This design comes from an exercise in tuning for small area and a short achievable clock period on the open sky130 flow, not from production work. Where RTL was checked, it was by simulation tests only, not by an equivalence proof against the original. Not every run is shown, and edits may drop behaviour that the tests do not exercise. The RTL of runs 4 to 19 was laid out without a check of its function.

## flow/design.v in outline (module list and top-level ports)
// module DCT: 8060 lines
// module DCT_fa: 4 lines
// module DCT_ha: 4 lines
module DCT #(parameter horizontal = 1) (
  input wire CLK, input wire RST, input wire i_stb,
  input wire [7:0] i_D0, i_D1, i_D2, i_D3, i_D4, i_D5, i_D6, i_D7,
  output wire o_stb,
  output wire signed [15:0] o_D0, o_D1, o_D2, o_D3, o_D4, o_D5, o_D6, o_D7
);
  // ...
==> flow/run.sh <==
#!/bin/bash
# synth_recipe.tcl (not shown) runs the flow's synth.tcl, then flattens the netlist and writes it again
# the make line also repeats each setting of config.mk as NAME=value (left out here)
make -C /OpenROAD-flow-scripts/flow DESIGN_CONFIG=/design/flow/config.mk WORK_HOME=/design/flow/orfs CLKGATE_MAP_FILE= SYNTH_SCRIPT=/design/flow/synth_recipe.tcl finish
==> flow/config.mk <==
export PLATFORM = sky130hd
export DESIGN_NAME = DCT
export DESIGN_NICKNAME = DCT
export VERILOG_FILES = /design/flow/design.v
export SDC_FILE = /design/flow/constraint.sdc
export NUM_CORES = 4
export LEC_CHECK = 0
export ABC_CLOCK_PERIOD_IN_PS = 3000
export CAP_MARGIN = 20
export CORE_MARGIN = 2
export CORE_UTILIZATION = 55
export PLACE_DENSITY = 0.75
export SETUP_SLACK_MARGIN = 5
export SLEW_MARGIN = 20
export SYNTH_HIERARCHICAL = 1
export SYNTH_MINIMUM_KEEP_SIZE = 0
==> flow/constraint.sdc <==
create_clock -name core_clock -period 8.0 [get_ports {CLK}]
set_input_delay 1.6000 -clock core_clock [delete_from_list [all_inputs] [get_ports {CLK}]]
set_output_delay 1.6000 -clock core_clock [all_outputs]
set_load 0.01 [all_outputs]
Figure 1. Clock distribution (run 1).
Bar = 100 um.
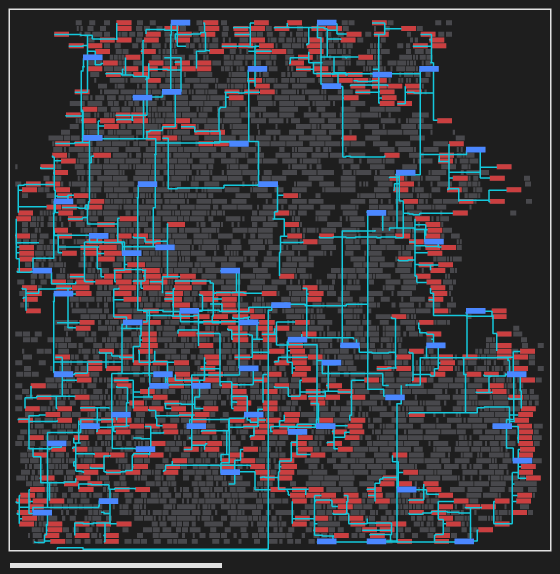
- clock-net drivers: blue (count 57)
- clock wires: cyan (length 6810 um)
- flip-flops: red (count 531)
- flops lie: widely spread
- routed clock nets: 58

Figure 2. Local utilization (run 1).
Bar = 100 um. 25 x 25 tiles, from dark blue (low) to red (high), 0 to 100% covered.
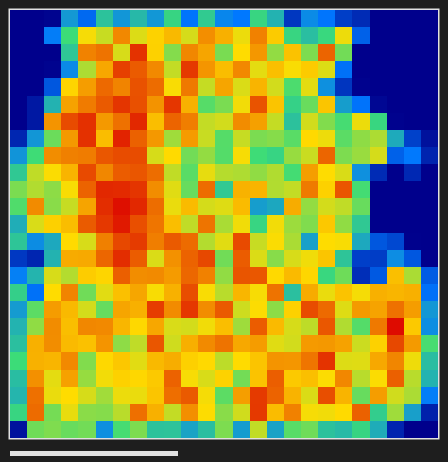
- mean over tiles: 60%
- emptiest ninth of the die: upper right
- fullest tile: 99%
- tiles over 75% full: 40%

Figure 3. Sizing map (run 1).
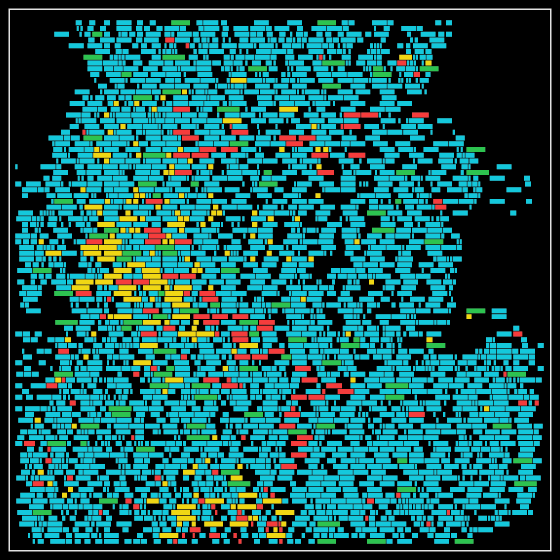
- x6 and larger: green (cells 92; share 2.9%; most used clkbuf_16)
- x3 and x4: yellow (cells 172; share 5.4%; most used buf_4)
- x1 and smaller: cyan (cells 2815; share 88%; most used inv_1)
- x2: red (cells 128; share 4.0%; most used dfxtp_2)

==> run notes, run 1 <==
final instance area around 0.040 mm^2; YS warnings 7; CP max-delay cell fa_2; Non-CTS buffers about 290; # setup viols final 0; # Taps roughly 840; commonest non-fill, non-tap cell in the layout inv_1; DPL Wire Length about 64 mm; DIE HEIGHT roughly 250 um; Tcrit/Tclk final about two fifths; buffers and inverters on the worst path 1; status no timing/DRC/antenna violations; pre-CTS setup slack roughly 3.9 ns; Die ar. 0.0650 mm^2; # IOs 196; min Tclk post-route approximately 3.2 ns; Vias 21200; largest family of logic cells by synthesized area adder cells; CP top delay family adder cells; TritonCTS Buffers 57; largest net degree at the start of global routing 19; Met1 Routed Length 34.1 mm; met1 usage a little over a third; CP max stage delay between 0.5 and 0.6 ns; relative slew slack between 40 and 50%; Root Buffer clkbuf_16; drt wl/cell roughly 21 um; top-count cell post-synth inv_1; DRC violations left 0; startpoint types flip-flop; maximum clock rate 0.317 GHz; first-pass detailed-route iteration total 5; Row Count 91; Leading cell kind multi-input gates; gr usage total between 20% and 30%; routability congestion estimate ~0.93; initial DRC count 1317; Layout area overhead 16.0%; most frequent CP cell fa_2; Nets around 4200; post-synthesis xor/xnor area fraction about 3.5%; max_cap viols 0; layout buffering overhead excluding clock cells under 10%; final WL 86.2 mm; fraction of area in multi-input gates a little over half; critical-path maximum fanout 6; post-synthesis simple-gate area fraction under 10%; initial core utilization 55.9%; Non-clock inverters between 500 and 600; Placed Area around 0.037 mm^2; post-placement cell count between 3000 and 4000; Clock Tree Buf Depth 3; largest cells by area after synthesis fa_1 31%, dfxtp_1 31%, ha_1 17%; fraction of the mapped netlist area in adder cells between 40% and 50%; met2 WL post-DR about 42 mm; Max Used Layer met4; critical path arrival roughly 3.7 ns; register share of the cell area a little over a quarter; Seq cells about 530; Slew @ Worst Pin a little under 0.8 ns; vias in the first global route about 24000; multi-input logic cell count 1736; register area roughly 0.011 mm^2; mux cell area share after synthesis 0%; multi-input logic area between 0.02 and 0.025 mm^2; Reg clk slew, reported paths approximately 0.06 ns; met3 Use GR under 10%; cell taking the most area after synthesis fa_1; asr flop ratio synth 0%; fin worst setup slack slightly below 5 ns; Final ANT Viol Nets 0; Syn Area/Cell 12.0 um^2; post-layout util 64.8%; Worst-Skew Late Latency between 0.6 and 0.7 ns; clock tree from TritonCTS yes; initial antenna violation count 5; Post-Syn Instances about 2900; CP required 8.53 ns; clock sinks approximately 530; Clock Buffer Count 70; global-route wire length before repair ~130 mm; commonest non-fill, non-tap cells in the layout 526 x inv_1, 514 x fa_1, 458 x dfxtp_1, 446 x ha_1, 135 x dlygate4sd2_1; Worst path depth 6; compound-cell area share of the yosys netlist between 5 and 6%; worst hold path class flip-flop to flip-flop; Hold Vio Cnt, Final 0; gr ovfl total 0; max-slew violations 0; RSZ-0062 raised after global routing yes; Post-synth EDFFs 0; Post-CTS Resized about 250; critical path type flip-flop to flip-flop; count of different cell masters after synthesis 56; Hold Crit Depth 0
==> run 1 -> run 2 <==
--- a/flow/config.mk
+++ b/flow/config.mk
@@ -8,8 +8,8 @@
 export ABC_CLOCK_PERIOD_IN_PS = 3000
 export CAP_MARGIN = 20
 export CORE_MARGIN = 2
-export CORE_UTILIZATION = 55
-export PLACE_DENSITY = 0.75
+export CORE_UTILIZATION = 40
+export PLACE_DENSITY = 0.6
 export SETUP_SLACK_MARGIN = 5
 export SLEW_MARGIN = 20
 export SYNTH_HIERARCHICAL = 1
Figure 4. Sizing map (run 2).
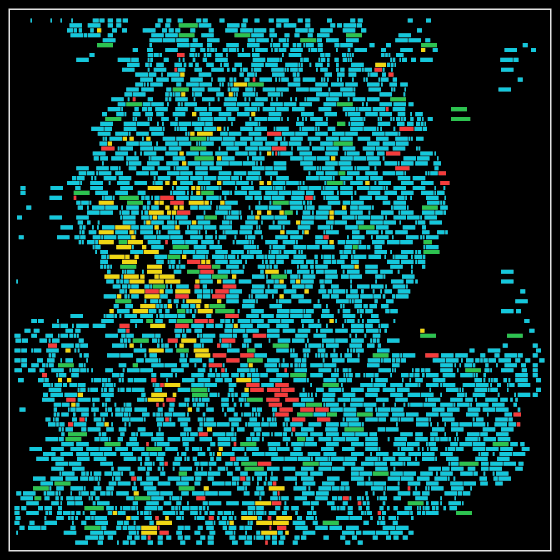
- x1 and smaller: cyan (cells 2841; share 89%; most used fa_1)
- x6 and larger: green (cells 93; share 2.9%; most used clkbuf_16)
- x2: red (cells 103; share 3.2%; most used dfxtp_2)
- x3 and x4: yellow (cells 152; share 4.8%; most used buf_4)

Figure 5. Clock distribution (run 2).
Bar = 100 um.
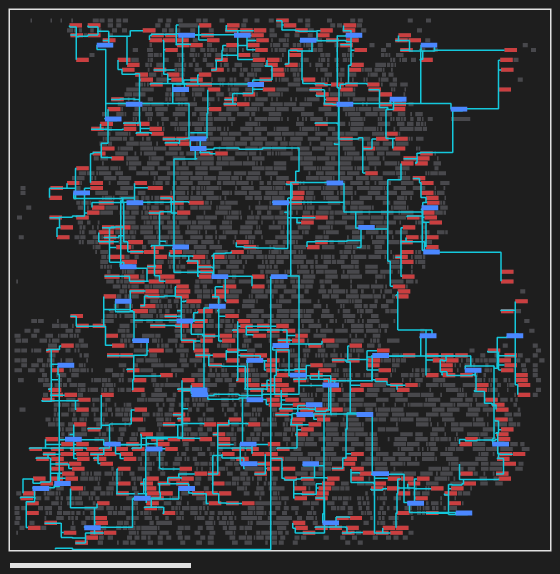
- clock wires: cyan (length 7320 um)
- flip-flops: red (count 531)
- clock-net drivers: blue (count 61)
- flops lie: widely spread

==> run 2 against run 1 <==
Against the previous run:
- largest cell class unchanged
- register-to-register slack better by 0.03 ns
- utilization is 18 points lower
- synthesized area stayed put
- critical endpoint is now r3_1717$_DFF_P_
- first-iteration DRC count is 20% lower
- cell area is 0.49% higher
- cell count is 7.1% higher
- hold slack hardly changed
==> run notes, run 2 <==
status no timing/DRC/antenna violations; routability congestion estimate 0.882; Reg clk slew, reported paths roughly 0.060 ns; number of flip-flops in the largest register 4; Slew @ Worst Pin 0.774 ns; Clock Tree Buf Depth 3; Max Used Layer met4; Vias 20200; final instance area about 0.040 mm^2; Hold Vio Cnt, Final 0; most frequent CP cell fa_2; Row Count about 110; gr ovfl total 0; Non-clock inverters ~540; relative slew slack between 40% and 50%; largest family of logic cells by synthesized area adder cells; first-pass detailed-route iteration total 5; Non-CTS buffers 276; post-synthesis xor/xnor area fraction about 3.5%; Post-synth EDFFs 0; cell taking the most area after synthesis fa_1; Clock Buffer Count 71; CP required around 8.5 ns; Placed Area between 0.03 and 0.04 mm^2; Clock-cell share under 10%; initial core utilization 40.5%; final WL around 82 mm; share of layout cells above drive strength 1 a little over a tenth; Leading cell kind multi-input gates; count of different cell masters after synthesis 56; asr flop ratio synth 0%; Nets about 4200; critical-path maximum fanout 5; setup_tns 0 ns; gr usage total 19.2%; post-placement cell count 4144; critical path arrival 3.61 ns; Post-Syn Instances ~2900; Tcrit/Tclk final 39.0%; top-count cell post-synth inv_1; compound-cell area share of the yosys netlist roughly 5.3%; Final ANT Viol Nets 0; initial antenna violation count 9; YS warnings 7; CP max stage delay 0.55 ns; CP max-delay cell fa_1; post-synthesis simple-gate area fraction 3.77%; global-route wire length before repair around 130 mm; Worst-Skew Late Latency between 0.6 and 0.7 ns; critical path type flip-flop to flip-flop; # setup viols final 0; worst hold path class flip-flop to flip-flop; clock sinks 531; FF-to-FF path depth 5; RSZ-0062 raised after global routing yes; Hold Crit Depth 0; buffers and inverters on the worst path 0; multi-input logic area approximately 0.021 mm^2; pre-CTS setup slack slightly above 4 ns; maximum clock rate roughly 0.32 GHz; largest cells by area after synthesis fa_1 31%, dfxtp_1 31%, ha_1 17%; Root Buffer clkbuf_16; Worst path depth 5; max_cap viols 0; register share of the cell area between 20 and 30%; vias in the first global route ~22000; mux cell area share after synthesis 0%; # IOs between 150 and 200; Post-CTS Resized ~230; commonest non-fill, non-tap cell in the layout fa_1; Die ar. 0.0889 mm^2; fraction of the mapped netlist area in adder cells about 48%; Syn Area/Cell around 12 um^2; # Taps approximately 1100; Seq/Total Area, Yosys 30.7%; met2 WL post-DR just under 40 mm; startpoint types flip-flop; fraction of area in multi-input gates a little over half; multi-input logic cell count 1736; Layout area overhead 16.5%; TritonCTS Buffers 61; DRC violations left 0; fin worst setup slack 4.88 ns; commonest non-fill, non-tap cells in the layout 532 x fa_1, 527 x inv_1, 460 x dfxtp_1, 447 x ha_1, 136 x dlygate4sd2_1; Seq cells about 530; CP top delay family adder cells; min Tclk post-route between 3 and 4 ns; DPL Wire Length about 63 mm; max-slew violations 0; layout buffering overhead excluding clock cells 6.09%; clock tree from TritonCTS yes
Figure 6. Routing congestion (run 2).
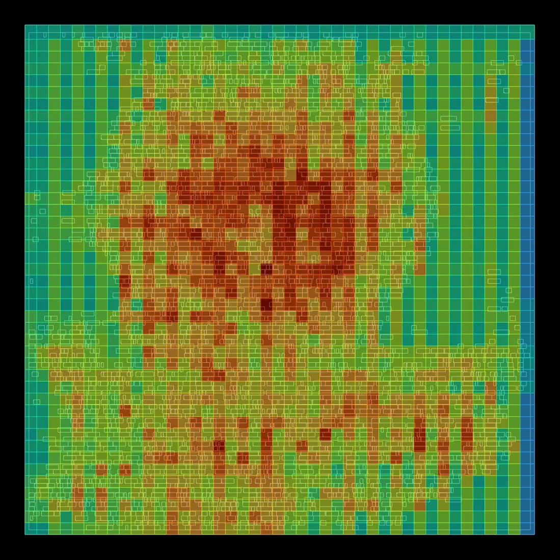
met3 Use GR: 3.41%
met1 usage: 25.4%
GR peak layer: met2
drt wl/cell: 19.0 um
post-layout util: 47.2%

==> run 2 -> run 3 <==
==> flow/flow/run.sh (new file) <==
#!/bin/bash
# Own layout flow: the standard layout (standard.sh, standard synthesis unchanged),
# with a tighter setup-repair target and plain buffers on the ports.
# Knobs are set in flow/knobs.txt (one make assignment per line).
set -euo pipefail
here=$(pwd)
python3 - "$here" <<'PY'
import sys, shlex
here = sys.argv[1]
s = open(here + '/standard.sh').read()
knobs = [l.strip() for l in open(here + '/flow/knobs.txt') if l.strip() and not l.startswith('#')]
extra = ' '.join(shlex.quote(k) for k in knobs)
s = s.replace('"${@:-finish}"', extra + ' "${@:-finish}"')
open(here + '/standard_own.sh', 'w').write(s)
PY
bash standard_own.sh > "$here/flow_make.log" 2>&1
==> flow/flow/knobs.txt (new file) <==
SETUP_SLACK_MARGIN=5.3
BUFFER_PORTS_ARGS=-buffer_cell sky130_fd_sc_hd__buf_2
==> flow/standard.sh (new file) <==
#!/bin/bash
# synth_recipe.tcl (not shown) runs the flow's synth.tcl, then flattens the netlist and writes it again
# the make line also repeats each setting of config.mk as NAME=value (left out here)
make -C /OpenROAD-flow-scripts/flow DESIGN_CONFIG=/design/flow/config.mk WORK_HOME=/design/flow/orfs CLKGATE_MAP_FILE= SYNTH_SCRIPT=/design/flow/synth_recipe.tcl "${@:-finish}"
removed: flow/run.sh
Figure 7. Clock distribution (run 3).
Bar = 100 um.
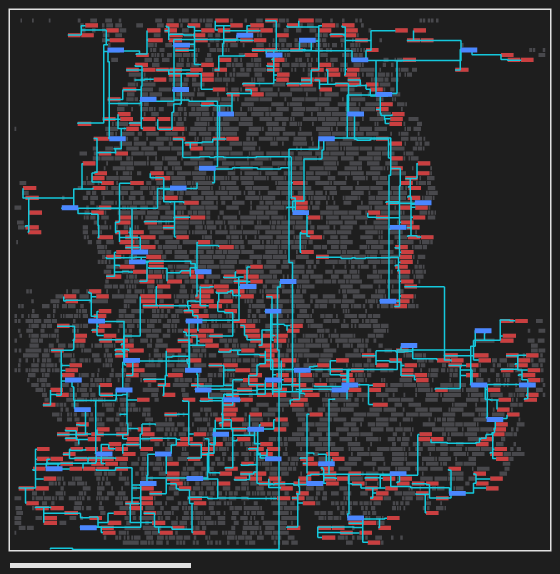
- flip-flops: red (count 531)
- clock wires: cyan (length 7430 um)
- clock-net drivers: blue (count 59)
- routed clock nets: 60

Figure 8. Metal 3 (run 3).
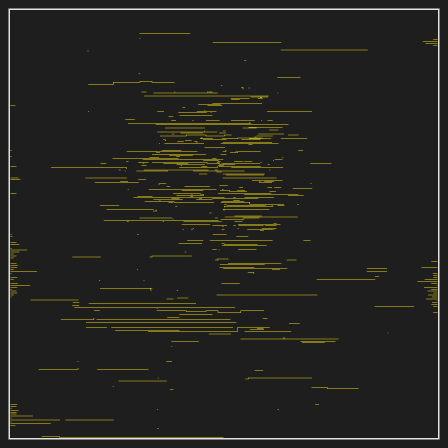
- nets with wire on the layer: 225
- share of all routed wire: 6.5%
- longest straight run: 114 um

==> run 3 against run 2 <==
Against the previous run:
- via count rose by 1.6%
- register-to-register slack gained 0.02 ns
- synthesized cell count is the same
- largest cell class unchanged
- cell area is 3.1% higher
- synthesized area is the same
- sequential cell count unchanged
- sequential share of layout area down 0.34 points
==> run notes, run 3 <==
fraction of area in multi-input gates a little over half; commonest non-fill, non-tap cell in the layout inv_1; Clock Buffer Count 76; commonest non-fill, non-tap cells in the layout 505 x inv_1, 424 x ha_1, 417 x fa_1, 385 x dfxtp_1, 126 x buf_4; Vias 20500; DPL Wire Length 63.8 mm; Reg clk slew, reported paths 0.06 ns; post-synthesis xor/xnor area fraction around 3.5%; share of layout cells above drive strength 1 about a quarter; clock sinks about 530; mux cell area share after synthesis 0%; initial antenna violation count 4; Post-Syn Instances between 2000 and 3000; cell taking the most area after synthesis fa_1; layout buffering overhead excluding clock cells under 10%; initial DRC count 1082; max-slew violations 0; Seq cells roughly 530; largest family of logic cells by synthesized area adder cells; DIE HEIGHT 298 um; Nets roughly 4300; DRC violations left 0; final WL roughly 85 mm; final instance area roughly 0.042 mm^2; Placed Area 0.0366 mm^2; min Tclk post-route roughly 3.1 ns; Die ar. ~0.09 mm^2; Worst-Skew Late Latency between 0.6 and 0.7 ns; critical-path maximum fanout 6; # Taps approximately 1100; met2 WL post-DR around 40 mm; YS warnings 7; Hold Vio Cnt, Final 0; Root Buffer clkbuf_16; status no timing/DRC/antenna violations; maximum clock rate approximately 0.32 GHz
Figure 9. Local utilization (run 3).
Bar = 100 um. 30 x 30 tiles, from dark blue (low) to red (high), 0 to 100% covered.
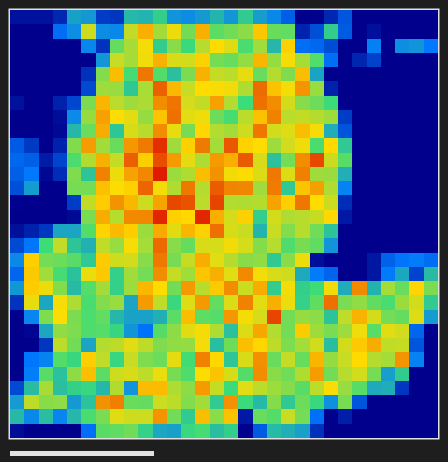
- emptiest ninth of the die: upper right
- fullest tile: 97%
- tiles over 75% full: 17%

--- run 4 (changed files replaced; the others as in run 3) ---
removed: flow/flow/run.sh
removed: flow/flow/knobs.txt
removed: flow/standard.sh
==> flow/design.v <==
module DCT
#(
  parameter horizontal = 1		  
)
(
	input wire        CLK,  
	input wire        RST,  
	input wire i_stb,	
	input wire  [7:0] i_D0,
	input wire  [7:0] i_D1,
	input wire  [7:0] i_D2,
	input wire  [7:0] i_D3,
	input wire  [7:0] i_D4,
	input wire  [7:0] i_D5,
	input wire  [7:0] i_D6,
	input wire  [7:0] i_D7,
  	output wire o_stb, 
	output wire signed [15:0] o_D0,
	output wire signed [15:0] o_D1,
	output wire signed [15:0] o_D2,
	output wire signed [15:0] o_D3,
	output wire signed [15:0] o_D4,
	output wire signed [15:0] o_D5,
	output wire signed [15:0] o_D6,
	output wire signed [15:0] o_D7
  ); 
  	assign o_D0=s3_DST0;
	assign o_D1=s3_DST1;
	assign o_D2=s3_DST2;
	assign o_D3=s3_DST3;
	assign o_D4=s3_DST4;
	assign o_D5=s3_DST5;
	assign o_D6=s3_DST6;
	assign o_D7=s3_DST7;	
localparam  TRANSFORM_JPEG_IPREC_CONST_BITS   =     13																   ;
localparam  TRANSFORM_JPEG_IPREC_CONST_MULTIPLIER = (1<<TRANSFORM_JPEG_IPREC_CONST_BITS)							   ;
localparam  TRANSFORM_JPEG_IFAST_CONST_BITS       = 8																   ;
localparam  TRANSFORM_JPEG_IFAST_CONST_MULTIPLIER = (1<<TRANSFORM_JPEG_IFAST_CONST_BITS)							   ;
localparam  PASS1_BITS = 2																								;
localparam  Shift1st  = TRANSFORM_JPEG_IPREC_CONST_BITS - PASS1_BITS;												   ;
localparam  Add1st    = 1<<(Shift1st-1); 																			   ;
localparam  Shift2nd  = TRANSFORM_JPEG_IPREC_CONST_BITS + PASS1_BITS -1;										  ;
localparam  Add2nd    = 1<<(Shift2nd-1); 	
localparam Add = horizontal ? Add1st : Add2nd;
localparam Shift = horizontal ? Shift1st : Shift2nd;
localparam integer m_P_0o298631336 = 2446;  
localparam integer m_P_0o390180644 = 3196;  
localparam integer m_P_0o541196100 = 4433;  
localparam integer m_P_0o765366865 = 6270;  
localparam integer m_P_0o899976223 = 7373;  
localparam integer m_P_1o175875602 = 9633;  
localparam integer m_P_1o501321110 = 12299;  
localparam integer m_P_1o847759065 = 15137;  
localparam integer m_P_1o961570560 = 16069;  
localparam integer m_P_2o053119869 = 16819;  
localparam integer m_P_2o562915447 = 20995;  
localparam integer m_P_3o072711026 = 25172;  
  reg s1_stb;
  reg signed [31:0]  s1_D0;
  reg signed [31:0] s1_D1;
  reg signed [31:0] s1_D2;
  reg signed [31:0] s1_D3;
  reg signed [31:0] s1_D4;
  reg signed [31:0] s1_D5;
  reg signed [31:0] s1_D6;
  reg signed [31:0] s1_D7;	 
  reg signed [31:0] s1_E0;
  reg signed [31:0] s1_E1;
  reg signed [31:0] s1_E2;
  reg signed [31:0] s1_E3;
  reg signed [31:0] s1_O3;
  reg signed [31:0] s1_O2;
  reg signed [31:0] s1_O1;
  reg signed [31:0] s1_O0;	  
  always@(posedge CLK)
	  if(RST) s1_stb <= 1'b0;
	  else    s1_stb <= i_stb;
  always@(posedge CLK)begin   
	  s1_D0 <=  i_D0 ;
	  s1_D1	<=  i_D1 ;
	  s1_D2	<=  i_D2 ;
	  s1_D3	<=  i_D3 ;
	  s1_D4	<=  i_D4 ;
	  s1_D5	<=  i_D5 ;
	  s1_D6	<=  i_D6 ;
	  s1_D7	<=  i_D7 ;
	  s1_E0	<=  i_D0 + i_D7;
	  s1_E1	<=  i_D1 + i_D6;
	  s1_E2 <=  i_D2 + i_D5;
	  s1_E3	<=  i_D3 + i_D4;
	  s1_O3	<=  i_D3 - i_D4;
	  s1_O2	<=  i_D2 - i_D5;
	  s1_O1	<=  i_D1 - i_D6;
	  s1_O0	<=  i_D0 - i_D7;	  
	  end
  reg s2_stb;
  reg signed [31:0] s2_D0;
  reg signed [31:0] s2_D1;
  reg signed [31:0] s2_D2;
  reg signed [31:0] s2_D3;
  reg signed [31:0] s2_D4;
  reg signed [31:0] s2_D5;
  reg signed [31:0] s2_D6;
  reg signed [31:0] s2_D7;	 
  reg signed [31:0] s2_E0;
  reg signed [31:0] s2_E1;
  reg signed [31:0] s2_E2;
  reg signed [31:0] s2_E3;
  reg signed [31:0] s2_O3;
  reg signed [31:0] s2_O2;
  reg signed [31:0] s2_O1;
  reg signed [31:0] s2_O0;	 
  reg signed [31:0] s2_EE0;
  reg signed [31:0] s2_EO0;
  reg signed [31:0] s2_EE1;
  reg signed [31:0] s2_EO1;
  reg signed [31:0] s2_B;
  reg signed [31:0] s2_B1;
  reg signed [31:0] s2_B2;
  reg signed [31:0] s2_B3;
  reg signed [31:0] s2_B4;
  reg signed [31:0] s2_A;
  always@(posedge CLK)begin  
	  s2_D0 <=  s1_D0 ;
	  s2_D1	<=  s1_D1 ;
	  s2_D2	<=  s1_D2 ;
	  s2_D3	<=  s1_D3 ;
	  s2_D4	<=  s1_D4 ;
	  s2_D5	<=  s1_D5 ;
	  s2_D6	<=  s1_D6 ;
	  s2_D7	<=  s1_D7 ;
	  s2_E0	<=  s1_E0;
	  s2_E1	<=  s1_E1;
	  s2_E2 <=  s1_E2;
	  s2_E3	<=  s1_E3;
	  s2_O3	<=  s1_O3;
	  s2_O2	<=  s1_O2;
	  s2_O1	<=  s1_O1;
	  s2_O0	<=  s1_O0;
	  s2_EE0 <=  s1_E0 + s1_E3;
	  s2_EO0 <=  s1_E0 - s1_E3;
	  s2_EE1 <=  s1_E1 + s1_E2;
	  s2_EO1 <=  s1_E1 - s1_E2;	
	s2_B  	<=  (s1_O0 + s1_O1 + s1_O2 + s1_O3)* m_P_1o175875602;
	s2_B1	<=(s1_O3+s1_O0)*(-m_P_0o899976223);
	s2_B2	<=(s1_O2+s1_O1)*(-m_P_2o562915447);
  end
  reg s2_stb_tmp;
  reg signed [31:0] s2b_EE0;
  reg signed [31:0] s2b_EE1;
  reg signed [31:0] s2b_EO0;
  reg signed [31:0] s2b_EO1;
  reg signed [31:0] s2b_O0;
  reg signed [31:0] s2b_O1;
  reg signed [31:0] s2b_O2;
  reg signed [31:0] s2b_O3;
  reg signed [31:0] s2b_B1;
  reg signed [31:0] s2b_B2;
  always@(posedge CLK)begin  
	s2_B3<=(s2_O3+s2_O1)*(-m_P_1o961570560)+s2_B;
	s2_B4<=(s2_O2+s2_O0)*(-m_P_0o390180644)+s2_B;
	s2_A <=(s2_EO1+s2_EO0)*m_P_0o541196100;
	s2b_EE0 <= s2_EE0;
	s2b_EE1 <= s2_EE1;
	s2b_EO0 <= s2_EO0;
	s2b_EO1 <= s2_EO1;
	s2b_O0  <= s2_O0;
	s2b_O1  <= s2_O1;
	s2b_O2  <= s2_O2;
	s2b_O3  <= s2_O3;
	s2b_B1  <= s2_B1;
	s2b_B2  <= s2_B2;
  end
  reg signed [15:0] s3_DST0;
  reg signed [15:0] s3_DST1;
  reg signed [15:0] s3_DST2;
  reg signed [15:0] s3_DST3;
  reg signed [15:0] s3_DST4;
  reg signed [15:0] s3_DST5;
  reg signed [15:0] s3_DST6;
  reg signed [15:0] s3_DST7;
  reg s3_stb;  
  always@(posedge CLK)
 begin  	 
	  s3_DST0 <=  (s2b_EE0 + s2b_EE1)<< PASS1_BITS;
	  s3_DST4 <=  (s2b_EE0 - s2b_EE1)<< PASS1_BITS;
	  s3_DST2 <=  (s2_A+ (s2b_EO0 * m_P_0o765366865) + Add) >> Shift;
	  s3_DST6 <=  (s2_A +(s2b_EO1 * (-m_P_1o847759065)) + Add) >> Shift;
	  s3_DST1 <=  (((s2b_O0 * (m_P_1o501321110))+s2b_B1 + s2_B4 + Add) >> Shift);	 
	  s3_DST3 <=  (((s2b_O1 * (m_P_3o072711026))+s2b_B2 + s2_B3 + Add) >> Shift);
	  s3_DST5 <=  (((s2b_O2 * (m_P_2o053119869))+s2b_B2 + s2_B4 + Add) >> Shift);
	  s3_DST7 <=  (((s2b_O3 * (m_P_0o298631336))+s2b_B1 + s2_B3 + Add) >> Shift);		
 end	 
  reg signed [15:0] s4_DST0;
  reg signed [15:0] s4_DST1;
  reg signed [15:0] s4_DST2;
  reg signed [15:0] s4_DST3;
  reg signed [15:0] s4_DST4;
  reg signed [15:0] s4_DST5;
  reg signed [15:0] s4_DST6;
  reg signed [15:0] s4_DST7;
  always@(posedge CLK)
	  if(RST) begin
	    s2_stb     <= 1'b0;
	    s2_stb_tmp <= 1'b0;
	    s3_stb     <= 1'b0;
	  end else begin
	    s2_stb     <= s1_stb;
	    s2_stb_tmp <= s2_stb;
	    s3_stb     <= s2_stb_tmp;
	  end
  assign o_stb=s3_stb;
endmodule	
==> flow/run.sh <==
#!/bin/bash
# synth_recipe.tcl (not shown) runs the flow's synth.tcl, then flattens the netlist and writes it again
# the make line also repeats each setting of config.mk as NAME=value (left out here)
make -C /OpenROAD-flow-scripts/flow DESIGN_CONFIG=/design/flow/config.mk WORK_HOME=/design/flow/orfs CLKGATE_MAP_FILE= SYNTH_SCRIPT=/design/flow/synth_recipe.tcl finish
==> flow/config.mk <==
export PLATFORM = sky130hd
export DESIGN_NAME = DCT
export DESIGN_NICKNAME = DCT
export VERILOG_FILES = /design/flow/design.v
export SDC_FILE = /design/flow/constraint.sdc
export NUM_CORES = 4
export LEC_CHECK = 0
export CAP_MARGIN = 20
export CORE_MARGIN = 2
export CORE_UTILIZATION = 40
export PLACE_DENSITY = 0.6
export SLEW_MARGIN = 20
Figure 10. Clock distribution (run 4).
Bar = 100 um.
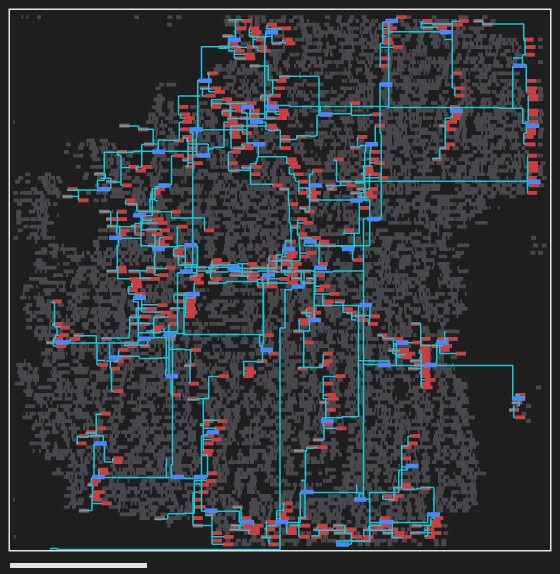
- clock-net drivers: blue (count 66)
- flip-flops: red (count 541)
- clock wires: cyan (length 8650 um)
- routed clock nets: 67

Figure 11. Sizing map (run 4).
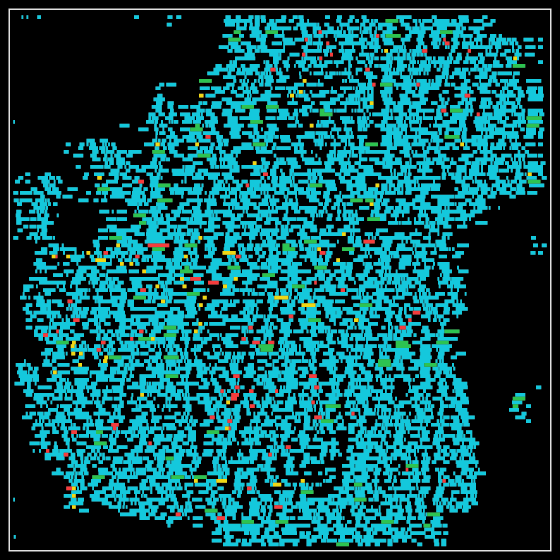
- x3 and x4: yellow (cells 62; share 0.96%; most used buf_4)
- x2: red (cells 82; share 1.3%; most used or2_2)
- x6 and larger: green (cells 89; share 1.4%; most used clkbuf_16)
- x1 and smaller: cyan (cells 6257; share 96%; most used inv_1)

==> run 4 against run 3 <==
Against the previous run:
- sequential cell count increased by 10
- critical path depth increased by 25
- maximum frequency decreased by 59%
- global-route usage decreased by 0.19 points
- clock-buffer cell count increased by 8
- die area increased by 74%
- still clean
- hold slack got worse by 0.013 ns
==> run notes, run 4 <==
startpoint types flip-flop; status no timing/DRC/antenna violations; Root Buffer clkbuf_16; initial DRC count between 1500 and 2000; register area between 0.01 and 0.015 mm^2; routability congestion estimate between 0.9 and 1; Syn Area/Cell around 9.8 um^2; CP top delay family adder cells; Tcrit/Tclk final between 90 and 100%; largest family of logic cells by synthesized area adder cells; multi-input logic area around 0.044 mm^2; met1 usage a little over a quarter; max-slew violations 0; most frequent CP cell fa_1; largest cells by area after synthesis ha_1 28%, fa_1 22%, dfxtp_1 18%; Worst path depth 30; layout buffering overhead excluding clock cells 3.25%; met3 Use GR between 2 and 3%; commonest non-fill, non-tap cells in the layout 1450 x inv_1, 1371 x ha_1, 668 x fa_1, 537 x dfxtp_1, 322 x xnor2_1; largest net degree at the start of global routing 38; drt wl/cell between 15 and 20 um; final WL approximately 150 mm; max_cap viols 0; # IOs about 200; share of layout cells above drive strength 1 3.59%; Seq/Total Area, Yosys 17.9%; Worst-Skew Late Latency around 0.66 ns; FF-to-FF path depth 30; Non-clock inverters roughly 1500; post-layout util between 40% and 50%; first-pass detailed-route iteration total 5; TritonCTS Buffers 66; DIE HEIGHT 393 um; relative slew slack a little over a quarter; Non-CTS buffers between 200 and 250; compound-cell area share of the yosys netlist under 10%; Slew @ Worst Pin approximately 1.1 ns; initial antenna violation count 26; top-count cell post-synth inv_1; # setup viols final 0; CP required 8.54 ns; gr usage total a little under 20%; met2 WL post-DR just under 70 mm; # Taps between 2000 and 2500; multi-input logic cell count around 4100; Reg clk slew, reported paths around 0.06 ns; maximum clock rate approximately 0.13 GHz; RSZ-0062 raised after global routing yes; clock sinks roughly 540; Seq cells ~540; Post-synth EDFFs 0; GR peak layer met2; Layout area overhead 11.6%; Met1 Routed Length between 60 and 70 mm; fraction of the mapped netlist area in adder cells 50.5%; Die ar. roughly 0.15 mm^2; register share of the cell area between 10% and 20%; Final ANT Viol Nets 0; Vias about 40000; Clock Tree Buf Depth 3; critical path type flip-flop to flip-flop; vias in the first global route about 42000; setup_tns 0 ns; pre-CTS setup slack about 0.2 ns; critical path arrival slightly above 8 ns; Leading cell kind multi-input gates; post-synthesis xor/xnor area fraction between 6 and 7%; worst hold path class flip-flop to flip-flop; Row Count 142; Nets around 8500; asr flop ratio synth 0%; fin worst setup slack around 0.38 ns; final instance area about 0.068 mm^2; post-placement cell count about 8400; critical-path maximum fanout 6; mux cell area share after synthesis less than 1%; DPL Wire Length 131 mm; Hold Vio Cnt, Final 0
Figure 12. Metal 3 (run 4).
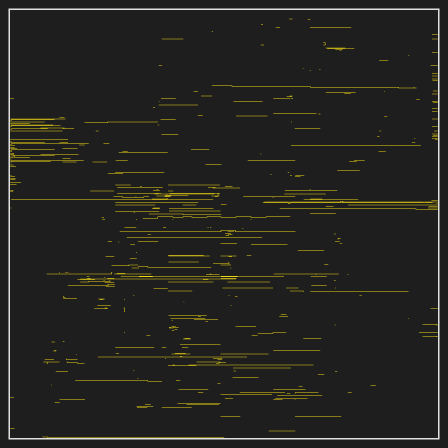
- share of all routed wire: 5.0%
- wire length on this layer: 7290 um
- longest straight run: 185 um
- nets with wire on the layer: 269
- main direction: horizontal

--- run 5: outline of the changes from run 4 ---
flow/design.v: 213 -> 3748 lines; modules unchanged: 0
  DCT: edited, 213 -> 3748 lines
Figure 13. Sizing map (run 5).
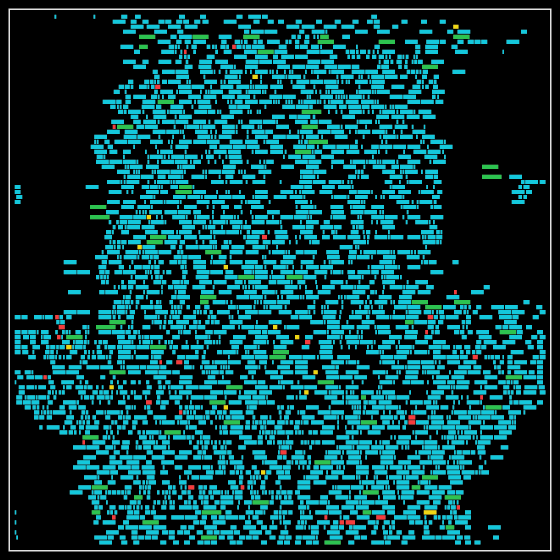
- x6 and larger: green (cells 66; share 2.0%; most used clkbuf_16)
- x3 and x4: yellow (cells 14; share 0.43%; most used buf_4)
- x1 and smaller: cyan (cells 3169; share 97%; most used inv_1)
- x2: red (cells 31; share 0.95%)

Figure 14. Clock distribution (run 5).
Bar = 100 um.
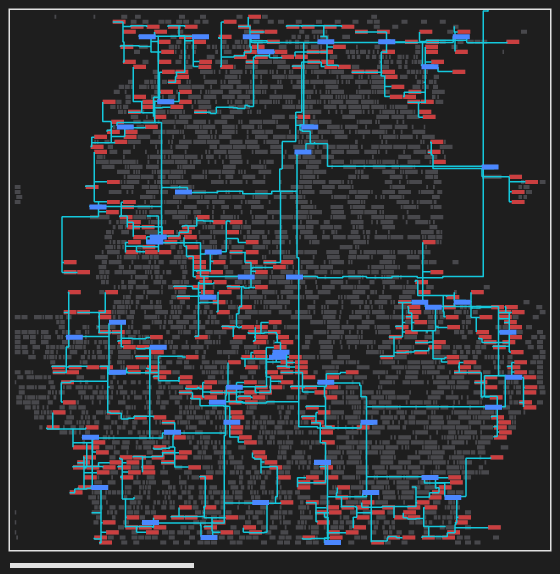
- flip-flops: red (count 427)
- clock-net drivers: blue (count 49)
- clock wires: cyan (length 6070 um)
- routed clock nets: 50

==> run 5 against run 4 <==
Against the previous run:
- still clean on timing, DRC and antenna
- via count decreased by 50%
- synthesized area down 45%
- hold slack gained 0.012 ns
- critical path depth shrank 17
- cell count is 49% lower
- utilization hardly changed
- maximum frequency grew 68%
- sequential share of layout area up 6.8 points
- highest routed layer unchanged
==> run notes, run 5 <==
CP top delay family adder cells; asr flop ratio synth 0%; # setup viols final 0; initial core utilization 40.2%; Max Used Layer met5; setup_tns 0 ns; Hold Vio Cnt, Final 0; CP max stage delay roughly 0.57 ns; met2 WL post-DR 39.1 mm; max-slew violations 0; gr usage total approximately 20%; min Tclk post-route 4.55 ns; Clock Buffer Count between 60 and 70; pre-CTS setup slack approximately 3.4 ns; Die ar. about 0.086 mm^2; routability congestion estimate about 1.0; mux cell area share after synthesis less than 1%; post-layout util approximately 45%; Non-CTS buffers around 190; met3 Use GR 3.99%; # Taps 1080; DPL Wire Length between 70 and 80 mm; DIE HEIGHT around 290 um; count of different cell masters after synthesis 69; number of flip-flops in the largest register 4; critical-path maximum fanout 6; met1 usage ~27%; first-pass detailed-route iteration total 5; initial DRC count 1241; cell taking the most area after synthesis fa_1; DRC violations left 0; post-synthesis simple-gate area fraction 4.87%; Worst path depth 13; largest cells by area after synthesis fa_1 35%, dfxtp_1 26%, ha_1 11%; Hold Crit Depth 0; register area about 0.0085 mm^2; Post-Syn Instances roughly 3100; multi-input logic cell count around 1700; Nets 4192; status no timing/DRC/antenna violations; TritonCTS Buffers 49; Post-CTS Resized 0; Worst-Skew Late Latency ~0.61 ns; Tcrit/Tclk final between 50% and 60%; CP required 8.48 ns; Root Buffer clkbuf_16; global-route wire length before repair around 130 mm; FF-to-FF path depth 13; Clock Tree Buf Depth 3; worst hold path class flip-flop to flip-flop; post-synthesis xor/xnor area fraction 4.47%; Post-synth EDFFs 0; final instance area 0.0375 mm^2; fin worst setup slack 3.45 ns; Row Count approximately 110; Met1 Routed Length 36.4 mm; Reg clk slew, reported paths roughly 0.060 ns; Vias 20200; gr ovfl total 0; most frequent CP cell fa_1; commonest non-fill, non-tap cells in the layout 878 x inv_1, 586 x fa_1, 427 x dfxtp_1, 296 x ha_1, 188 x clkdlybuf4s50_1; # IOs a little under 200; compound-cell area share of the yosys netlist under 10%; RSZ-0062 raised after global routing no; Placed Area roughly 0.036 mm^2
Figure 15. Local utilization (run 5).
Bar = 100 um. 29 x 29 tiles, from dark blue (low) to red (high), 0 to 100% covered.
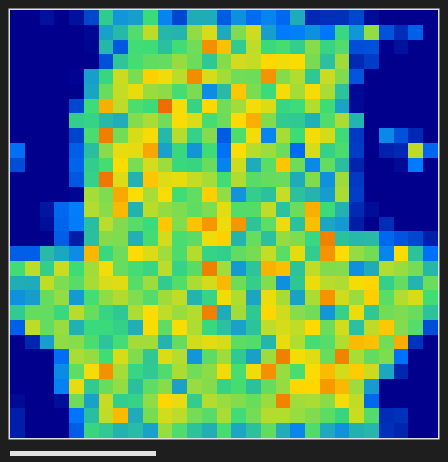
- mean over tiles: 42%
- fullest tile: 88%
- nearly empty tiles: 19%
- tiles over 75% full: 6.8%

==> run 6: too many edits to list; what changed since run 5 <==
flow/design.v: 3748 -> 3671 lines; modules unchanged: 0
  DCT: edited, 3748 -> 3663 lines
  DCT_fa: new, 4 lines
  DCT_ha: new, 4 lines
==> module DCT_ha as of run 6 <==
module DCT_ha (input wire a, input wire b, output wire s, output wire co);
  assign s = a ^ b;
  assign co = a & b;
endmodule
==> module DCT_fa as of run 6 <==
module DCT_fa (input wire a, input wire b, input wire c, output wire s, output wire co);
  assign s = a ^ b ^ c;
  assign co = (a & b) | (a & c) | (b & c);
endmodule
--- a/flow/config.mk
+++ b/flow/config.mk
@@ -6,7 +6,11 @@
 export NUM_CORES = 4
 export LEC_CHECK = 0
+export ABC_CLOCK_PERIOD_IN_PS = 3500
 export CAP_MARGIN = 20
 export CORE_MARGIN = 2
 export CORE_UTILIZATION = 40
 export PLACE_DENSITY = 0.6
+export SETUP_SLACK_MARGIN = 4.5
 export SLEW_MARGIN = 20
+export SYNTH_HIERARCHICAL = 1
+export SYNTH_MINIMUM_KEEP_SIZE = 0
Figure 16. Local utilization (run 6).
Bar = 100 um. 29 x 29 tiles, from dark blue (low) to red (high), 0 to 100% covered.
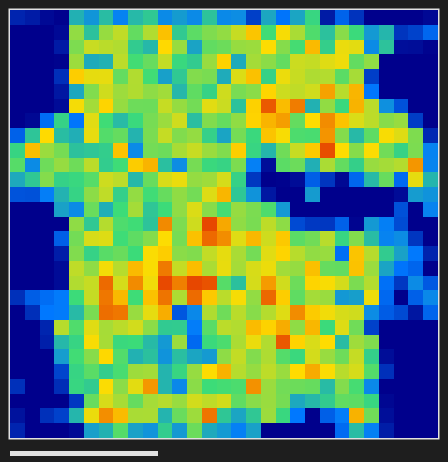
- fullest tile: 92%
- mean over tiles: 44%
- tiles over 75% full: 10%
- nearly empty tiles: 17%

Figure 17. Routing congestion (run 6).
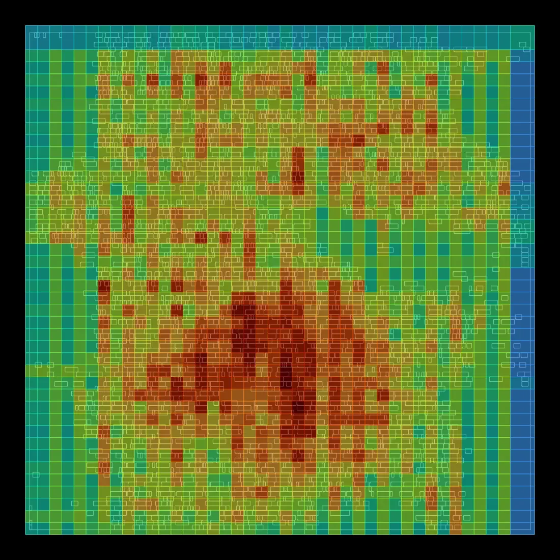
drt wl/cell: 19.8 um
met1 usage: 26.5%
gr usage total: 19.9%

==> run 6 against run 5 <==
Against the previous run:
- synthesized area fell by 2.5%
- synthesized cell count decreased by 8.9%
- critical path depth increased by 1
- still clean on timing, DRC and antenna
- clock-buffer cell count decreased by 3
- worst setup slack worse by 0.47 ns
- die area down 2.5%
- maximum frequency fell by 9.3%
- largest cell class unchanged
- routed wire length shrank 1.8%
==> run notes, run 6 <==
post-synthesis xor/xnor area fraction approximately 4.7%; final WL about 80 mm; DPL Wire Length 64.8 mm; fraction of area in multi-input gates between 50% and 60%; Clock Tree Buf Depth 3; # Taps roughly 1100; met3 Use GR roughly 5.5%; routability congestion estimate just under 1; share of layout cells above drive strength 1 roughly 14%; initial core utilization between 40 and 50%; register share of the cell area about 23%; DIE HEIGHT between 200 and 300 um; TritonCTS Buffers a little under 50; largest net degree at the start of global routing 15; compound-cell area share of the yosys netlist ~6.4%; commonest non-fill, non-tap cell in the layout inv_1; initial DRC count approximately 1200; min Tclk post-route around 5.0 ns; post-synthesis simple-gate area fraction roughly 5%; CP required between 8 and 9 ns; max_cap viols 0; critical-path maximum fanout 2; Layout area overhead 17.0%; final instance area roughly 0.038 mm^2; Clock Buffer Count 62; post-layout util a little under half; global-route wire length before repair 124 mm; setup_tns 0 ns; Placed Area roughly 0.035 mm^2; status no timing/DRC/antenna violations; Worst path depth 14; GR peak layer met2; post-placement cell count roughly 4000; Die ar. roughly 0.084 mm^2; Seq cells around 430; register area roughly 0.009 mm^2; critical path type flip-flop to flip-flop; largest family of logic cells by synthesized area adder cells; max-slew violations 0; fin worst setup slack 2.98 ns; met2 WL post-DR between 30 and 40 mm; CP max stage delay between 0.5 and 0.6 ns; Seq/Total Area, Yosys 26.2%; Non-CTS buffers a little under 300; # setup viols final 0
Figure 18. Clock distribution (run 6).
Bar = 100 um.
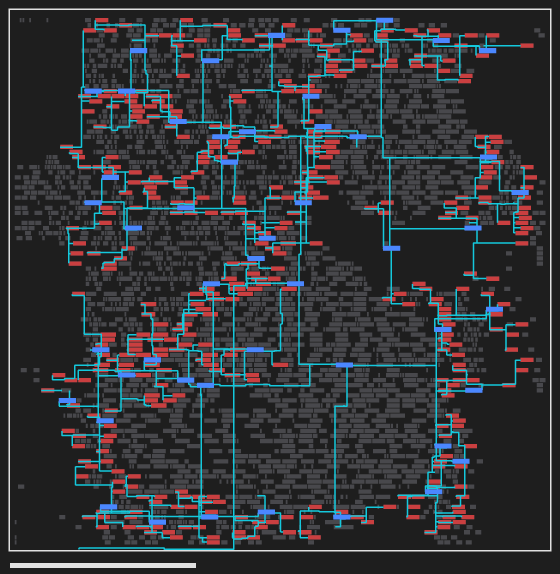
- clock wires: cyan (length 6070 um)
- clock-net drivers: blue (count 49)
- flip-flops: red (count 427)
- routed clock nets: 50

==> run 6 -> run 7 <==
==> flow/config.mk (replaced) <==
export PLATFORM = sky130hd
export DESIGN_NAME = DCT
export DESIGN_NICKNAME = DCT
export VERILOG_FILES = /design/flow/design.v
export SDC_FILE = /design/flow/constraint.sdc
export NUM_CORES = 4
export LEC_CHECK = 0
export ABC_CLOCK_PERIOD_IN_PS = 3000
export CAP_MARGIN = 20
export CORE_MARGIN = 2
export CORE_UTILIZATION = 40
export PLACE_DENSITY = 0.6
export SETUP_SLACK_MARGIN = 5
export SLEW_MARGIN = 20
export SYNTH_HIERARCHICAL = 1
export SYNTH_MINIMUM_KEEP_SIZE = 0
Figure 19. Routing congestion (run 7).
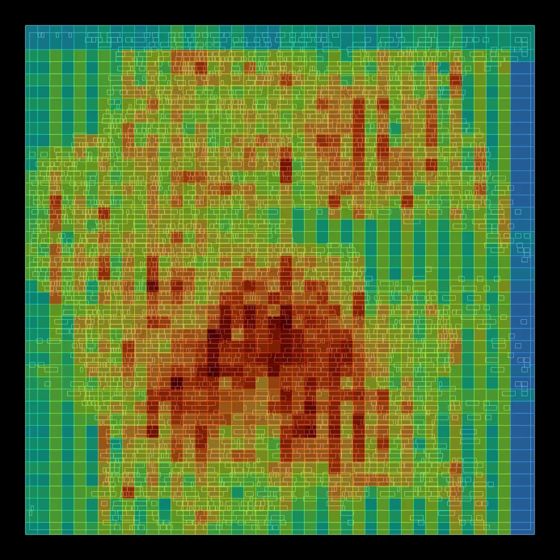
post-layout util: 48.3%
met2 usage: 32.0%

Figure 20. Metal 3 (run 7).
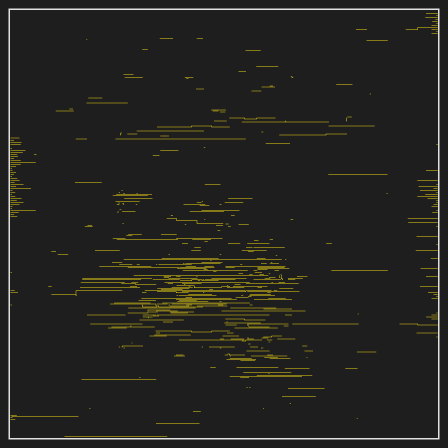
- wire length on this layer: 5240 um
- nets with wire on the layer: 292
- longest straight run: 107 um

==> run 7 against run 6 <==
Against the previous run:
- routed wire length grew 2.2%
- register-to-register slack gained 0.04 ns
- worst setup slack gained 0.037 ns
- largest cell class unchanged
- via count grew 1.4%
- utilization grew 1.0 points
==> run notes, run 7 <==
status no timing/DRC/antenna violations; fraction of the mapped netlist area in adder cells 47.6%; relative slew slack approximately 56%; max_cap viols 0; largest cells by area after synthesis fa_1 37%, dfxtp_1 26%, ha_1 11%; worst hold path class flip-flop to flip-flop; Clock Buffer Count 67; pre-CTS setup slack 2.82 ns; layout buffering overhead excluding clock cells 7.85%; vias in the first global route 21300; Syn Area/Cell between 10 and 15 um^2; fraction of area in multi-input gates a little under three fifths; share of layout cells above drive strength 1 between 15 and 20%; DPL Wire Length ~65 mm; Clock Tree Buf Depth 3; first-pass detailed-route iteration total 5; largest family of logic cells by synthesized area adder cells; buffers and inverters on the worst path 2; cell taking the most area after synthesis fa_1; Clock-cell share roughly 4.5%; Root Buffer clkbuf_16; global-route wire length before repair 129 mm; Post-synth EDFFs 0; Seq/Total Area, Yosys between 20% and 30%; Non-CTS buffers approximately 320; # Taps 1060; Seq cells 427; CP required around 8.5 ns; Non-clock inverters ~560; count of different cell masters after synthesis 65; Row Count approximately 100; Slew @ Worst Pin roughly 0.66 ns; met2 WL post-DR about 38 mm; # setup viols final 0; largest net degree at the start of global routing 15; initial antenna violation count 0; Hold Crit Depth 0; post-placement cell count around 4000; multi-input logic area ~0.022 mm^2; critical path arrival roughly 5.5 ns; startpoint types flip-flop; initial core utilization approximately two fifths; FF-to-FF path depth 14; register share of the cell area 22.8%; Hold Vio Cnt, Final 0; Placed Area 0.0353 mm^2; Leading cell kind multi-input gates; Worst-Skew Late Latency just over 0.6 ns; drt wl/cell approximately 20 um; mux cell area share after synthesis less than 1%; TritonCTS Buffers 50; final WL 83.7 mm; CP top delay family adder cells; most frequent CP cell fa_2; top-count cell post-synth fa_1; final instance area 0.0390 mm^2; commonest non-fill, non-tap cell in the layout inv_1; met3 Use GR under 10%; Layout area overhead 19.4%; initial DRC count between 1000 and 1500; DIE HEIGHT roughly 290 um; Worst path depth 14; number of flip-flops in the largest register 4; min Tclk post-route roughly 5.0 ns; CP max-delay cell fa_2; clock tree from TritonCTS yes; routability congestion estimate between 0.9 and 1; met1 usage 28.5%; Post-CTS Resized 333; multi-input logic cell count 1713
Figure 21. Local utilization (run 7).
Bar = 100 um. 29 x 29 tiles, from dark blue (low) to red (high), 0 to 100% covered.
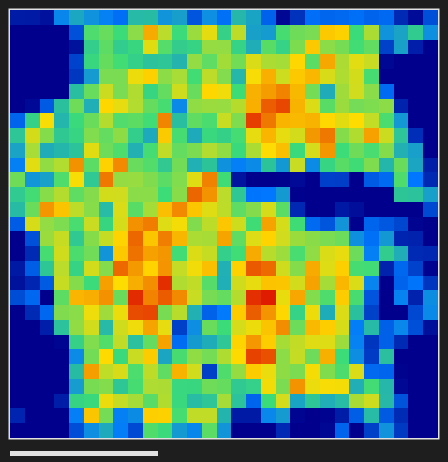
- mean over tiles: 45%
- nearly empty tiles: 15%
- tiles over 75% full: 14%
- fullest tile: 97%

==> run 8: too many edits to list; what changed since run 7 <==
flow/design.v: 3671 -> 7799 lines; modules unchanged: 2
  DCT: edited, 3663 -> 7791 lines
--- a/flow/config.mk
+++ b/flow/config.mk
@@ -6,10 +6,8 @@
 export NUM_CORES = 4
 export LEC_CHECK = 0
-export ABC_CLOCK_PERIOD_IN_PS = 3000
 export CAP_MARGIN = 20
 export CORE_MARGIN = 2
 export CORE_UTILIZATION = 40
 export PLACE_DENSITY = 0.6
-export SETUP_SLACK_MARGIN = 5
 export SLEW_MARGIN = 20
 export SYNTH_HIERARCHICAL = 1
Figure 22. Local utilization (run 8).
Bar = 100 um. 29 x 29 tiles, from dark blue (low) to red (high), 0 to 100% covered.
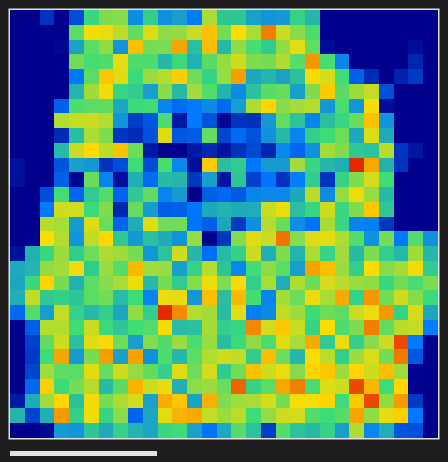
- mean over tiles: 43%
- fullest tile: 95%
- emptiest ninth of the die: upper right
- tiles over 75% full: 8.1%

Figure 23. Clock distribution (run 8).
Bar = 100 um.
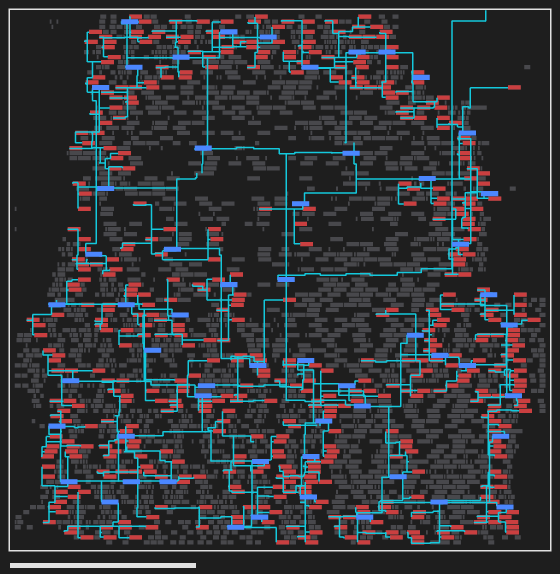
- flip-flops: red (count 506)
- clock wires: cyan (length 6740 um)
- clock-net drivers: blue (count 56)
- routed clock nets: 57
- flops lie: widely spread

==> run 8 against run 7 <==
Against the previous run:
- die area up 0.59%
- utilization down 2.7 points
- register-to-register slack worse by 0.91 ns
- clock-buffer cell count up 11
- cell area down 4.4%
- global-route usage up 0.71 points
- worst setup slack worse by 0.91 ns
- cell count down 5.9%
- maximum frequency down 15%
- critical path type unchanged
==> run notes, run 8 <==
CP required roughly 8.5 ns; final instance area ~0.037 mm^2; Seq cells between 500 and 600; global-route wire length before repair between 100 and 150 mm; drt wl/cell around 22 um; clock sinks between 500 and 600; Die ar. 0.0844 mm^2; Vias roughly 19000; maximum clock rate approximately 0.17 GHz; CP max stage delay roughly 0.82 ns; setup_tns 0 ns; commonest non-fill, non-tap cells in the layout 557 x fa_1, 506 x dfxtp_1, 434 x inv_1, 374 x ha_1, 188 x clkdlybuf4s50_1; cell taking the most area after synthesis fa_1; asr flop ratio synth 0%; met2 WL post-DR between 40 and 50 mm; CP top delay family adder cells; largest cells by area after synthesis fa_1 34%, dfxtp_1 31%, ha_1 14%; mux cell area share after synthesis 0%; compound-cell area share of the yosys netlist 4.70%; CP max-delay cell dfxtp_1; initial DRC count approximately 890; post-layout util 45.6%; cell chain of the critical path fa_1 -> fa_1 -> fa_1 -> fa_1 -> fa_1 -> fa_1 -> inv_1 -> ha_1 -> ha_1 -> inv_1 -> fa_1 -> fa_1 -> fa_1 -> fa_1; TritonCTS Buffers 56; Slew @ Worst Pin 0.995 ns; register share of the cell area 27.2%; Worst-Skew Late Latency 0.64 ns; Met1 Routed Length 37.7 mm; register area approximately 0.01 mm^2; Placed Area 0.0353 mm^2; Hold Crit Depth 0; clock tree from TritonCTS yes; Syn Area/Cell between 10 and 15 um^2; Reg clk slew, reported paths ~0.060 ns; Row Count around 110; Post-CTS Resized 0; first-pass detailed-route iteration total 5; number of flip-flops in the largest register 4; max_cap viols 0; max-slew violations 0; buffers and inverters on the worst path 2; status no timing/DRC/antenna violations; Layout area overhead 13.5%; count of different cell masters after synthesis about 60; Tcrit/Tclk final roughly 74%; post-synthesis simple-gate area fraction under 10%; GR peak layer met2; post-synthesis xor/xnor area fraction about 4%; YS warnings 7; post-placement cell count ~3800; Post-synth EDFFs 0; final WL between 80 and 90 mm; initial antenna violation count 5; most frequent CP cell fa_1; Worst path depth 14; multi-input logic cell count between 1500 and 2000; Clock Buffer Count 78; Post-Syn Instances around 2700; critical-path maximum fanout 8; FF-to-FF path depth 14; RSZ-0062 raised after global routing no; Leading cell kind multi-input gates; critical path type flip-flop to flip-flop; met3 Use GR under 10%; routability congestion estimate around 0.89; met2 usage 35.9%; DRC violations left 0; worst hold path class flip-flop to flip-flop; initial core utilization between 40% and 50%; Root Buffer clkbuf_16; Non-clock inverters 434; share of layout cells above drive strength 1 slightly above 5%; gr ovfl total 0; Non-CTS buffers 211; relative slew slack 33.6%; Nets approximately 3800; layout buffering overhead excluding clock cells 5.51%; DIE HEIGHT between 200 and 300 um; # setup viols final 0; Clock Tree Buf Depth 3; # IOs a little under 200; CP Capture Type flip-flop; gr usage total 21.3%; fin worst setup slack 2.11 ns; Seq/Total Area, Yosys between 30% and 40%; commonest non-fill, non-tap cell in the layout fa_1; min Tclk post-route approximately 5.9 ns; largest net degree at the start of global routing 17; startpoint types flip-flop; Hold Vio Cnt, Final 0; # Taps about 1100; largest family of logic cells by synthesized area adder cells; pre-CTS setup slack 2.10 ns; top-count cell post-synth fa_1; DPL Wire Length approximately 71 mm
Figure 24. Metal 3 (run 8).
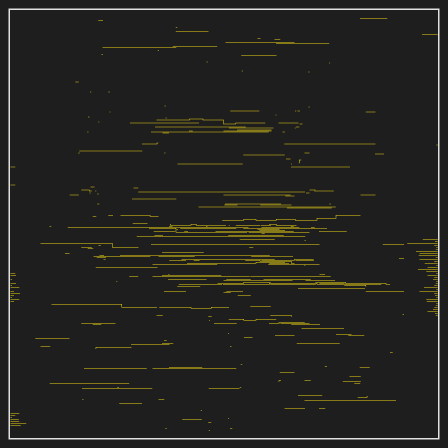
- nets with wire on the layer: 188
- share of all routed wire: 5.7%
- wire length on this layer: 4940 um

==> run 8 -> run 9 <==
--- a/flow/config.mk
+++ b/flow/config.mk
@@ -5,10 +5,12 @@
 export SDC_FILE = /design/flow/constraint.sdc
 export NUM_CORES = 4
 export LEC_CHECK = 0
+export ABC_CLOCK_PERIOD_IN_PS = 3500
 export CAP_MARGIN = 20
 export CORE_MARGIN = 2
 export CORE_UTILIZATION = 40
 export PLACE_DENSITY = 0.6
+export SETUP_SLACK_MARGIN = 4.5
 export SLEW_MARGIN = 20
 export SYNTH_HIERARCHICAL = 1
 export SYNTH_MINIMUM_KEEP_SIZE = 0
Figure 25. Local utilization (run 9).
Bar = 100 um. 29 x 29 tiles, from dark blue (low) to red (high), 0 to 100% covered.
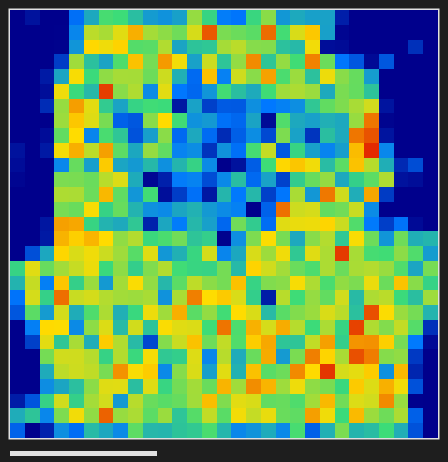
- nearly empty tiles: 14%
- tiles over 75% full: 10%
- emptiest ninth of the die: upper right
- mean over tiles: 44%
- fullest tile: 95%

Figure 26. Clock distribution (run 9).
Bar = 100 um.
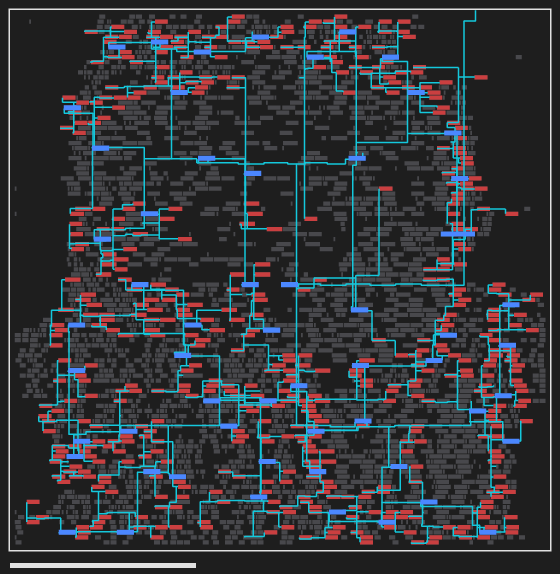
- flip-flops: red (count 506)
- clock wires: cyan (length 7070 um)
- clock-net drivers: blue (count 58)
- flops lie: widely spread

==> run 9 against run 8 <==
Against the previous run:
- still clean
- register-to-register slack improved by 0.84 ns
- clock skew fell by 0.0025 ns
- critical path type unchanged
- critical endpoint unchanged
- highest routed layer unchanged
==> run notes, run 9 <==
status no timing/DRC/antenna violations; Tcrit/Tclk final about 63%; Hold Vio Cnt, Final 0; CP max stage delay around 0.56 ns; Non-CTS buffers 291; Seq cells 506; relative slew slack between 50 and 60%; Row Count ~110; routability congestion estimate between 0.9 and 1; multi-input logic cell count around 1600; mux cell area share after synthesis 0%; cell chain of the critical path fa_1 -> fa_2 -> fa_2 -> fa_1 -> fa_2 -> fa_1 -> inv_2 -> ha_4 -> ha_4 -> inv_2 -> fa_2 -> fa_2 -> fa_2 -> fa_2; global-route wire length before repair around 140 mm; pre-CTS setup slack approximately 2.5 ns; top-count cell post-synth fa_1; CP max-delay cell fa_1; Layout area overhead 18.3%; CP Capture Type flip-flop; # Taps 1070; commonest non-fill, non-tap cells in the layout 453 x fa_1, 428 x inv_1, 415 x dfxtp_1, 363 x ha_1, 186 x clkdlybuf4s50_1; # IOs 196; startpoint types flip-flop; # setup viols final 0; fraction of the mapped netlist area in adder cells 48.2%; Post-Syn Instances 2668; critical path type flip-flop to flip-flop; largest cells by area after synthesis fa_1 34%, dfxtp_1 31%, ha_1 14%; max_cap viols 0; met2 WL post-DR roughly 45 mm; Worst path depth 14; fin worst setup slack around 3.0 ns; Syn Area/Cell ~12 um^2; initial core utilization between 40 and 50%; RSZ-0062 raised after global routing yes; multi-input logic area 0.0206 mm^2; Worst-Skew Late Latency 0.65 ns; Root Buffer clkbuf_16; commonest non-fill, non-tap cell in the layout fa_1; register area 0.0104 mm^2; final instance area slightly below 0.04 mm^2; DRC violations left 0; vias in the first global route between 20000 and 25000; final WL between 90 and 100 mm; Leading cell kind multi-input gates; critical path arrival roughly 5.6 ns; DIE HEIGHT between 200 and 300 um; buffers and inverters on the worst path 2; worst hold path class flip-flop to flip-flop; gr ovfl total 0; compound-cell area share of the yosys netlist about 4.7%; setup_tns 0 ns; post-placement cell count between 3000 and 4000; post-layout util a little under half; Vias ~19000; FF-to-FF path depth 14; Nets 3897; TritonCTS Buffers between 50 and 60; gr usage total 22.0%; share of layout cells above drive strength 1 between 10% and 20%; Clock Buffer Count 68
Figure 27. Routing congestion (run 9).
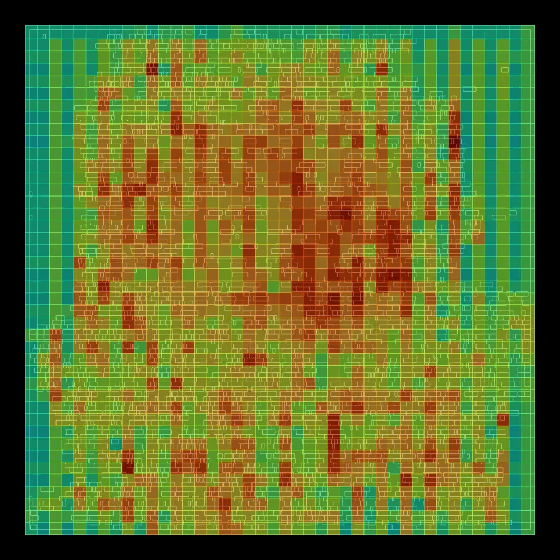
met2 usage: 38.3%
met1 usage: 28.9%
drt wl/cell: 22.4 um

## Run 10: large edit since run 9, in outline
flow/design.v: 7799 -> 8102 lines; modules unchanged: 2
  DCT: edited, 7791 -> 8094 lines
--- a/flow/config.mk
+++ b/flow/config.mk
@@ -6,10 +6,10 @@
 export NUM_CORES = 4
 export LEC_CHECK = 0
-export ABC_CLOCK_PERIOD_IN_PS = 3500
+export ABC_CLOCK_PERIOD_IN_PS = 3000
 export CAP_MARGIN = 20
 export CORE_MARGIN = 2
 export CORE_UTILIZATION = 40
 export PLACE_DENSITY = 0.6
-export SETUP_SLACK_MARGIN = 4.5
+export SETUP_SLACK_MARGIN = 5
 export SLEW_MARGIN = 20
 export SYNTH_HIERARCHICAL = 1
Figure 28. Metal 3 (run 10).
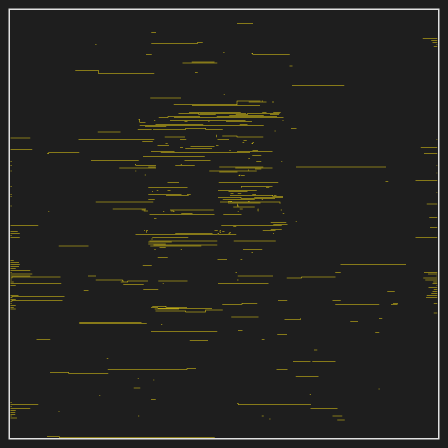
- share of all routed wire: 5.1%
- nets with wire on the layer: 209
- longest straight run: 109 um
- wire length on this layer: 4170 um
- main direction: horizontal

Figure 29. Routing congestion (run 10).
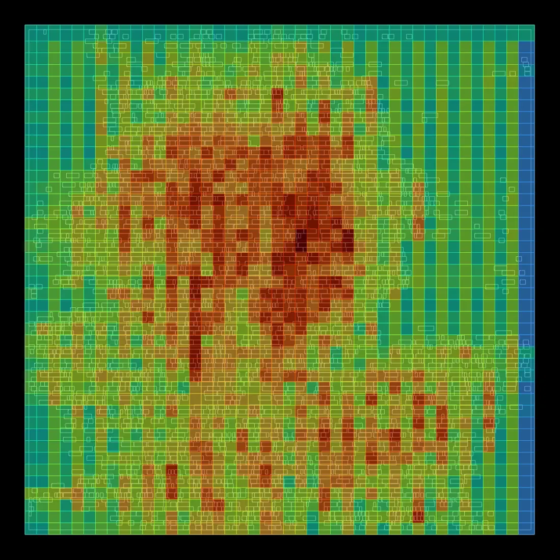
met1 usage: 25.6%
met2 usage: 31.0%
post-layout util: 46.3%
gr usage total: 18.9%

==> run 10 against run 9 <==
Against the previous run:
- still clean
- first-iteration DRC count increased by 23%
- register-to-register slack improved by 1.7 ns
- sequential cell count increased by 23
- clock skew increased by 0.017 ns
- utilization decreased by 1.3 points
- critical endpoint is now r2_1408$_DFF_P_
- largest cell class unchanged
==> run notes, run 10 <==
status no timing/DRC/antenna violations; register share of the cell area between 20% and 30%; mux cell area share after synthesis less than 1%; relative slew slack between 50% and 60%; startpoint types flip-flop; post-route insts no fill 4328; Post-CTS Resized approximately 210; multi-input logic area approximately 0.022 mm^2; Row Count between 100 and 150; Layout area overhead 15.1%; post-placement cell count ~4200; clock tree from TritonCTS yes; final WL around 81 mm; largest cells by area after synthesis fa_1 31%, dfxtp_1 30%, ha_1 17%; DRC violations left 0; FF-to-FF path depth 12; fin worst setup slack between 4 and 5 ns; commonest non-fill, non-tap cells in the layout 530 x inv_1, 530 x fa_1, 465 x dfxtp_1, 462 x ha_1, 135 x dlygate4sd2_1; CP max stage delay around 0.49 ns; CP max-delay cell fa_1; fraction of the mapped netlist area in adder cells just under 50%; layout buffering overhead excluding clock cells under 10%; Vias between 15000 and 20000; maximum clock rate 0.302 GHz; post-synthesis xor/xnor area fraction around 3.5%; # setup viols final 0; Placed Area ~0.038 mm^2; Root Buffer clkbuf_16; Met1 Routed Length 36.4 mm; min Tclk post-route approximately 3.3 ns; gr ovfl total 0; largest family of logic cells by synthesized area adder cells; initial core utilization around 40%; CP top delay family adder cells; multi-input logic cell count roughly 1800; count of different cell masters after synthesis approximately 60; top-count cell post-synth inv_1; met3 Use GR under 10%; DIE HEIGHT about 300 um; Post-Syn Instances slightly below 3000; Non-CTS buffers between 200 and 250; TritonCTS Buffers 60; vias in the first global route between 20000 and 25000; YS warnings 7; post-synthesis simple-gate area fraction 3.75%; Seq/Total Area, Yosys a little under a third; worst hold path class flip-flop to flip-flop; Reg clk slew, reported paths roughly 0.06 ns; most frequent CP cell a21o_1; critical-path maximum fanout 3; asr flop ratio synth 0%; fraction of area in multi-input gates 54.2%; Slew @ Worst Pin between 0.7 and 0.8 ns; Post-synth EDFFs 0; initial antenna violation count 4; Clock Buffer Count 87; share of layout cells above drive strength 1 9.08%; Seq cells about 530; cell chain of the critical path ha_4 -> fa_1 -> fa_1 -> ha_1 -> a21o_1 -> a21o_1 -> a21o_1 -> a31o_4 -> a21o_1 -> ha_4 -> nor2_4 -> xnor2_2; register area approximately 0.011 mm^2; Clock Tree Buf Depth 3; CP Capture Type flip-flop; # IOs slightly below 200; CP required between 8 and 9 ns; number of flip-flops in the largest register 4; compound-cell area share of the yosys netlist 5.66%; critical path type flip-flop to flip-flop; routability congestion estimate around 0.89; largest net degree at the start of global routing 20; max_cap viols 0; Hold Vio Cnt, Final 0; Die ar. 0.0895 mm^2; Worst-Skew Late Latency between 0.6 and 0.7 ns; Clock-cell share 5.03%; drt wl/cell 18.8 um; # Taps roughly 1200; first-pass detailed-route iteration total 5; Non-clock inverters 539; Nets roughly 4200; Hold Crit Depth 0; Final ANT Viol Nets 0; GR peak layer met2; final instance area approximately 0.04 mm^2; DPL Wire Length 62.8 mm
Figure 30. Sizing map (run 10).
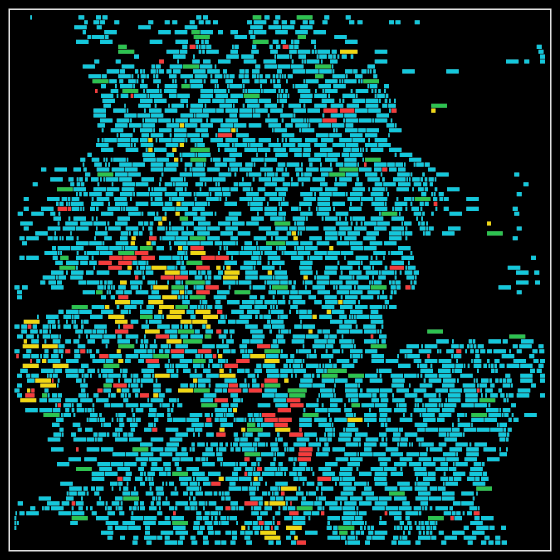
- x1 and smaller: cyan (cells 2884; share 91%)
- x2: red (cells 107; share 3.4%; most used dfxtp_2)
- x3 and x4: yellow (cells 94; share 3.0%; most used buf_4)
- x6 and larger: green (cells 87; share 2.7%; most used clkbuf_16)

==> run 10 -> run 11 <==
==> flow/config.mk (replaced) <==
export PLATFORM = sky130hd
export DESIGN_NAME = DCT
export DESIGN_NICKNAME = DCT
export VERILOG_FILES = /design/flow/design.v
export SDC_FILE = /design/flow/constraint.sdc
export NUM_CORES = 4
export LEC_CHECK = 0
export ABC_CLOCK_PERIOD_IN_PS = 3500
export CAP_MARGIN = 20
export CORE_MARGIN = 2
export CORE_UTILIZATION = 40
export PLACE_DENSITY = 0.6
export SETUP_SLACK_MARGIN = 4.5
export SLEW_MARGIN = 20
export SYNTH_HIERARCHICAL = 1
export SYNTH_MINIMUM_KEEP_SIZE = 0
Figure 31. Routing congestion (run 11).
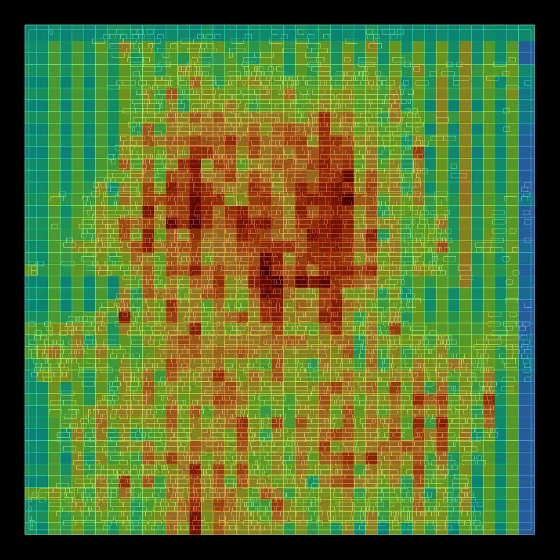
met1 usage: 24.6%
drt wl/cell: 18.7 um

Figure 32. Local utilization (run 11).
Bar = 100 um. 30 x 30 tiles, from dark blue (low) to red (high), 0 to 100% covered.
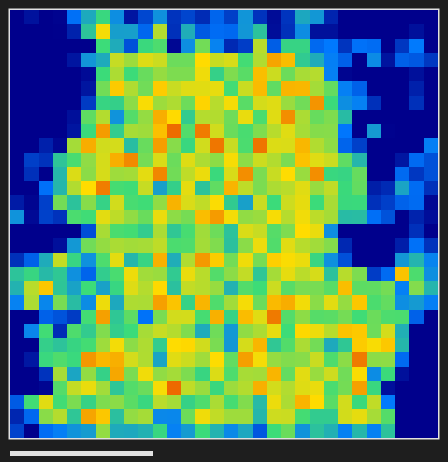
- tiles over 75% full: 8.2%
- emptiest ninth of the die: upper right
- nearly empty tiles: 17%
- fullest tile: 88%

==> run 11 against run 10 <==
Against the previous run:
- synthesized cell count unchanged
- first-iteration DRC count fell by 12%
- global-route usage decreased by 0.25 points
- hold slack barely moved
==> run notes, run 11 <==
status no timing/DRC/antenna violations; Clock-cell share 5.43%; YS warnings 7; Layout area overhead 14.0%; Clock Buffer Count 80; Seq/Total Area, Yosys between 30 and 40%; mux cell area share after synthesis less than 1%; max-slew violations 0; Slew @ Worst Pin 0.996 ns; commonest non-fill, non-tap cells in the layout 539 x inv_1, 535 x fa_1, 521 x dfxtp_1, 483 x ha_1, 188 x clkdlybuf4s50_1; max_cap viols 0; compound-cell area share of the yosys netlist around 5.7%; post-layout util 45.9%; register area 0.0106 mm^2; Worst-Skew Late Latency roughly 0.67 ns; Leading cell kind multi-input gates; Row Count 108; initial DRC count 932; Nets about 4200; Clock Tree Buf Depth 3; multi-input logic area ~0.021 mm^2; RSZ-0062 raised after global routing no; asr flop ratio synth 0%; final instance area 0.0397 mm^2; startpoint types flip-flop; vias in the first global route about 22000; final WL 80.3 mm; Post-Syn Instances approximately 3000; register share of the cell area between 20% and 30%; clock tree from TritonCTS yes; Max Used Layer met5; Placed Area 0.0375 mm^2; met2 WL post-DR around 37 mm; layout buffering overhead excluding clock cells 5.11%; initial core utilization 40.2%; setup_tns 0 ns; Seq cells between 500 and 600; relative slew slack 33.5%; buffers and inverters on the worst path 1; min Tclk post-route 3.44 ns; cell taking the most area after synthesis fa_1; Hold Crit Depth 0; post-placement cell count approximately 4200; commonest non-fill, non-tap cell in the layout inv_1; critical path arrival 3.97 ns; met3 Use GR under 10%; TritonCTS Buffers between 50 and 60; largest family of logic cells by synthesized area adder cells; CP required approximately 8.5 ns; largest cells by area after synthesis fa_1 31%, dfxtp_1 30%, ha_1 17%; initial antenna violation count 5; DRC violations left 0; Post-synth EDFFs 0; CP Capture Type flip-flop; fraction of area in multi-input gates ~54%; largest net degree at the start of global routing 19; CP max stage delay 0.94 ns; Met1 Routed Length about 36 mm; routability congestion estimate 0.893; Hold Vio Cnt, Final 0; Final ANT Viol Nets 0; worst hold path class flip-flop to flip-flop; Die ar. between 0.08 and 0.09 mm^2; clock sinks ~530; # Taps between 1000 and 1500; pre-CTS setup slack between 3 and 4 ns; first-pass detailed-route iteration total 4; most frequent CP cell fa_1; post-route insts no fill ~4300; critical path type flip-flop to flip-flop
Figure 33. Sizing map (run 11).
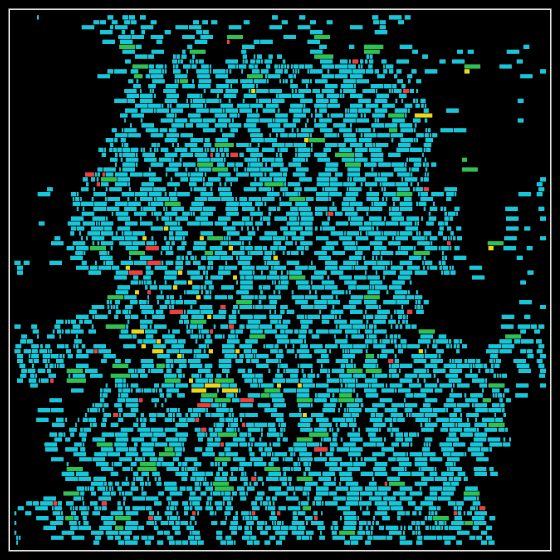
- x1 and smaller: cyan (cells 2979; share 95%; most used inv_1)
- x2: red (cells 43; share 1.4%; most used or2_2)
- x3 and x4: yellow (cells 33; share 1.1%; most used buf_4)
- x6 and larger: green (cells 86; share 2.7%; most used clkbuf_16)

==> run 12: too many edits to list; what changed since run 11 <==
flow/design.v: 8102 -> 8202 lines; modules unchanged: 2
  DCT: edited, 8094 -> 8194 lines
--- a/flow/config.mk
+++ b/flow/config.mk
@@ -6,10 +6,10 @@
 export NUM_CORES = 4
 export LEC_CHECK = 0
-export ABC_CLOCK_PERIOD_IN_PS = 3500
+export ABC_CLOCK_PERIOD_IN_PS = 3000
 export CAP_MARGIN = 20
 export CORE_MARGIN = 2
 export CORE_UTILIZATION = 40
 export PLACE_DENSITY = 0.6
-export SETUP_SLACK_MARGIN = 4.5
+export SETUP_SLACK_MARGIN = 5
 export SLEW_MARGIN = 20
 export SYNTH_HIERARCHICAL = 1
Figure 34. Routing congestion (run 12).
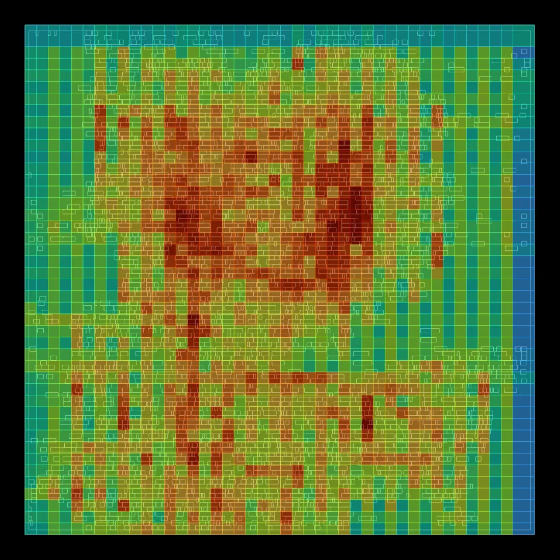
gr usage total: 19.2%
met2 usage: 32.1%

Figure 35. Local utilization (run 12).
Bar = 100 um. 30 x 30 tiles, from dark blue (low) to red (high), 0 to 100% covered.
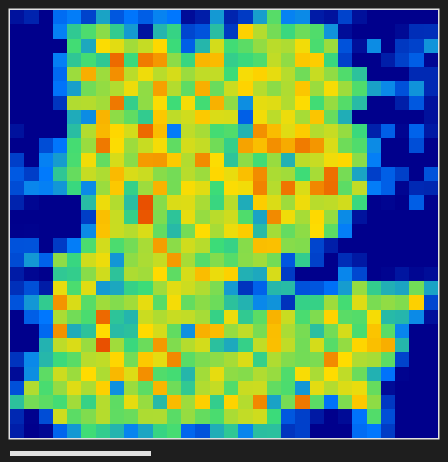
- tiles over 75% full: 11%
- nearly empty tiles: 16%
- emptiest ninth of the die: middle right

==> run 12 against run 11 <==
Against the previous run:
- cell count is 1.8% higher
- routed wire length grew 3.6%
- global-route usage up 0.53 points
- synthesized area rose by 2.3%
- non-clock buffer count grew 24
- first-iteration DRC count fell by 0.43%
- die area is 2.3% higher
- utilization rose by 0.93 points
- highest routed layer unchanged
==> run notes, run 12 <==
Post-Syn Instances between 2000 and 3000; Tcrit/Tclk final 37.4%; vias in the first global route about 22000; status no timing/DRC/antenna violations; RSZ-0062 raised after global routing yes; post-synthesis simple-gate area fraction under 10%; Vias 20100; Met1 Routed Length around 36 mm; Non-CTS buffers ~230; # Taps 1165; fraction of the mapped netlist area in adder cells 46.5%; # setup viols final 0; worst hold path class flip-flop to flip-flop; fin worst setup slack 5.01 ns; Worst-Skew Late Latency 0.63 ns; DPL Wire Length around 66 mm; Clock Tree Buf Depth 3; relative slew slack approximately two fifths; clock sinks about 590; initial core utilization 40.4%; largest cells by area after synthesis dfxtp_1 33%, fa_1 30%, ha_1 16%; Worst path depth 13; initial antenna violation count 2; Die ar. 0.0916 mm^2; DRC violations left 0; post-synthesis xor/xnor area fraction 3.34%; top-count cell post-synth dfxtp_1; Clock Buffer Count 86; multi-input logic area 0.0215 mm^2; CP Capture Type flip-flop; count of different cell masters after synthesis 56; Max Used Layer met5; Placed Area around 0.039 mm^2; commonest non-fill, non-tap cells in the layout 555 x dfxtp_1, 538 x inv_1, 537 x fa_1, 444 x ha_1, 132 x dlygate4sd2_1
Figure 36. Sizing map (run 12).
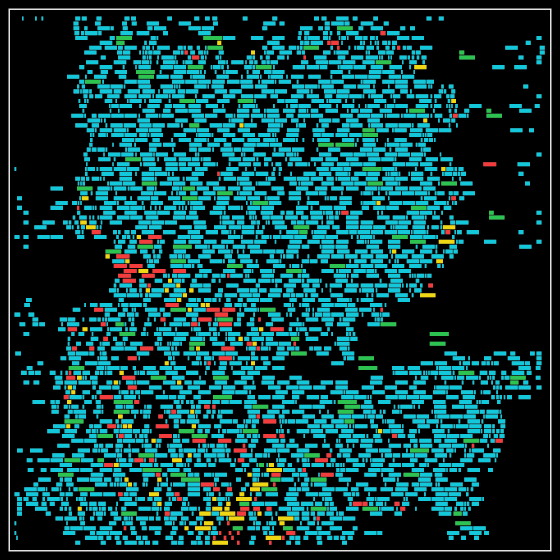
- x6 and larger: green (cells 105; share 3.3%; most used clkbuf_16)
- x2: red (cells 121; share 3.8%; most used dfxtp_2)
- x1 and smaller: cyan (cells 2901; share 90%; most used dfxtp_1)
- x3 and x4: yellow (cells 83; share 2.6%; most used buf_4)

==> run 12 -> run 13 <==
--- a/flow/config.mk
+++ b/flow/config.mk
@@ -9,6 +9,7 @@
 export CAP_MARGIN = 20
 export CORE_MARGIN = 2
 export CORE_UTILIZATION = 40
+export CTS_BUF_LIST = sky130_fd_sc_hd__clkbuf_4 sky130_fd_sc_hd__clkbuf_8
 export PLACE_DENSITY = 0.6
 export SETUP_SLACK_MARGIN = 5
 export SLEW_MARGIN = 20
Figure 37. Sizing map (run 13).
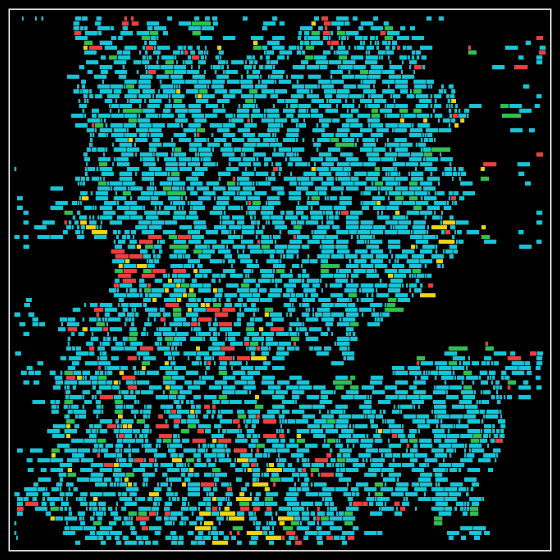
- x1 and smaller: cyan (cells 2874; share 88%; most used dfxtp_1)
- x2: red (cells 146; share 4.5%; most used dfxtp_2)
- x6 and larger: green (cells 151; share 4.6%; most used clkbuf_8)
- x3 and x4: yellow (cells 96; share 2.9%; most used buf_4)

Figure 38. Clock distribution (run 13).
Bar = 100 um.
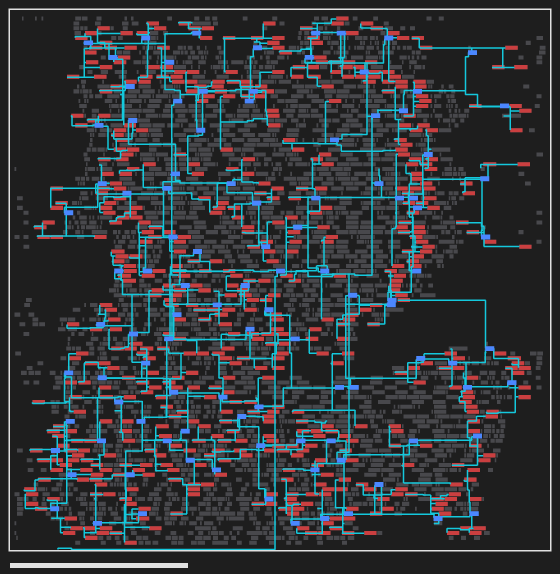
- clock wires: cyan (length 8910 um)
- flip-flops: red (count 589)
- clock-net drivers: blue (count 104)
- routed clock nets: 105

==> run 13 against run 12 <==
Against the previous run:
- highest routed layer is now met4
- cell area barely moved
- utilization barely moved
- maximum frequency fell by 1.2%
- register-to-register slack got worse by 0.04 ns
- still clean
==> run notes, run 13 <==
critical path type flip-flop to flip-flop; register share of the cell area between 20% and 30%; status no timing/DRC/antenna violations; cell taking the most area after synthesis dfxtp_1; Leading cell kind multi-input gates; Hold Vio Cnt, Final 0; Non-CTS buffers ~220; Hold Crit Depth 0; Worst path depth 13; DIE HEIGHT ~300 um; mux cell area share after synthesis 0%; Post-Syn Instances between 2000 and 3000; startpoint types flip-flop; initial DRC count around 860; largest cells by area after synthesis dfxtp_1 33%, fa_1 30%, ha_1 16%; drt wl/cell approximately 19 um; Clock Tree Buf Depth 3; multi-input logic area between 0.02 and 0.025 mm^2; # Taps 1165; register area around 0.012 mm^2; Root Buffer clkbuf_8; compound-cell area share of the yosys netlist under 10%; Seq cells slightly below 600; Placed Area 0.0386 mm^2; fin worst setup slack about 5 ns; first-pass detailed-route iteration total 5; CP required between 8 and 9 ns; gr ovfl total 0; share of layout cells above drive strength 1 12.0%; initial core utilization about two fifths; CP top delay family adder cells; worst hold path class flip-flop to flip-flop; relative slew slack about 39%; asr flop ratio synth 0%; critical-path maximum fanout 3; met1 usage roughly a quarter; final instance area between 0.04 and 0.05 mm^2; setup_tns 0 ns; critical path arrival 3.68 ns; DPL Wire Length about 66 mm; post-synthesis xor/xnor area fraction between 3 and 4%; CP Capture Type flip-flop; DRC violations left 0; Seq/Total Area, Yosys between 30% and 40%; Row Count approximately 110; fraction of the mapped netlist area in adder cells 46.5%; post-layout util a little under half; post-synthesis simple-gate area fraction roughly 3.6%; maximum clock rate 0.330 GHz; RSZ-0062 raised after global routing yes; Nets 4250; routability congestion estimate 0.878; Post-synth EDFFs 0; FF-to-FF path depth 13; commonest non-fill, non-tap cell in the layout dfxtp_1; TritonCTS Buffers 104; Non-clock inverters between 500 and 600; multi-input logic cell count approximately 1700; final WL approximately 83 mm; Vias 20300; # setup viols final 0; Die ar. ~0.092 mm^2; largest family of logic cells by synthesized area adder cells; met2 usage 31.8%; fraction of area in multi-input gates around 52%; met2 WL post-DR 39.4 mm; max_cap viols 0; Post-CTS Resized ~260; clock tree from TritonCTS yes; met3 Use GR between 4 and 5%; largest net degree at the start of global routing 15; layout buffering overhead excluding clock cells 4.91%; Slew @ Worst Pin just over 0.9 ns; Clock Buffer Count between 150 and 200; Syn Area/Cell around 12 um^2; # IOs just under 200; Final ANT Viol Nets 0
Figure 39. Metal 3 (run 13).
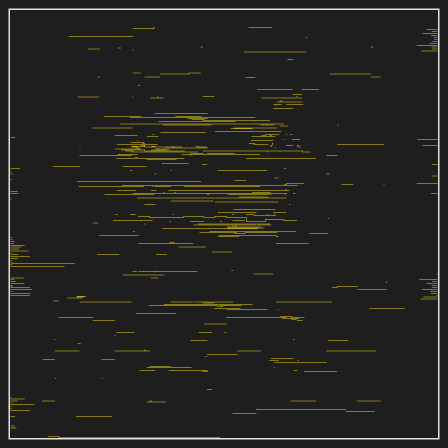
- nets with wire on the layer: 198
- main direction: horizontal
- longest straight run: 124 um
- wire length on this layer: 5350 um
- share of all routed wire: 6.4%

==> run 13 -> run 14 <==
==> flow/flow/run.sh (new file) <==
#!/bin/bash
# Own layout flow: the standard layout (standard.sh, standard synthesis unchanged),
# with a tighter setup-repair target and plain buffers on the ports.
# Knobs are set in flow/knobs.txt (one make assignment per line).
set -euo pipefail
here=$(pwd)
python3 - "$here" <<'PY'
import sys, shlex
here = sys.argv[1]
s = open(here + '/standard.sh').read()
knobs = [l.strip() for l in open(here + '/flow/knobs.txt') if l.strip() and not l.startswith('#')]
extra = ' '.join(shlex.quote(k) for k in knobs)
s = s.replace('"${@:-finish}"', extra + ' "${@:-finish}"')
open(here + '/standard_own.sh', 'w').write(s)
PY
bash standard_own.sh > "$here/flow_make.log" 2>&1
==> flow/flow/knobs.txt (new file) <==
SETUP_SLACK_MARGIN=5.2
BUFFER_PORTS_ARGS=-buffer_cell sky130_fd_sc_hd__buf_2
==> flow/standard.sh (new file) <==
#!/bin/bash
# synth_recipe.tcl (not shown) runs the flow's synth.tcl, then flattens the netlist and writes it again
# the make line also repeats each setting of config.mk as NAME=value (left out here)
make -C /OpenROAD-flow-scripts/flow DESIGN_CONFIG=/design/flow/config.mk WORK_HOME=/design/flow/orfs CLKGATE_MAP_FILE= SYNTH_SCRIPT=/design/flow/synth_recipe.tcl "${@:-finish}"
--- a/flow/config.mk
+++ b/flow/config.mk
@@ -9,7 +9,6 @@
 export CAP_MARGIN = 20
 export CORE_MARGIN = 2
 export CORE_UTILIZATION = 40
-export CTS_BUF_LIST = sky130_fd_sc_hd__clkbuf_4 sky130_fd_sc_hd__clkbuf_8
 export PLACE_DENSITY = 0.6
 export SETUP_SLACK_MARGIN = 5
 export SLEW_MARGIN = 20
removed: flow/run.sh
Figure 40. Routing congestion (run 14).
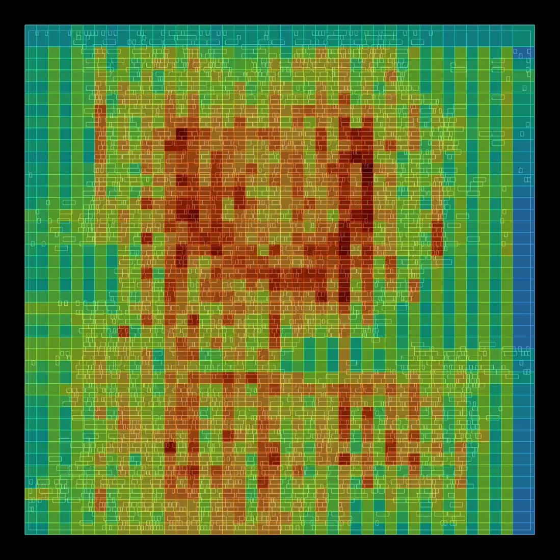
met3 Use GR: 4.08%
met1 usage: 24.7%
post-layout util: 46.6%

Figure 41. Clock distribution (run 14).
Bar = 100 um.
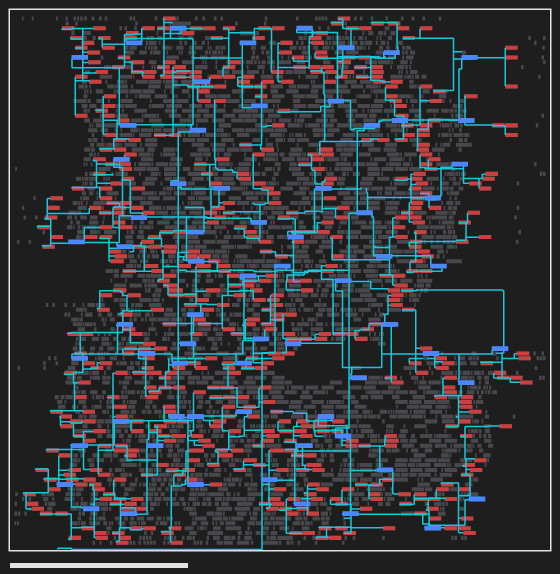
- clock wires: cyan (length 8200 um)
- clock-net drivers: blue (count 68)
- flip-flops: red (count 589)
- flops lie: widely spread

==> run 14 against run 13 <==
Against the previous run:
- still clean
- worst setup slack better by 0.035 ns
- clock-buffer cell count decreased by 65
- global-route usage fell by 0.13 points
- utilization decreased by 0.27 points
- non-clock buffer count increased by 25
- register-to-register slack better by 0.03 ns
- sequential share of layout area rose by 0.33 points
- largest cell class unchanged
==> run notes, run 14 <==
clock sinks 589; Non-CTS buffers around 250; Root Buffer clkbuf_16; Hold Crit Depth 0; share of layout cells above drive strength 1 17.3%; layout buffering overhead excluding clock cells 3.70%; max_cap viols 0; register share of the cell area between 20% and 30%; Clock Buffer Count 89; top-count cell post-synth dfxtp_1; drt wl/cell around 19 um; multi-input logic area roughly 0.022 mm^2; DPL Wire Length about 65 mm; Leading cell kind multi-input gates; Clock Tree Buf Depth 3; critical-path maximum fanout 2; Non-clock inverters between 500 and 600; Final ANT Viol Nets 0; commonest non-fill, non-tap cells in the layout 537 x fa_1, 535 x inv_1, 524 x dfxtp_1, 435 x ha_1, 172 x buf_2; startpoint types flip-flop; Post-CTS Resized between 100 and 150; final instance area between 0.04 and 0.05 mm^2; post-synthesis xor/xnor area fraction between 3 and 4%; CP max-delay cell fa_1; Row Count about 110; multi-input logic cell count about 1700; initial core utilization 40.4%; DRC violations left 0; buffers and inverters on the worst path 2; Seq/Total Area, Yosys around 33%; count of different cell masters after synthesis 56; TritonCTS Buffers just under 70; Worst-Skew Late Latency 0.61 ns; register area between 0.01 and 0.015 mm^2; # Taps approximately 1200; Clock-cell share 5.92%; number of flip-flops in the largest register 4; critical path arrival between 3 and 4 ns; Worst path depth 13; DIE HEIGHT just over 300 um; # IOs just under 200; met2 WL post-DR slightly below 40 mm; Max Used Layer met5; vias in the first global route between 20000 and 25000; Die ar. just over 0.09 mm^2; global-route wire length before repair approximately 130 mm; post-placement cell count 4219; routability congestion estimate 0.880; GR peak layer met2; maximum clock rate 0.334 GHz; Post-synth EDFFs 0; max-slew violations 0; final WL ~83 mm; status no timing/DRC/antenna violations; compound-cell area share of the yosys netlist between 5 and 6%; clock tree from TritonCTS yes; gr usage total 19.1%; post-synthesis simple-gate area fraction 3.56%; initial antenna violation count 9; setup_tns 0 ns; relative slew slack a little under half; Tcrit/Tclk final 37.4%; Slew @ Worst Pin 0.820 ns; mux cell area share after synthesis 0%; cell chain of the critical path fa_1 -> fa_1 -> ha_1 -> o21a_1 -> o21ai_2 -> a21boi_1 -> o21ai_2 -> a21boi_2 -> o21ai_2 -> buf_4 -> buf_6 -> a21oi_4 -> xor2_1; initial DRC count ~990; Met1 Routed Length 35.9 mm
Figure 42. Metal 3 (run 14).
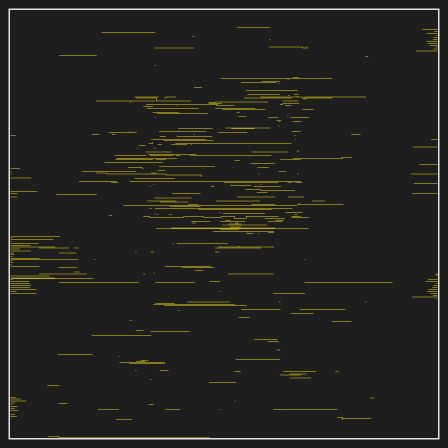
- share of all routed wire: 6.3%
- longest straight run: 123 um
- main direction: horizontal

==> run 14 -> run 15 <==
==> flow/flow/knobs.txt (replaced) <==
SETUP_SLACK_MARGIN=5.0
BUFFER_PORTS_ARGS=-buffer_cell sky130_fd_sc_hd__buf_2
Figure 43. Local utilization (run 15).
Bar = 100 um. 30 x 30 tiles, from dark blue (low) to red (high), 0 to 100% covered.
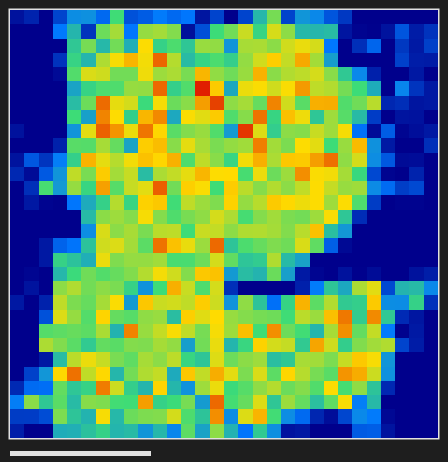
- fullest tile: 97%
- nearly empty tiles: 18%
- mean over tiles: 42%
- tiles over 75% full: 10%

Figure 44. Routing congestion (run 15).
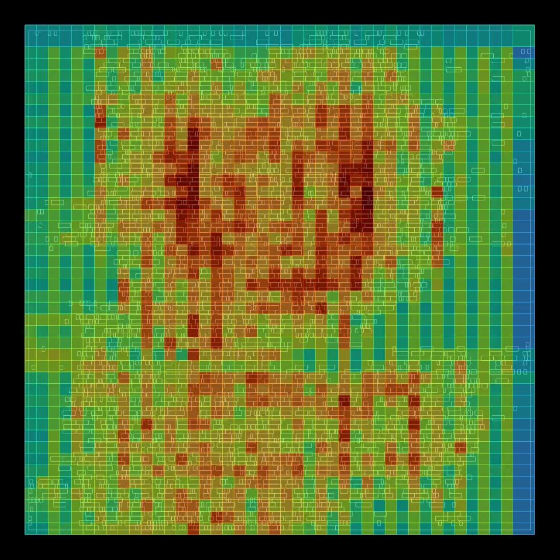
met2 usage: 31.9%
met3 Use GR: 3.50%
drt wl/cell: 19.0 um

==> run 15 against run 14 <==
Against the previous run:
- clock skew grew 0.00099 ns
- maximum frequency grew 0.69%
- non-clock buffer count shrank 33
- hold slack lost 0.0042 ns
- register-to-register slack gained 0.02 ns
- sequential cell count is the same
- cell area shrank 2.4%
- cell count shrank 0.82%
- global-route usage is essentially flat
- synthesized cell count is the same
- largest cell class unchanged
==> run notes, run 15 <==
register share of the cell area between 20% and 30%; post-layout util between 40% and 50%; asr flop ratio synth 0%; status no timing/DRC/antenna violations; Tcrit/Tclk final around 37%; gr ovfl total 0; Row Count ~110; compound-cell area share of the yosys netlist slightly above 5%; Worst-Skew Late Latency 0.63 ns; Root Buffer clkbuf_16; Clock-cell share under 10%; global-route wire length before repair 129 mm; CP top delay family adder cells; commonest non-fill, non-tap cells in the layout 556 x dfxtp_1, 537 x inv_1, 537 x fa_1, 448 x ha_1, 188 x buf_2; # setup viols final 0; count of different cell masters after synthesis 56; CP max-delay cell dfxtp_1; Vias 20200; layout buffering overhead excluding clock cells about 2.8%; Hold Vio Cnt, Final 0; Layout area overhead 12.6%; max_cap viols 0; initial antenna violation count 9; RSZ-0062 raised after global routing yes; share of layout cells above drive strength 1 13.6%; met1 usage around 25%; Clock Tree Buf Depth 3; post-route insts no fill 4353; commonest non-fill, non-tap cell in the layout dfxtp_1; final instance area between 0.04 and 0.05 mm^2; top-count cell post-synth dfxtp_1; first-pass detailed-route iteration total 6; final WL roughly 83 mm; max-slew violations 0; Final ANT Viol Nets 0; Slew @ Worst Pin between 0.9 and 1 ns; clock tree from TritonCTS yes; fraction of area in multi-input gates ~53%; pre-CTS setup slack between 4 and 5 ns; buffers and inverters on the worst path 0; multi-input logic cell count approximately 1700; Nets around 4200; DPL Wire Length approximately 65 mm; Post-Syn Instances just under 3000; critical path arrival approximately 3.5 ns; Post-CTS Resized 27; post-synthesis xor/xnor area fraction approximately 3.3%; Non-CTS buffers ~210; YS warnings 7; # IOs slightly below 200; DRC violations left 0; critical-path maximum fanout 7; Hold Crit Depth 0; Syn Area/Cell about 12 um^2; min Tclk post-route around 3.0 ns; relative slew slack between 30 and 40%; CP max stage delay 0.90 ns; most frequent CP cell fa_1; critical path type flip-flop to flip-flop; largest net degree at the start of global routing 14; Post-synth EDFFs 0; Max Used Layer met5; fin worst setup slack roughly 5.0 ns; cell taking the most area after synthesis dfxtp_1; CP Capture Type flip-flop; initial DRC count 1061; Met1 Routed Length between 30 and 40 mm
Figure 45. Clock distribution (run 15).
Bar = 100 um.
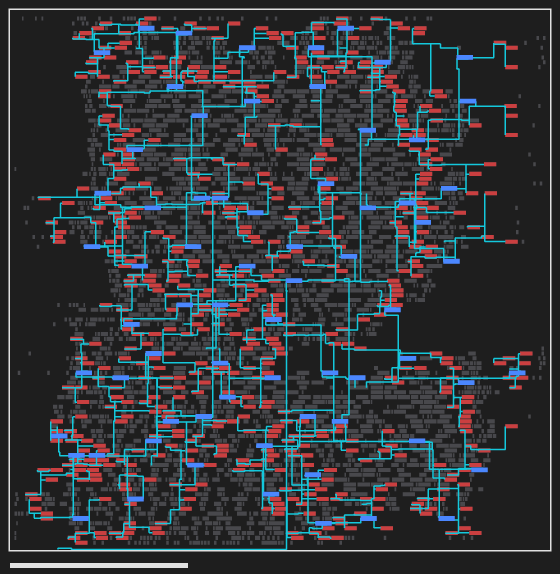
- clock wires: cyan (length 8280 um)
- flip-flops: red (count 589)
- clock-net drivers: blue (count 69)
- routed clock nets: 70

==> run 15 -> run 16 <==
==> flow/flow/knobs.txt (replaced) <==
SETUP_SLACK_MARGIN=5.2
BUFFER_PORTS_ARGS=-buffer_cell sky130_fd_sc_hd__buf_2
--- a/flow/config.mk
+++ b/flow/config.mk
@@ -5,7 +5,7 @@
 export SDC_FILE = /design/flow/constraint.sdc
 export NUM_CORES = 4
 export LEC_CHECK = 0
-export ABC_CLOCK_PERIOD_IN_PS = 3000
+export ABC_CLOCK_PERIOD_IN_PS = 1500
 export CAP_MARGIN = 20
 export CORE_MARGIN = 2
 export CORE_UTILIZATION = 40
Figure 46. Local utilization (run 16).
Bar = 100 um. 30 x 30 tiles, from dark blue (low) to red (high), 0 to 100% covered.
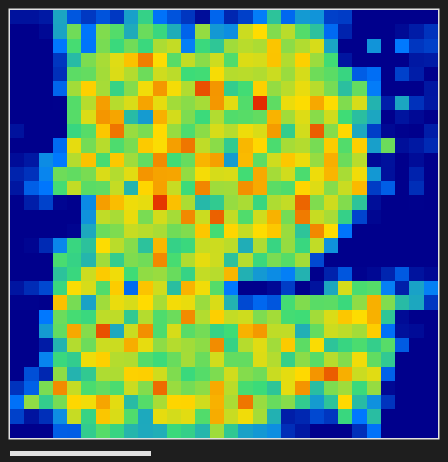
- nearly empty tiles: 18%
- fullest tile: 95%
- mean over tiles: 43%

==> run 16 against run 15 <==
Against the previous run:
- first-iteration DRC count down 6.8%
- critical path type unchanged
- sequential share of layout area shrank 0.52 points
- utilization increased by 1.1 points
- sequential cell count unchanged
- largest cell class unchanged
- cell count grew 0.83%
- register-to-register slack worse by 0.02 ns
- via count grew 0.68%
- maximum frequency fell by 0.68%
- clock skew decreased by 0.00099 ns
==> run notes, run 16 <==
setup_tns 0 ns; Non-clock inverters about 540; worst hold path class flip-flop to flip-flop; status no timing/DRC/antenna violations; Clock Buffer Count just under 90; FF-to-FF path depth 13; maximum clock rate around 0.33 GHz; CP max-delay cell fa_1; Met1 Routed Length roughly 36 mm; Non-CTS buffers 246; max-slew violations 0; register area roughly 0.012 mm^2; relative slew slack between 40% and 50%; # IOs ~200; cell taking the most area after synthesis dfxtp_1; CP Capture Type flip-flop; critical-path maximum fanout 2; Final ANT Viol Nets 0; drt wl/cell between 15 and 20 um; Slew @ Worst Pin between 0.8 and 0.9 ns; Seq cells between 500 and 600; Post-Syn Instances 2942; Vias between 20000 and 25000; Die ar. between 0.09 and 0.1 mm^2; final instance area roughly 0.041 mm^2; Hold Vio Cnt, Final 0; CP max stage delay between 0.5 and 0.6 ns; clock sinks ~590; fraction of area in multi-input gates 52.8%; Worst path depth 13; final WL 83.5 mm; fin worst setup slack 5.01 ns; DIE HEIGHT ~300 um; GR peak layer met2; DPL Wire Length approximately 65 mm; Reg clk slew, reported paths ~0.060 ns; RSZ-0062 raised after global routing yes
Figure 47. Sizing map (run 16).
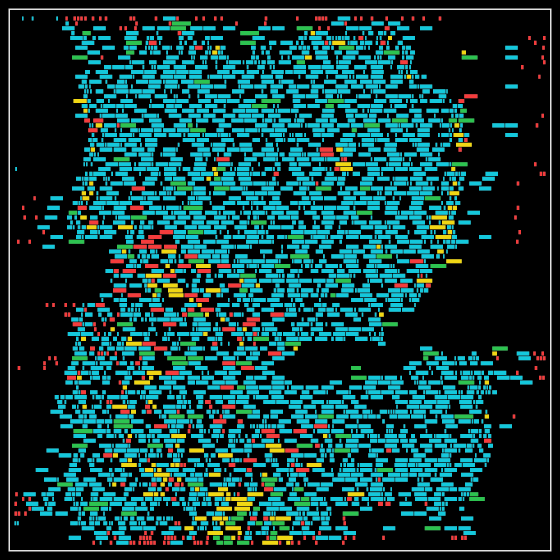
- x2: red (cells 303; share 9.4%; most used buf_2)
- x3 and x4: yellow (cells 134; share 4.2%; most used buf_4)
- x6 and larger: green (cells 119; share 3.7%; most used clkbuf_16)
- x1 and smaller: cyan (cells 2665; share 83%; most used fa_1)

## Run 17: large edit since run 16, in outline
flow/design.v: 8202 -> 8378 lines; modules unchanged: 2
  DCT: edited, 8194 -> 8370 lines
==> flow/run.sh (new file) <==
#!/bin/bash
# synth_recipe.tcl (not shown) runs the flow's synth.tcl, then flattens the netlist and writes it again
# the make line also repeats each setting of config.mk as NAME=value (left out here)
make -C /OpenROAD-flow-scripts/flow DESIGN_CONFIG=/design/flow/config.mk WORK_HOME=/design/flow/orfs CLKGATE_MAP_FILE= SYNTH_SCRIPT=/design/flow/synth_recipe.tcl finish
--- a/flow/config.mk
+++ b/flow/config.mk
@@ -6,5 +6,5 @@
 export NUM_CORES = 4
 export LEC_CHECK = 0
-export ABC_CLOCK_PERIOD_IN_PS = 1500
+export ABC_CLOCK_PERIOD_IN_PS = 3000
 export CAP_MARGIN = 20
 export CORE_MARGIN = 2
removed: flow/flow/run.sh
removed: flow/flow/knobs.txt
removed: flow/standard.sh
Figure 48. Sizing map (run 17).
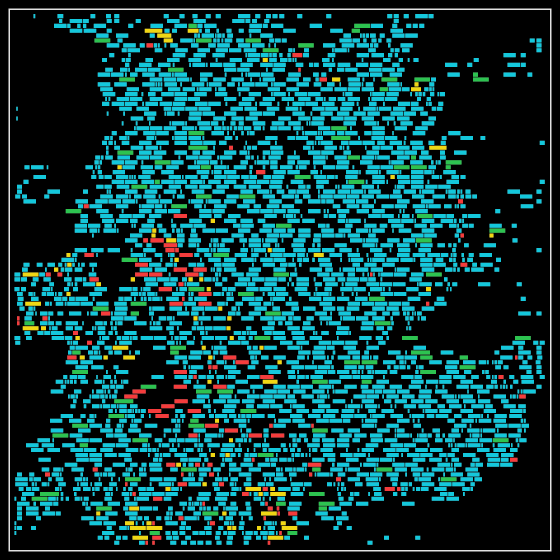
- x6 and larger: green (cells 99; share 3.2%; most used clkbuf_16)
- x1 and smaller: cyan (cells 2777; share 91%; most used dfxtp_1)
- x2: red (cells 104; share 3.4%; most used dfxtp_2)
- x3 and x4: yellow (cells 75; share 2.5%; most used buf_4)

Figure 49. Metal 3 (run 17).
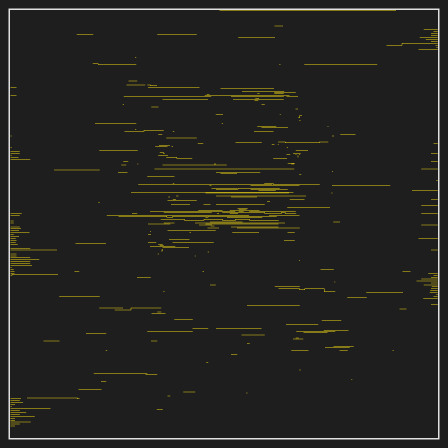
- wire length on this layer: 4320 um
- longest straight run: 124 um
- share of all routed wire: 5.3%

==> run 17 against run 16 <==
Against the previous run:
- still clean on timing, DRC and antenna
- maximum frequency fell by 2.6%
- global-route usage shrank 0.30 points
- worst setup slack worse by 0.080 ns
- clock-buffer cell count rose by 5
- sequential share of layout area increased by 0.28 points
- via count decreased by 3.9%
- sequential cell count up 2
- highest routed layer unchanged
==> run notes, run 17 <==
status no timing/DRC/antenna violations; Clock Tree Buf Depth 3; initial core utilization 40.2%; worst hold path class flip-flop to flip-flop; Non-CTS buffers about 220; commonest non-fill, non-tap cell in the layout dfxtp_1; register area about 0.012 mm^2; fraction of the mapped netlist area in adder cells a little under half; Worst path depth 13; post-route insts no fill approximately 4200; min Tclk post-route about 3.1 ns; count of different cell masters after synthesis 66; Hold Vio Cnt, Final 0; Non-clock inverters around 380; clock sinks 591; startpoint types flip-flop; top-count cell post-synth dfxtp_1; multi-input logic cell count approximately 1700; post-layout util between 40% and 50%; Leading cell kind multi-input gates; gr usage total a little under a fifth; gr ovfl total 0; post-placement cell count about 4100; global-route wire length before repair roughly 130 mm; # Taps between 1000 and 1500; largest net degree at the start of global routing 14; # IOs slightly below 200; post-synthesis xor/xnor area fraction 3.49%; layout buffering overhead excluding clock cells 4.75%; met2 WL post-DR around 38 mm; pre-CTS setup slack 3.88 ns; Max Used Layer met5; TritonCTS Buffers 71; Reg clk slew, reported paths 0.06 ns; DIE HEIGHT around 300 um; Row Count roughly 110; Post-CTS Resized between 150 and 200; Syn Area/Cell between 10 and 15 um^2; initial antenna violation count 1; Root Buffer clkbuf_16; fraction of area in multi-input gates 53.1%; commonest non-fill, non-tap cells in the layout 558 x dfxtp_1, 533 x fa_1, 446 x ha_1, 379 x inv_1, 130 x dlygate4sd2_1; critical path type flip-flop to flip-flop; Clock-cell share around 5.7%; final WL a little over 80 mm; DRC violations left 0; clock tree from TritonCTS yes; YS warnings 7; Vias between 15000 and 20000; CP max stage delay between 0.5 and 0.6 ns; multi-input logic area around 0.022 mm^2; met1 usage between 20% and 30%; max-slew violations 0; Final ANT Viol Nets 0; Layout area overhead 15.0%; FF-to-FF path depth 13; initial DRC count 1060; GR peak layer met2; routability congestion estimate between 0.8 and 0.9; CP max-delay cell fa_1; CP Capture Type flip-flop; first-pass detailed-route iteration total 5; asr flop ratio synth 0%; DPL Wire Length about 63 mm; critical-path maximum fanout 3; largest cells by area after synthesis dfxtp_1 33%, fa_1 30%, ha_1 17%; vias in the first global route about 21000; critical path arrival 3.61 ns; Die ar. around 0.091 mm^2; setup_tns 0 ns; Nets 4074; compound-cell area share of the yosys netlist slightly above 5%; max_cap viols 0; largest family of logic cells by synthesized area adder cells; CP top delay family adder cells; Placed Area roughly 0.038 mm^2; number of flip-flops in the largest register 4; Post-synth EDFFs 0
Figure 50. Routing congestion (run 17).
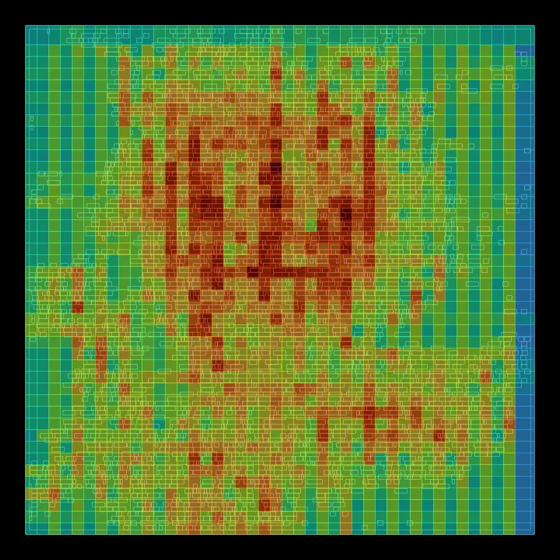
met3 Use GR: 3.43%
drt wl/cell: 19.3 um

==> run 17 -> run 18 <==
==> flow/flow/run.sh (new file) <==
#!/bin/bash
# Own layout flow: the standard layout (standard.sh, standard synthesis unchanged),
# with a tighter setup-repair target and plain buffers on the ports.
# Knobs are set in flow/knobs.txt (one make assignment per line).
set -euo pipefail
here=$(pwd)
python3 - "$here" <<'PY'
import sys, shlex
here = sys.argv[1]
s = open(here + '/standard.sh').read()
knobs = [l.strip() for l in open(here + '/flow/knobs.txt') if l.strip() and not l.startswith('#')]
extra = ' '.join(shlex.quote(k) for k in knobs)
s = s.replace('"${@:-finish}"', extra + ' "${@:-finish}"')
open(here + '/standard_own.sh', 'w').write(s)
PY
bash standard_own.sh > "$here/flow_make.log" 2>&1
==> flow/flow/knobs.txt (new file) <==
SETUP_SLACK_MARGIN=5.0
BUFFER_PORTS_ARGS=-buffer_cell sky130_fd_sc_hd__buf_2
==> flow/standard.sh (new file) <==
#!/bin/bash
# synth_recipe.tcl (not shown) runs the flow's synth.tcl, then flattens the netlist and writes it again
# the make line also repeats each setting of config.mk as NAME=value (left out here)
make -C /OpenROAD-flow-scripts/flow DESIGN_CONFIG=/design/flow/config.mk WORK_HOME=/design/flow/orfs CLKGATE_MAP_FILE= SYNTH_SCRIPT=/design/flow/synth_recipe.tcl "${@:-finish}"
removed: flow/run.sh
Figure 51. Local utilization (run 18).
Bar = 100 um. 30 x 30 tiles, from dark blue (low) to red (high), 0 to 100% covered.
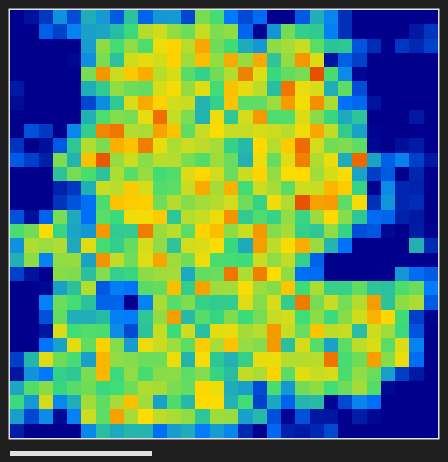
- mean over tiles: 42%
- emptiest ninth of the die: upper right
- fullest tile: 91%
- nearly empty tiles: 18%
- tiles over 75% full: 9.8%

Figure 52. Routing congestion (run 18).
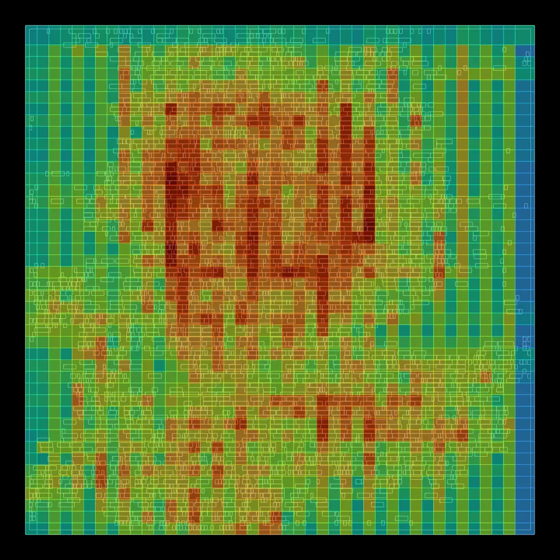
met2 usage: 30.4%
drt wl/cell: 19.2 um

==> run 18 against run 17 <==
Against the previous run:
- sequential share of layout area increased by 0.66 points
- global-route usage decreased by 0.19 points
==> run notes, run 18 <==
Layout area overhead 12.4%; Die ar. ~0.091 mm^2; largest family of logic cells by synthesized area adder cells; fraction of the mapped netlist area in adder cells 46.8%; critical path type flip-flop to flip-flop; startpoint types flip-flop; final instance area around 0.04 mm^2; asr flop ratio synth 0%; met1 usage roughly a quarter; worst hold path class flip-flop to flip-flop; top-count cell post-synth dfxtp_1; layout buffering overhead excluding clock cells about 2.8%; critical-path maximum fanout 3; maximum clock rate ~0.32 GHz; TritonCTS Buffers 69; clock sinks about 600; final WL around 81 mm; register area about 0.012 mm^2; min Tclk post-route 3.08 ns; commonest non-fill, non-tap cell in the layout dfxtp_1; post-route insts no fill approximately 4200; register share of the cell area between 20% and 30%; share of layout cells above drive strength 1 between 10 and 15%; Clock Buffer Count just under 90; met2 WL post-DR about 38 mm; max-slew violations 0; Clock-cell share under 10%; cell taking the most area after synthesis dfxtp_1; Reg clk slew, reported paths approximately 0.06 ns; global-route wire length before repair approximately 120 mm; Slew @ Worst Pin roughly 1 ns; compound-cell area share of the yosys netlist under 10%; Non-clock inverters ~380; post-synthesis simple-gate area fraction about 3.7%; status no timing/DRC/antenna violations; fin worst setup slack about 4.9 ns; largest net degree at the start of global routing 14; Hold Vio Cnt, Final 0; number of flip-flops in the largest register 4; Leading cell kind multi-input gates; gr ovfl total 0; Non-CTS buffers between 200 and 250; Tcrit/Tclk final about two fifths; Hold Crit Depth 0; buffers and inverters on the worst path 0; Seq/Total Area, Yosys about a third
Figure 53. Metal 3 (run 18).
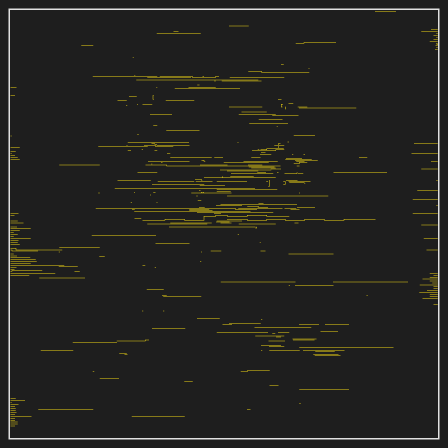
- longest straight run: 98.4 um
- share of all routed wire: 5.7%
- main direction: horizontal
- nets with wire on the layer: 208
- wire length on this layer: 4610 um

==> run 19: too many edits to list; what changed since run 18 <==
flow/design.v: 8378 -> 8422 lines; modules unchanged: 2
  DCT: edited, 8370 -> 8414 lines
Figure 54. Clock distribution (run 19).
Bar = 100 um.
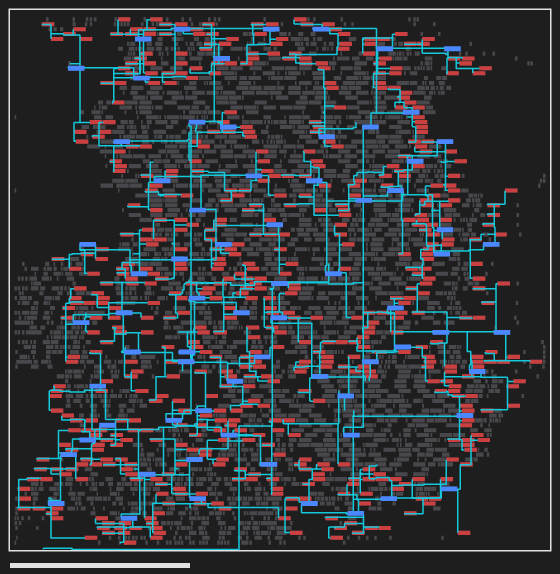
- clock wires: cyan (length 8040 um)
- clock-net drivers: blue (count 70)
- flip-flops: red (count 591)
- routed clock nets: 71

Figure 55. Routing congestion (run 19).
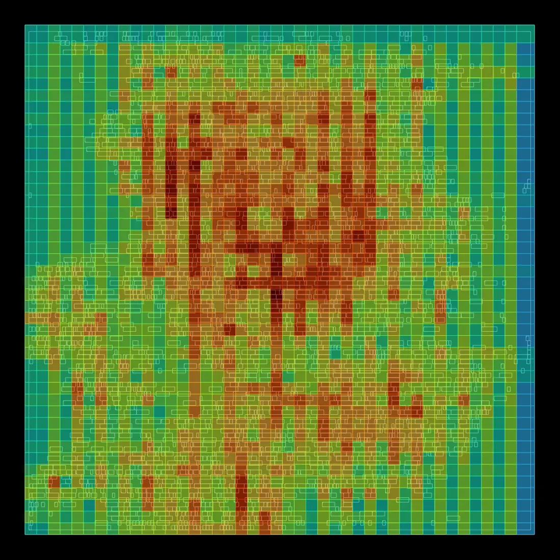
met1 usage: 24.8%
met2 usage: 29.8%
gr usage total: 18.6%
drt wl/cell: 19.1 um
met3 Use GR: 4.42%

==> run 19 against run 18 <==
Against the previous run:
- utilization is 0.15 points higher
- highest routed layer unchanged
- via count is 1.9% lower
- cell area is 0.89% lower
- routed wire length is 1.2% lower
- sequential share of layout area is 0.28 points higher
- die area is 0.61% lower
- register-to-register slack better by 0.12 ns
- first-iteration DRC count is 2.4% lower
- sequential cell count stayed put
- synthesized cell count is 0.43% higher
==> run notes, run 19 <==
final instance area 0.0394 mm^2; critical path arrival roughly 3.5 ns; Slew @ Worst Pin 0.889 ns; compound-cell area share of the yosys netlist 4.95%; layout buffering overhead excluding clock cells under 10%; Clock-cell share 6.05%; Max Used Layer met5; maximum clock rate ~0.34 GHz; post-placement cell count 4051; antenna fix cells 0; Placed Area around 0.037 mm^2; met2 WL post-DR about 37 mm; buffers and inverters on the worst path 0; pre-CTS setup slack 4.52 ns; fraction of area in multi-input gates roughly 54%; Post-synth EDFFs 0; Non-clock inverters between 300 and 400; gr ovfl total 0; TritonCTS Buffers 70; top-count cell post-synth dfxtp_1; most frequent CP cell o21a_1; Layout area overhead 12.1%; GR peak layer met2; CP max-delay cell fa_1; YS warnings 7; Final ANT Viol Nets 0; Clock Tree Buf Depth 3; largest cells by area after synthesis dfxtp_1 34%, fa_1 30%, ha_1 17%; startpoint types flip-flop; commonest non-fill, non-tap cell in the layout dfxtp_1; commonest non-fill, non-tap cells in the layout 558 x dfxtp_1, 521 x fa_1, 449 x ha_1, 390 x inv_1, 188 x buf_2; initial DRC count around 860; post-layout util between 40% and 50%; cell taking the most area after synthesis dfxtp_1; mux cell area share after synthesis less than 1%; FF-to-FF path depth 13; Syn Area/Cell between 10 and 15 um^2; Tcrit/Tclk final a little under two fifths; critical path type flip-flop to flip-flop; routability congestion estimate 0.872; post-route insts no fill roughly 4200; critical-path maximum fanout 3; relative slew slack around two fifths; CP Capture Type flip-flop; Die ar. 0.0902 mm^2; Vias/cell around 4.6; initial core utilization about two fifths; clock sinks around 590; largest family of logic cells by synthesized area adder cells; # IOs approximately 200; Hold Crit Depth 0; Max Clock Skew slightly above 0.04 ns; fraction of the mapped netlist area in adder cells ~46%; Post-Syn Instances around 2800; Row Count about 110; max_cap viols 0; worst hold path class flip-flop to flip-flop; Seq cells 591; global-route wire length before repair 124 mm; register share of the cell area between 30% and 40%; min Tclk post-route a little under 3 ns; status no timing/DRC/antenna violations; Worst-Skew Late Latency 0.65 ns; Leading cell kind multi-input gates; Reg clk slew, reported paths ~0.060 ns; CP required 8.56 ns; multi-input logic area 0.0211 mm^2; DPL Wire Length between 60 and 70 mm; fin worst setup slack 5.03 ns; # Taps ~1200; max-slew violations 0; post-synthesis simple-gate area fraction under 10%; share of layout cells above drive strength 1 ~14%; clock tree from TritonCTS yes; Root Buffer clkbuf_16; Vias ~19000; # setup viols final 0; register area between 0.01 and 0.015 mm^2; vias in the first global route 21000; Non-CTS buffers between 200 and 250; initial antenna violation count 4; count of different cell masters after synthesis between 50 and 60; CP top delay family adder cells; post-synthesis xor/xnor area fraction under 10%; Worst path depth 13; number of flip-flops in the largest register 4; Seq/Total Area, Yosys 33.7%; setup_tns 0 ns; Met1 Routed Length approximately 36 mm; Hold Vio Cnt, Final 0; final WL between 70 and 80 mm; CP max stage delay approximately 0.54 ns; first-pass detailed-route iteration total 5; cell chain of the critical path fa_1 -> fa_1 -> ha_4 -> o21a_1 -> o21ai_2 -> a21boi_1 -> o21a_1 -> o21a_1 -> o21ai_2 -> nand2b_1 -> ha_1 -> nor2_2 -> xnor2_1
Figure 56. Local utilization (run 19).
Bar = 100 um. 30 x 30 tiles, from dark blue (low) to red (high), 0 to 100% covered.
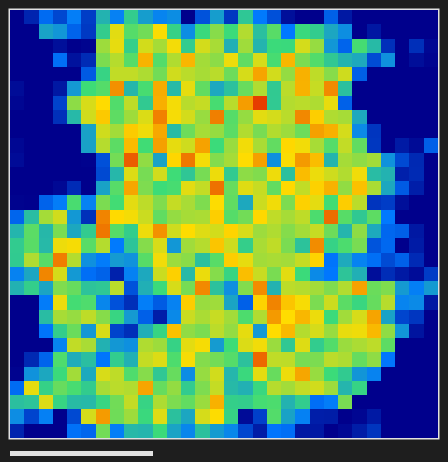
- mean over tiles: 42%
- densest ninth of the die: center
- tiles over 75% full: 8.6%
- fullest tile: 93%

[what the ideal ports hide]
No port has a modelled driver above. Below, the same layouts with a new extraction and two added sets of constraints. Step 1 sets driving cells, clkbuf_16 on the clock port and buf_2 on the other inputs (assumed; they add their load-dependent delay and slew). Step 2 adds t to the input delays and takes it off the output delays; t is the mean of the earliest and latest rising clock arrival at the registers after step 1. Input paths then give back, and output paths get back, about the clock's delay inside the block. a / b / c = ideal / step 1 / step 2; a / b = the first two.
run | t (ns) | setup WS [ns] | worst slew at a driven data input, ns
run 1 | 0.682 | 4.845 / 4.845 / 4.372 | 0.08
run 2 | 0.696 | 4.879 / 4.879 / 4.386 | 0.08
run 3 | 0.700 | 4.904 / 4.904 / 4.611 | 0.10
run 4 | 0.724 | 0.379 / 0.379 / 0.379 | 0.19
run 5 | 0.657 | 3.451 / 3.451 / 3.451 | 0.08
run 6 | 0.655 | 2.982 / 2.982 / 2.982 | 0.16
run 7 | 0.666 | 3.019 / 3.019 / 3.019 | 0.07
run 8 | 0.679 | 2.112 / 2.112 / 2.112 | 0.06
run 9 | 0.689 | 2.955 / 2.955 / 2.955 | 0.06
run 10 | 0.694 | 4.687 / 4.687 / 4.400 | 0.10
run 11 | 0.701 | 4.560 / 4.560 / 3.950 | 0.08
run 12 | 0.685 | 5.008 / 5.008 / 4.403 | 0.13
run 13 | 0.778 | 4.973 / 4.973 / 4.296 | 0.13
run 14 | 0.670 | 5.008 / 5.008 / 4.436 | 0.20
run 15 | 0.683 | 5.028 / 5.028 / 4.394 | 0.16
run 16 | 0.670 | 5.008 / 5.008 / 4.436 | 0.20
run 17 | 0.676 | 4.928 / 4.928 / 4.448 | 0.06
run 18 | 0.683 | 4.916 / 4.916 / 4.481 | 0.06
run 19 | 0.692 | 5.032 / 5.032 / 4.397 | 0.09
After both steps setup and hold are still met in every run listed. The setup slack of run 13, which loses most, moves by 0.000 ns with the drivers and by -0.677 ns with both steps.
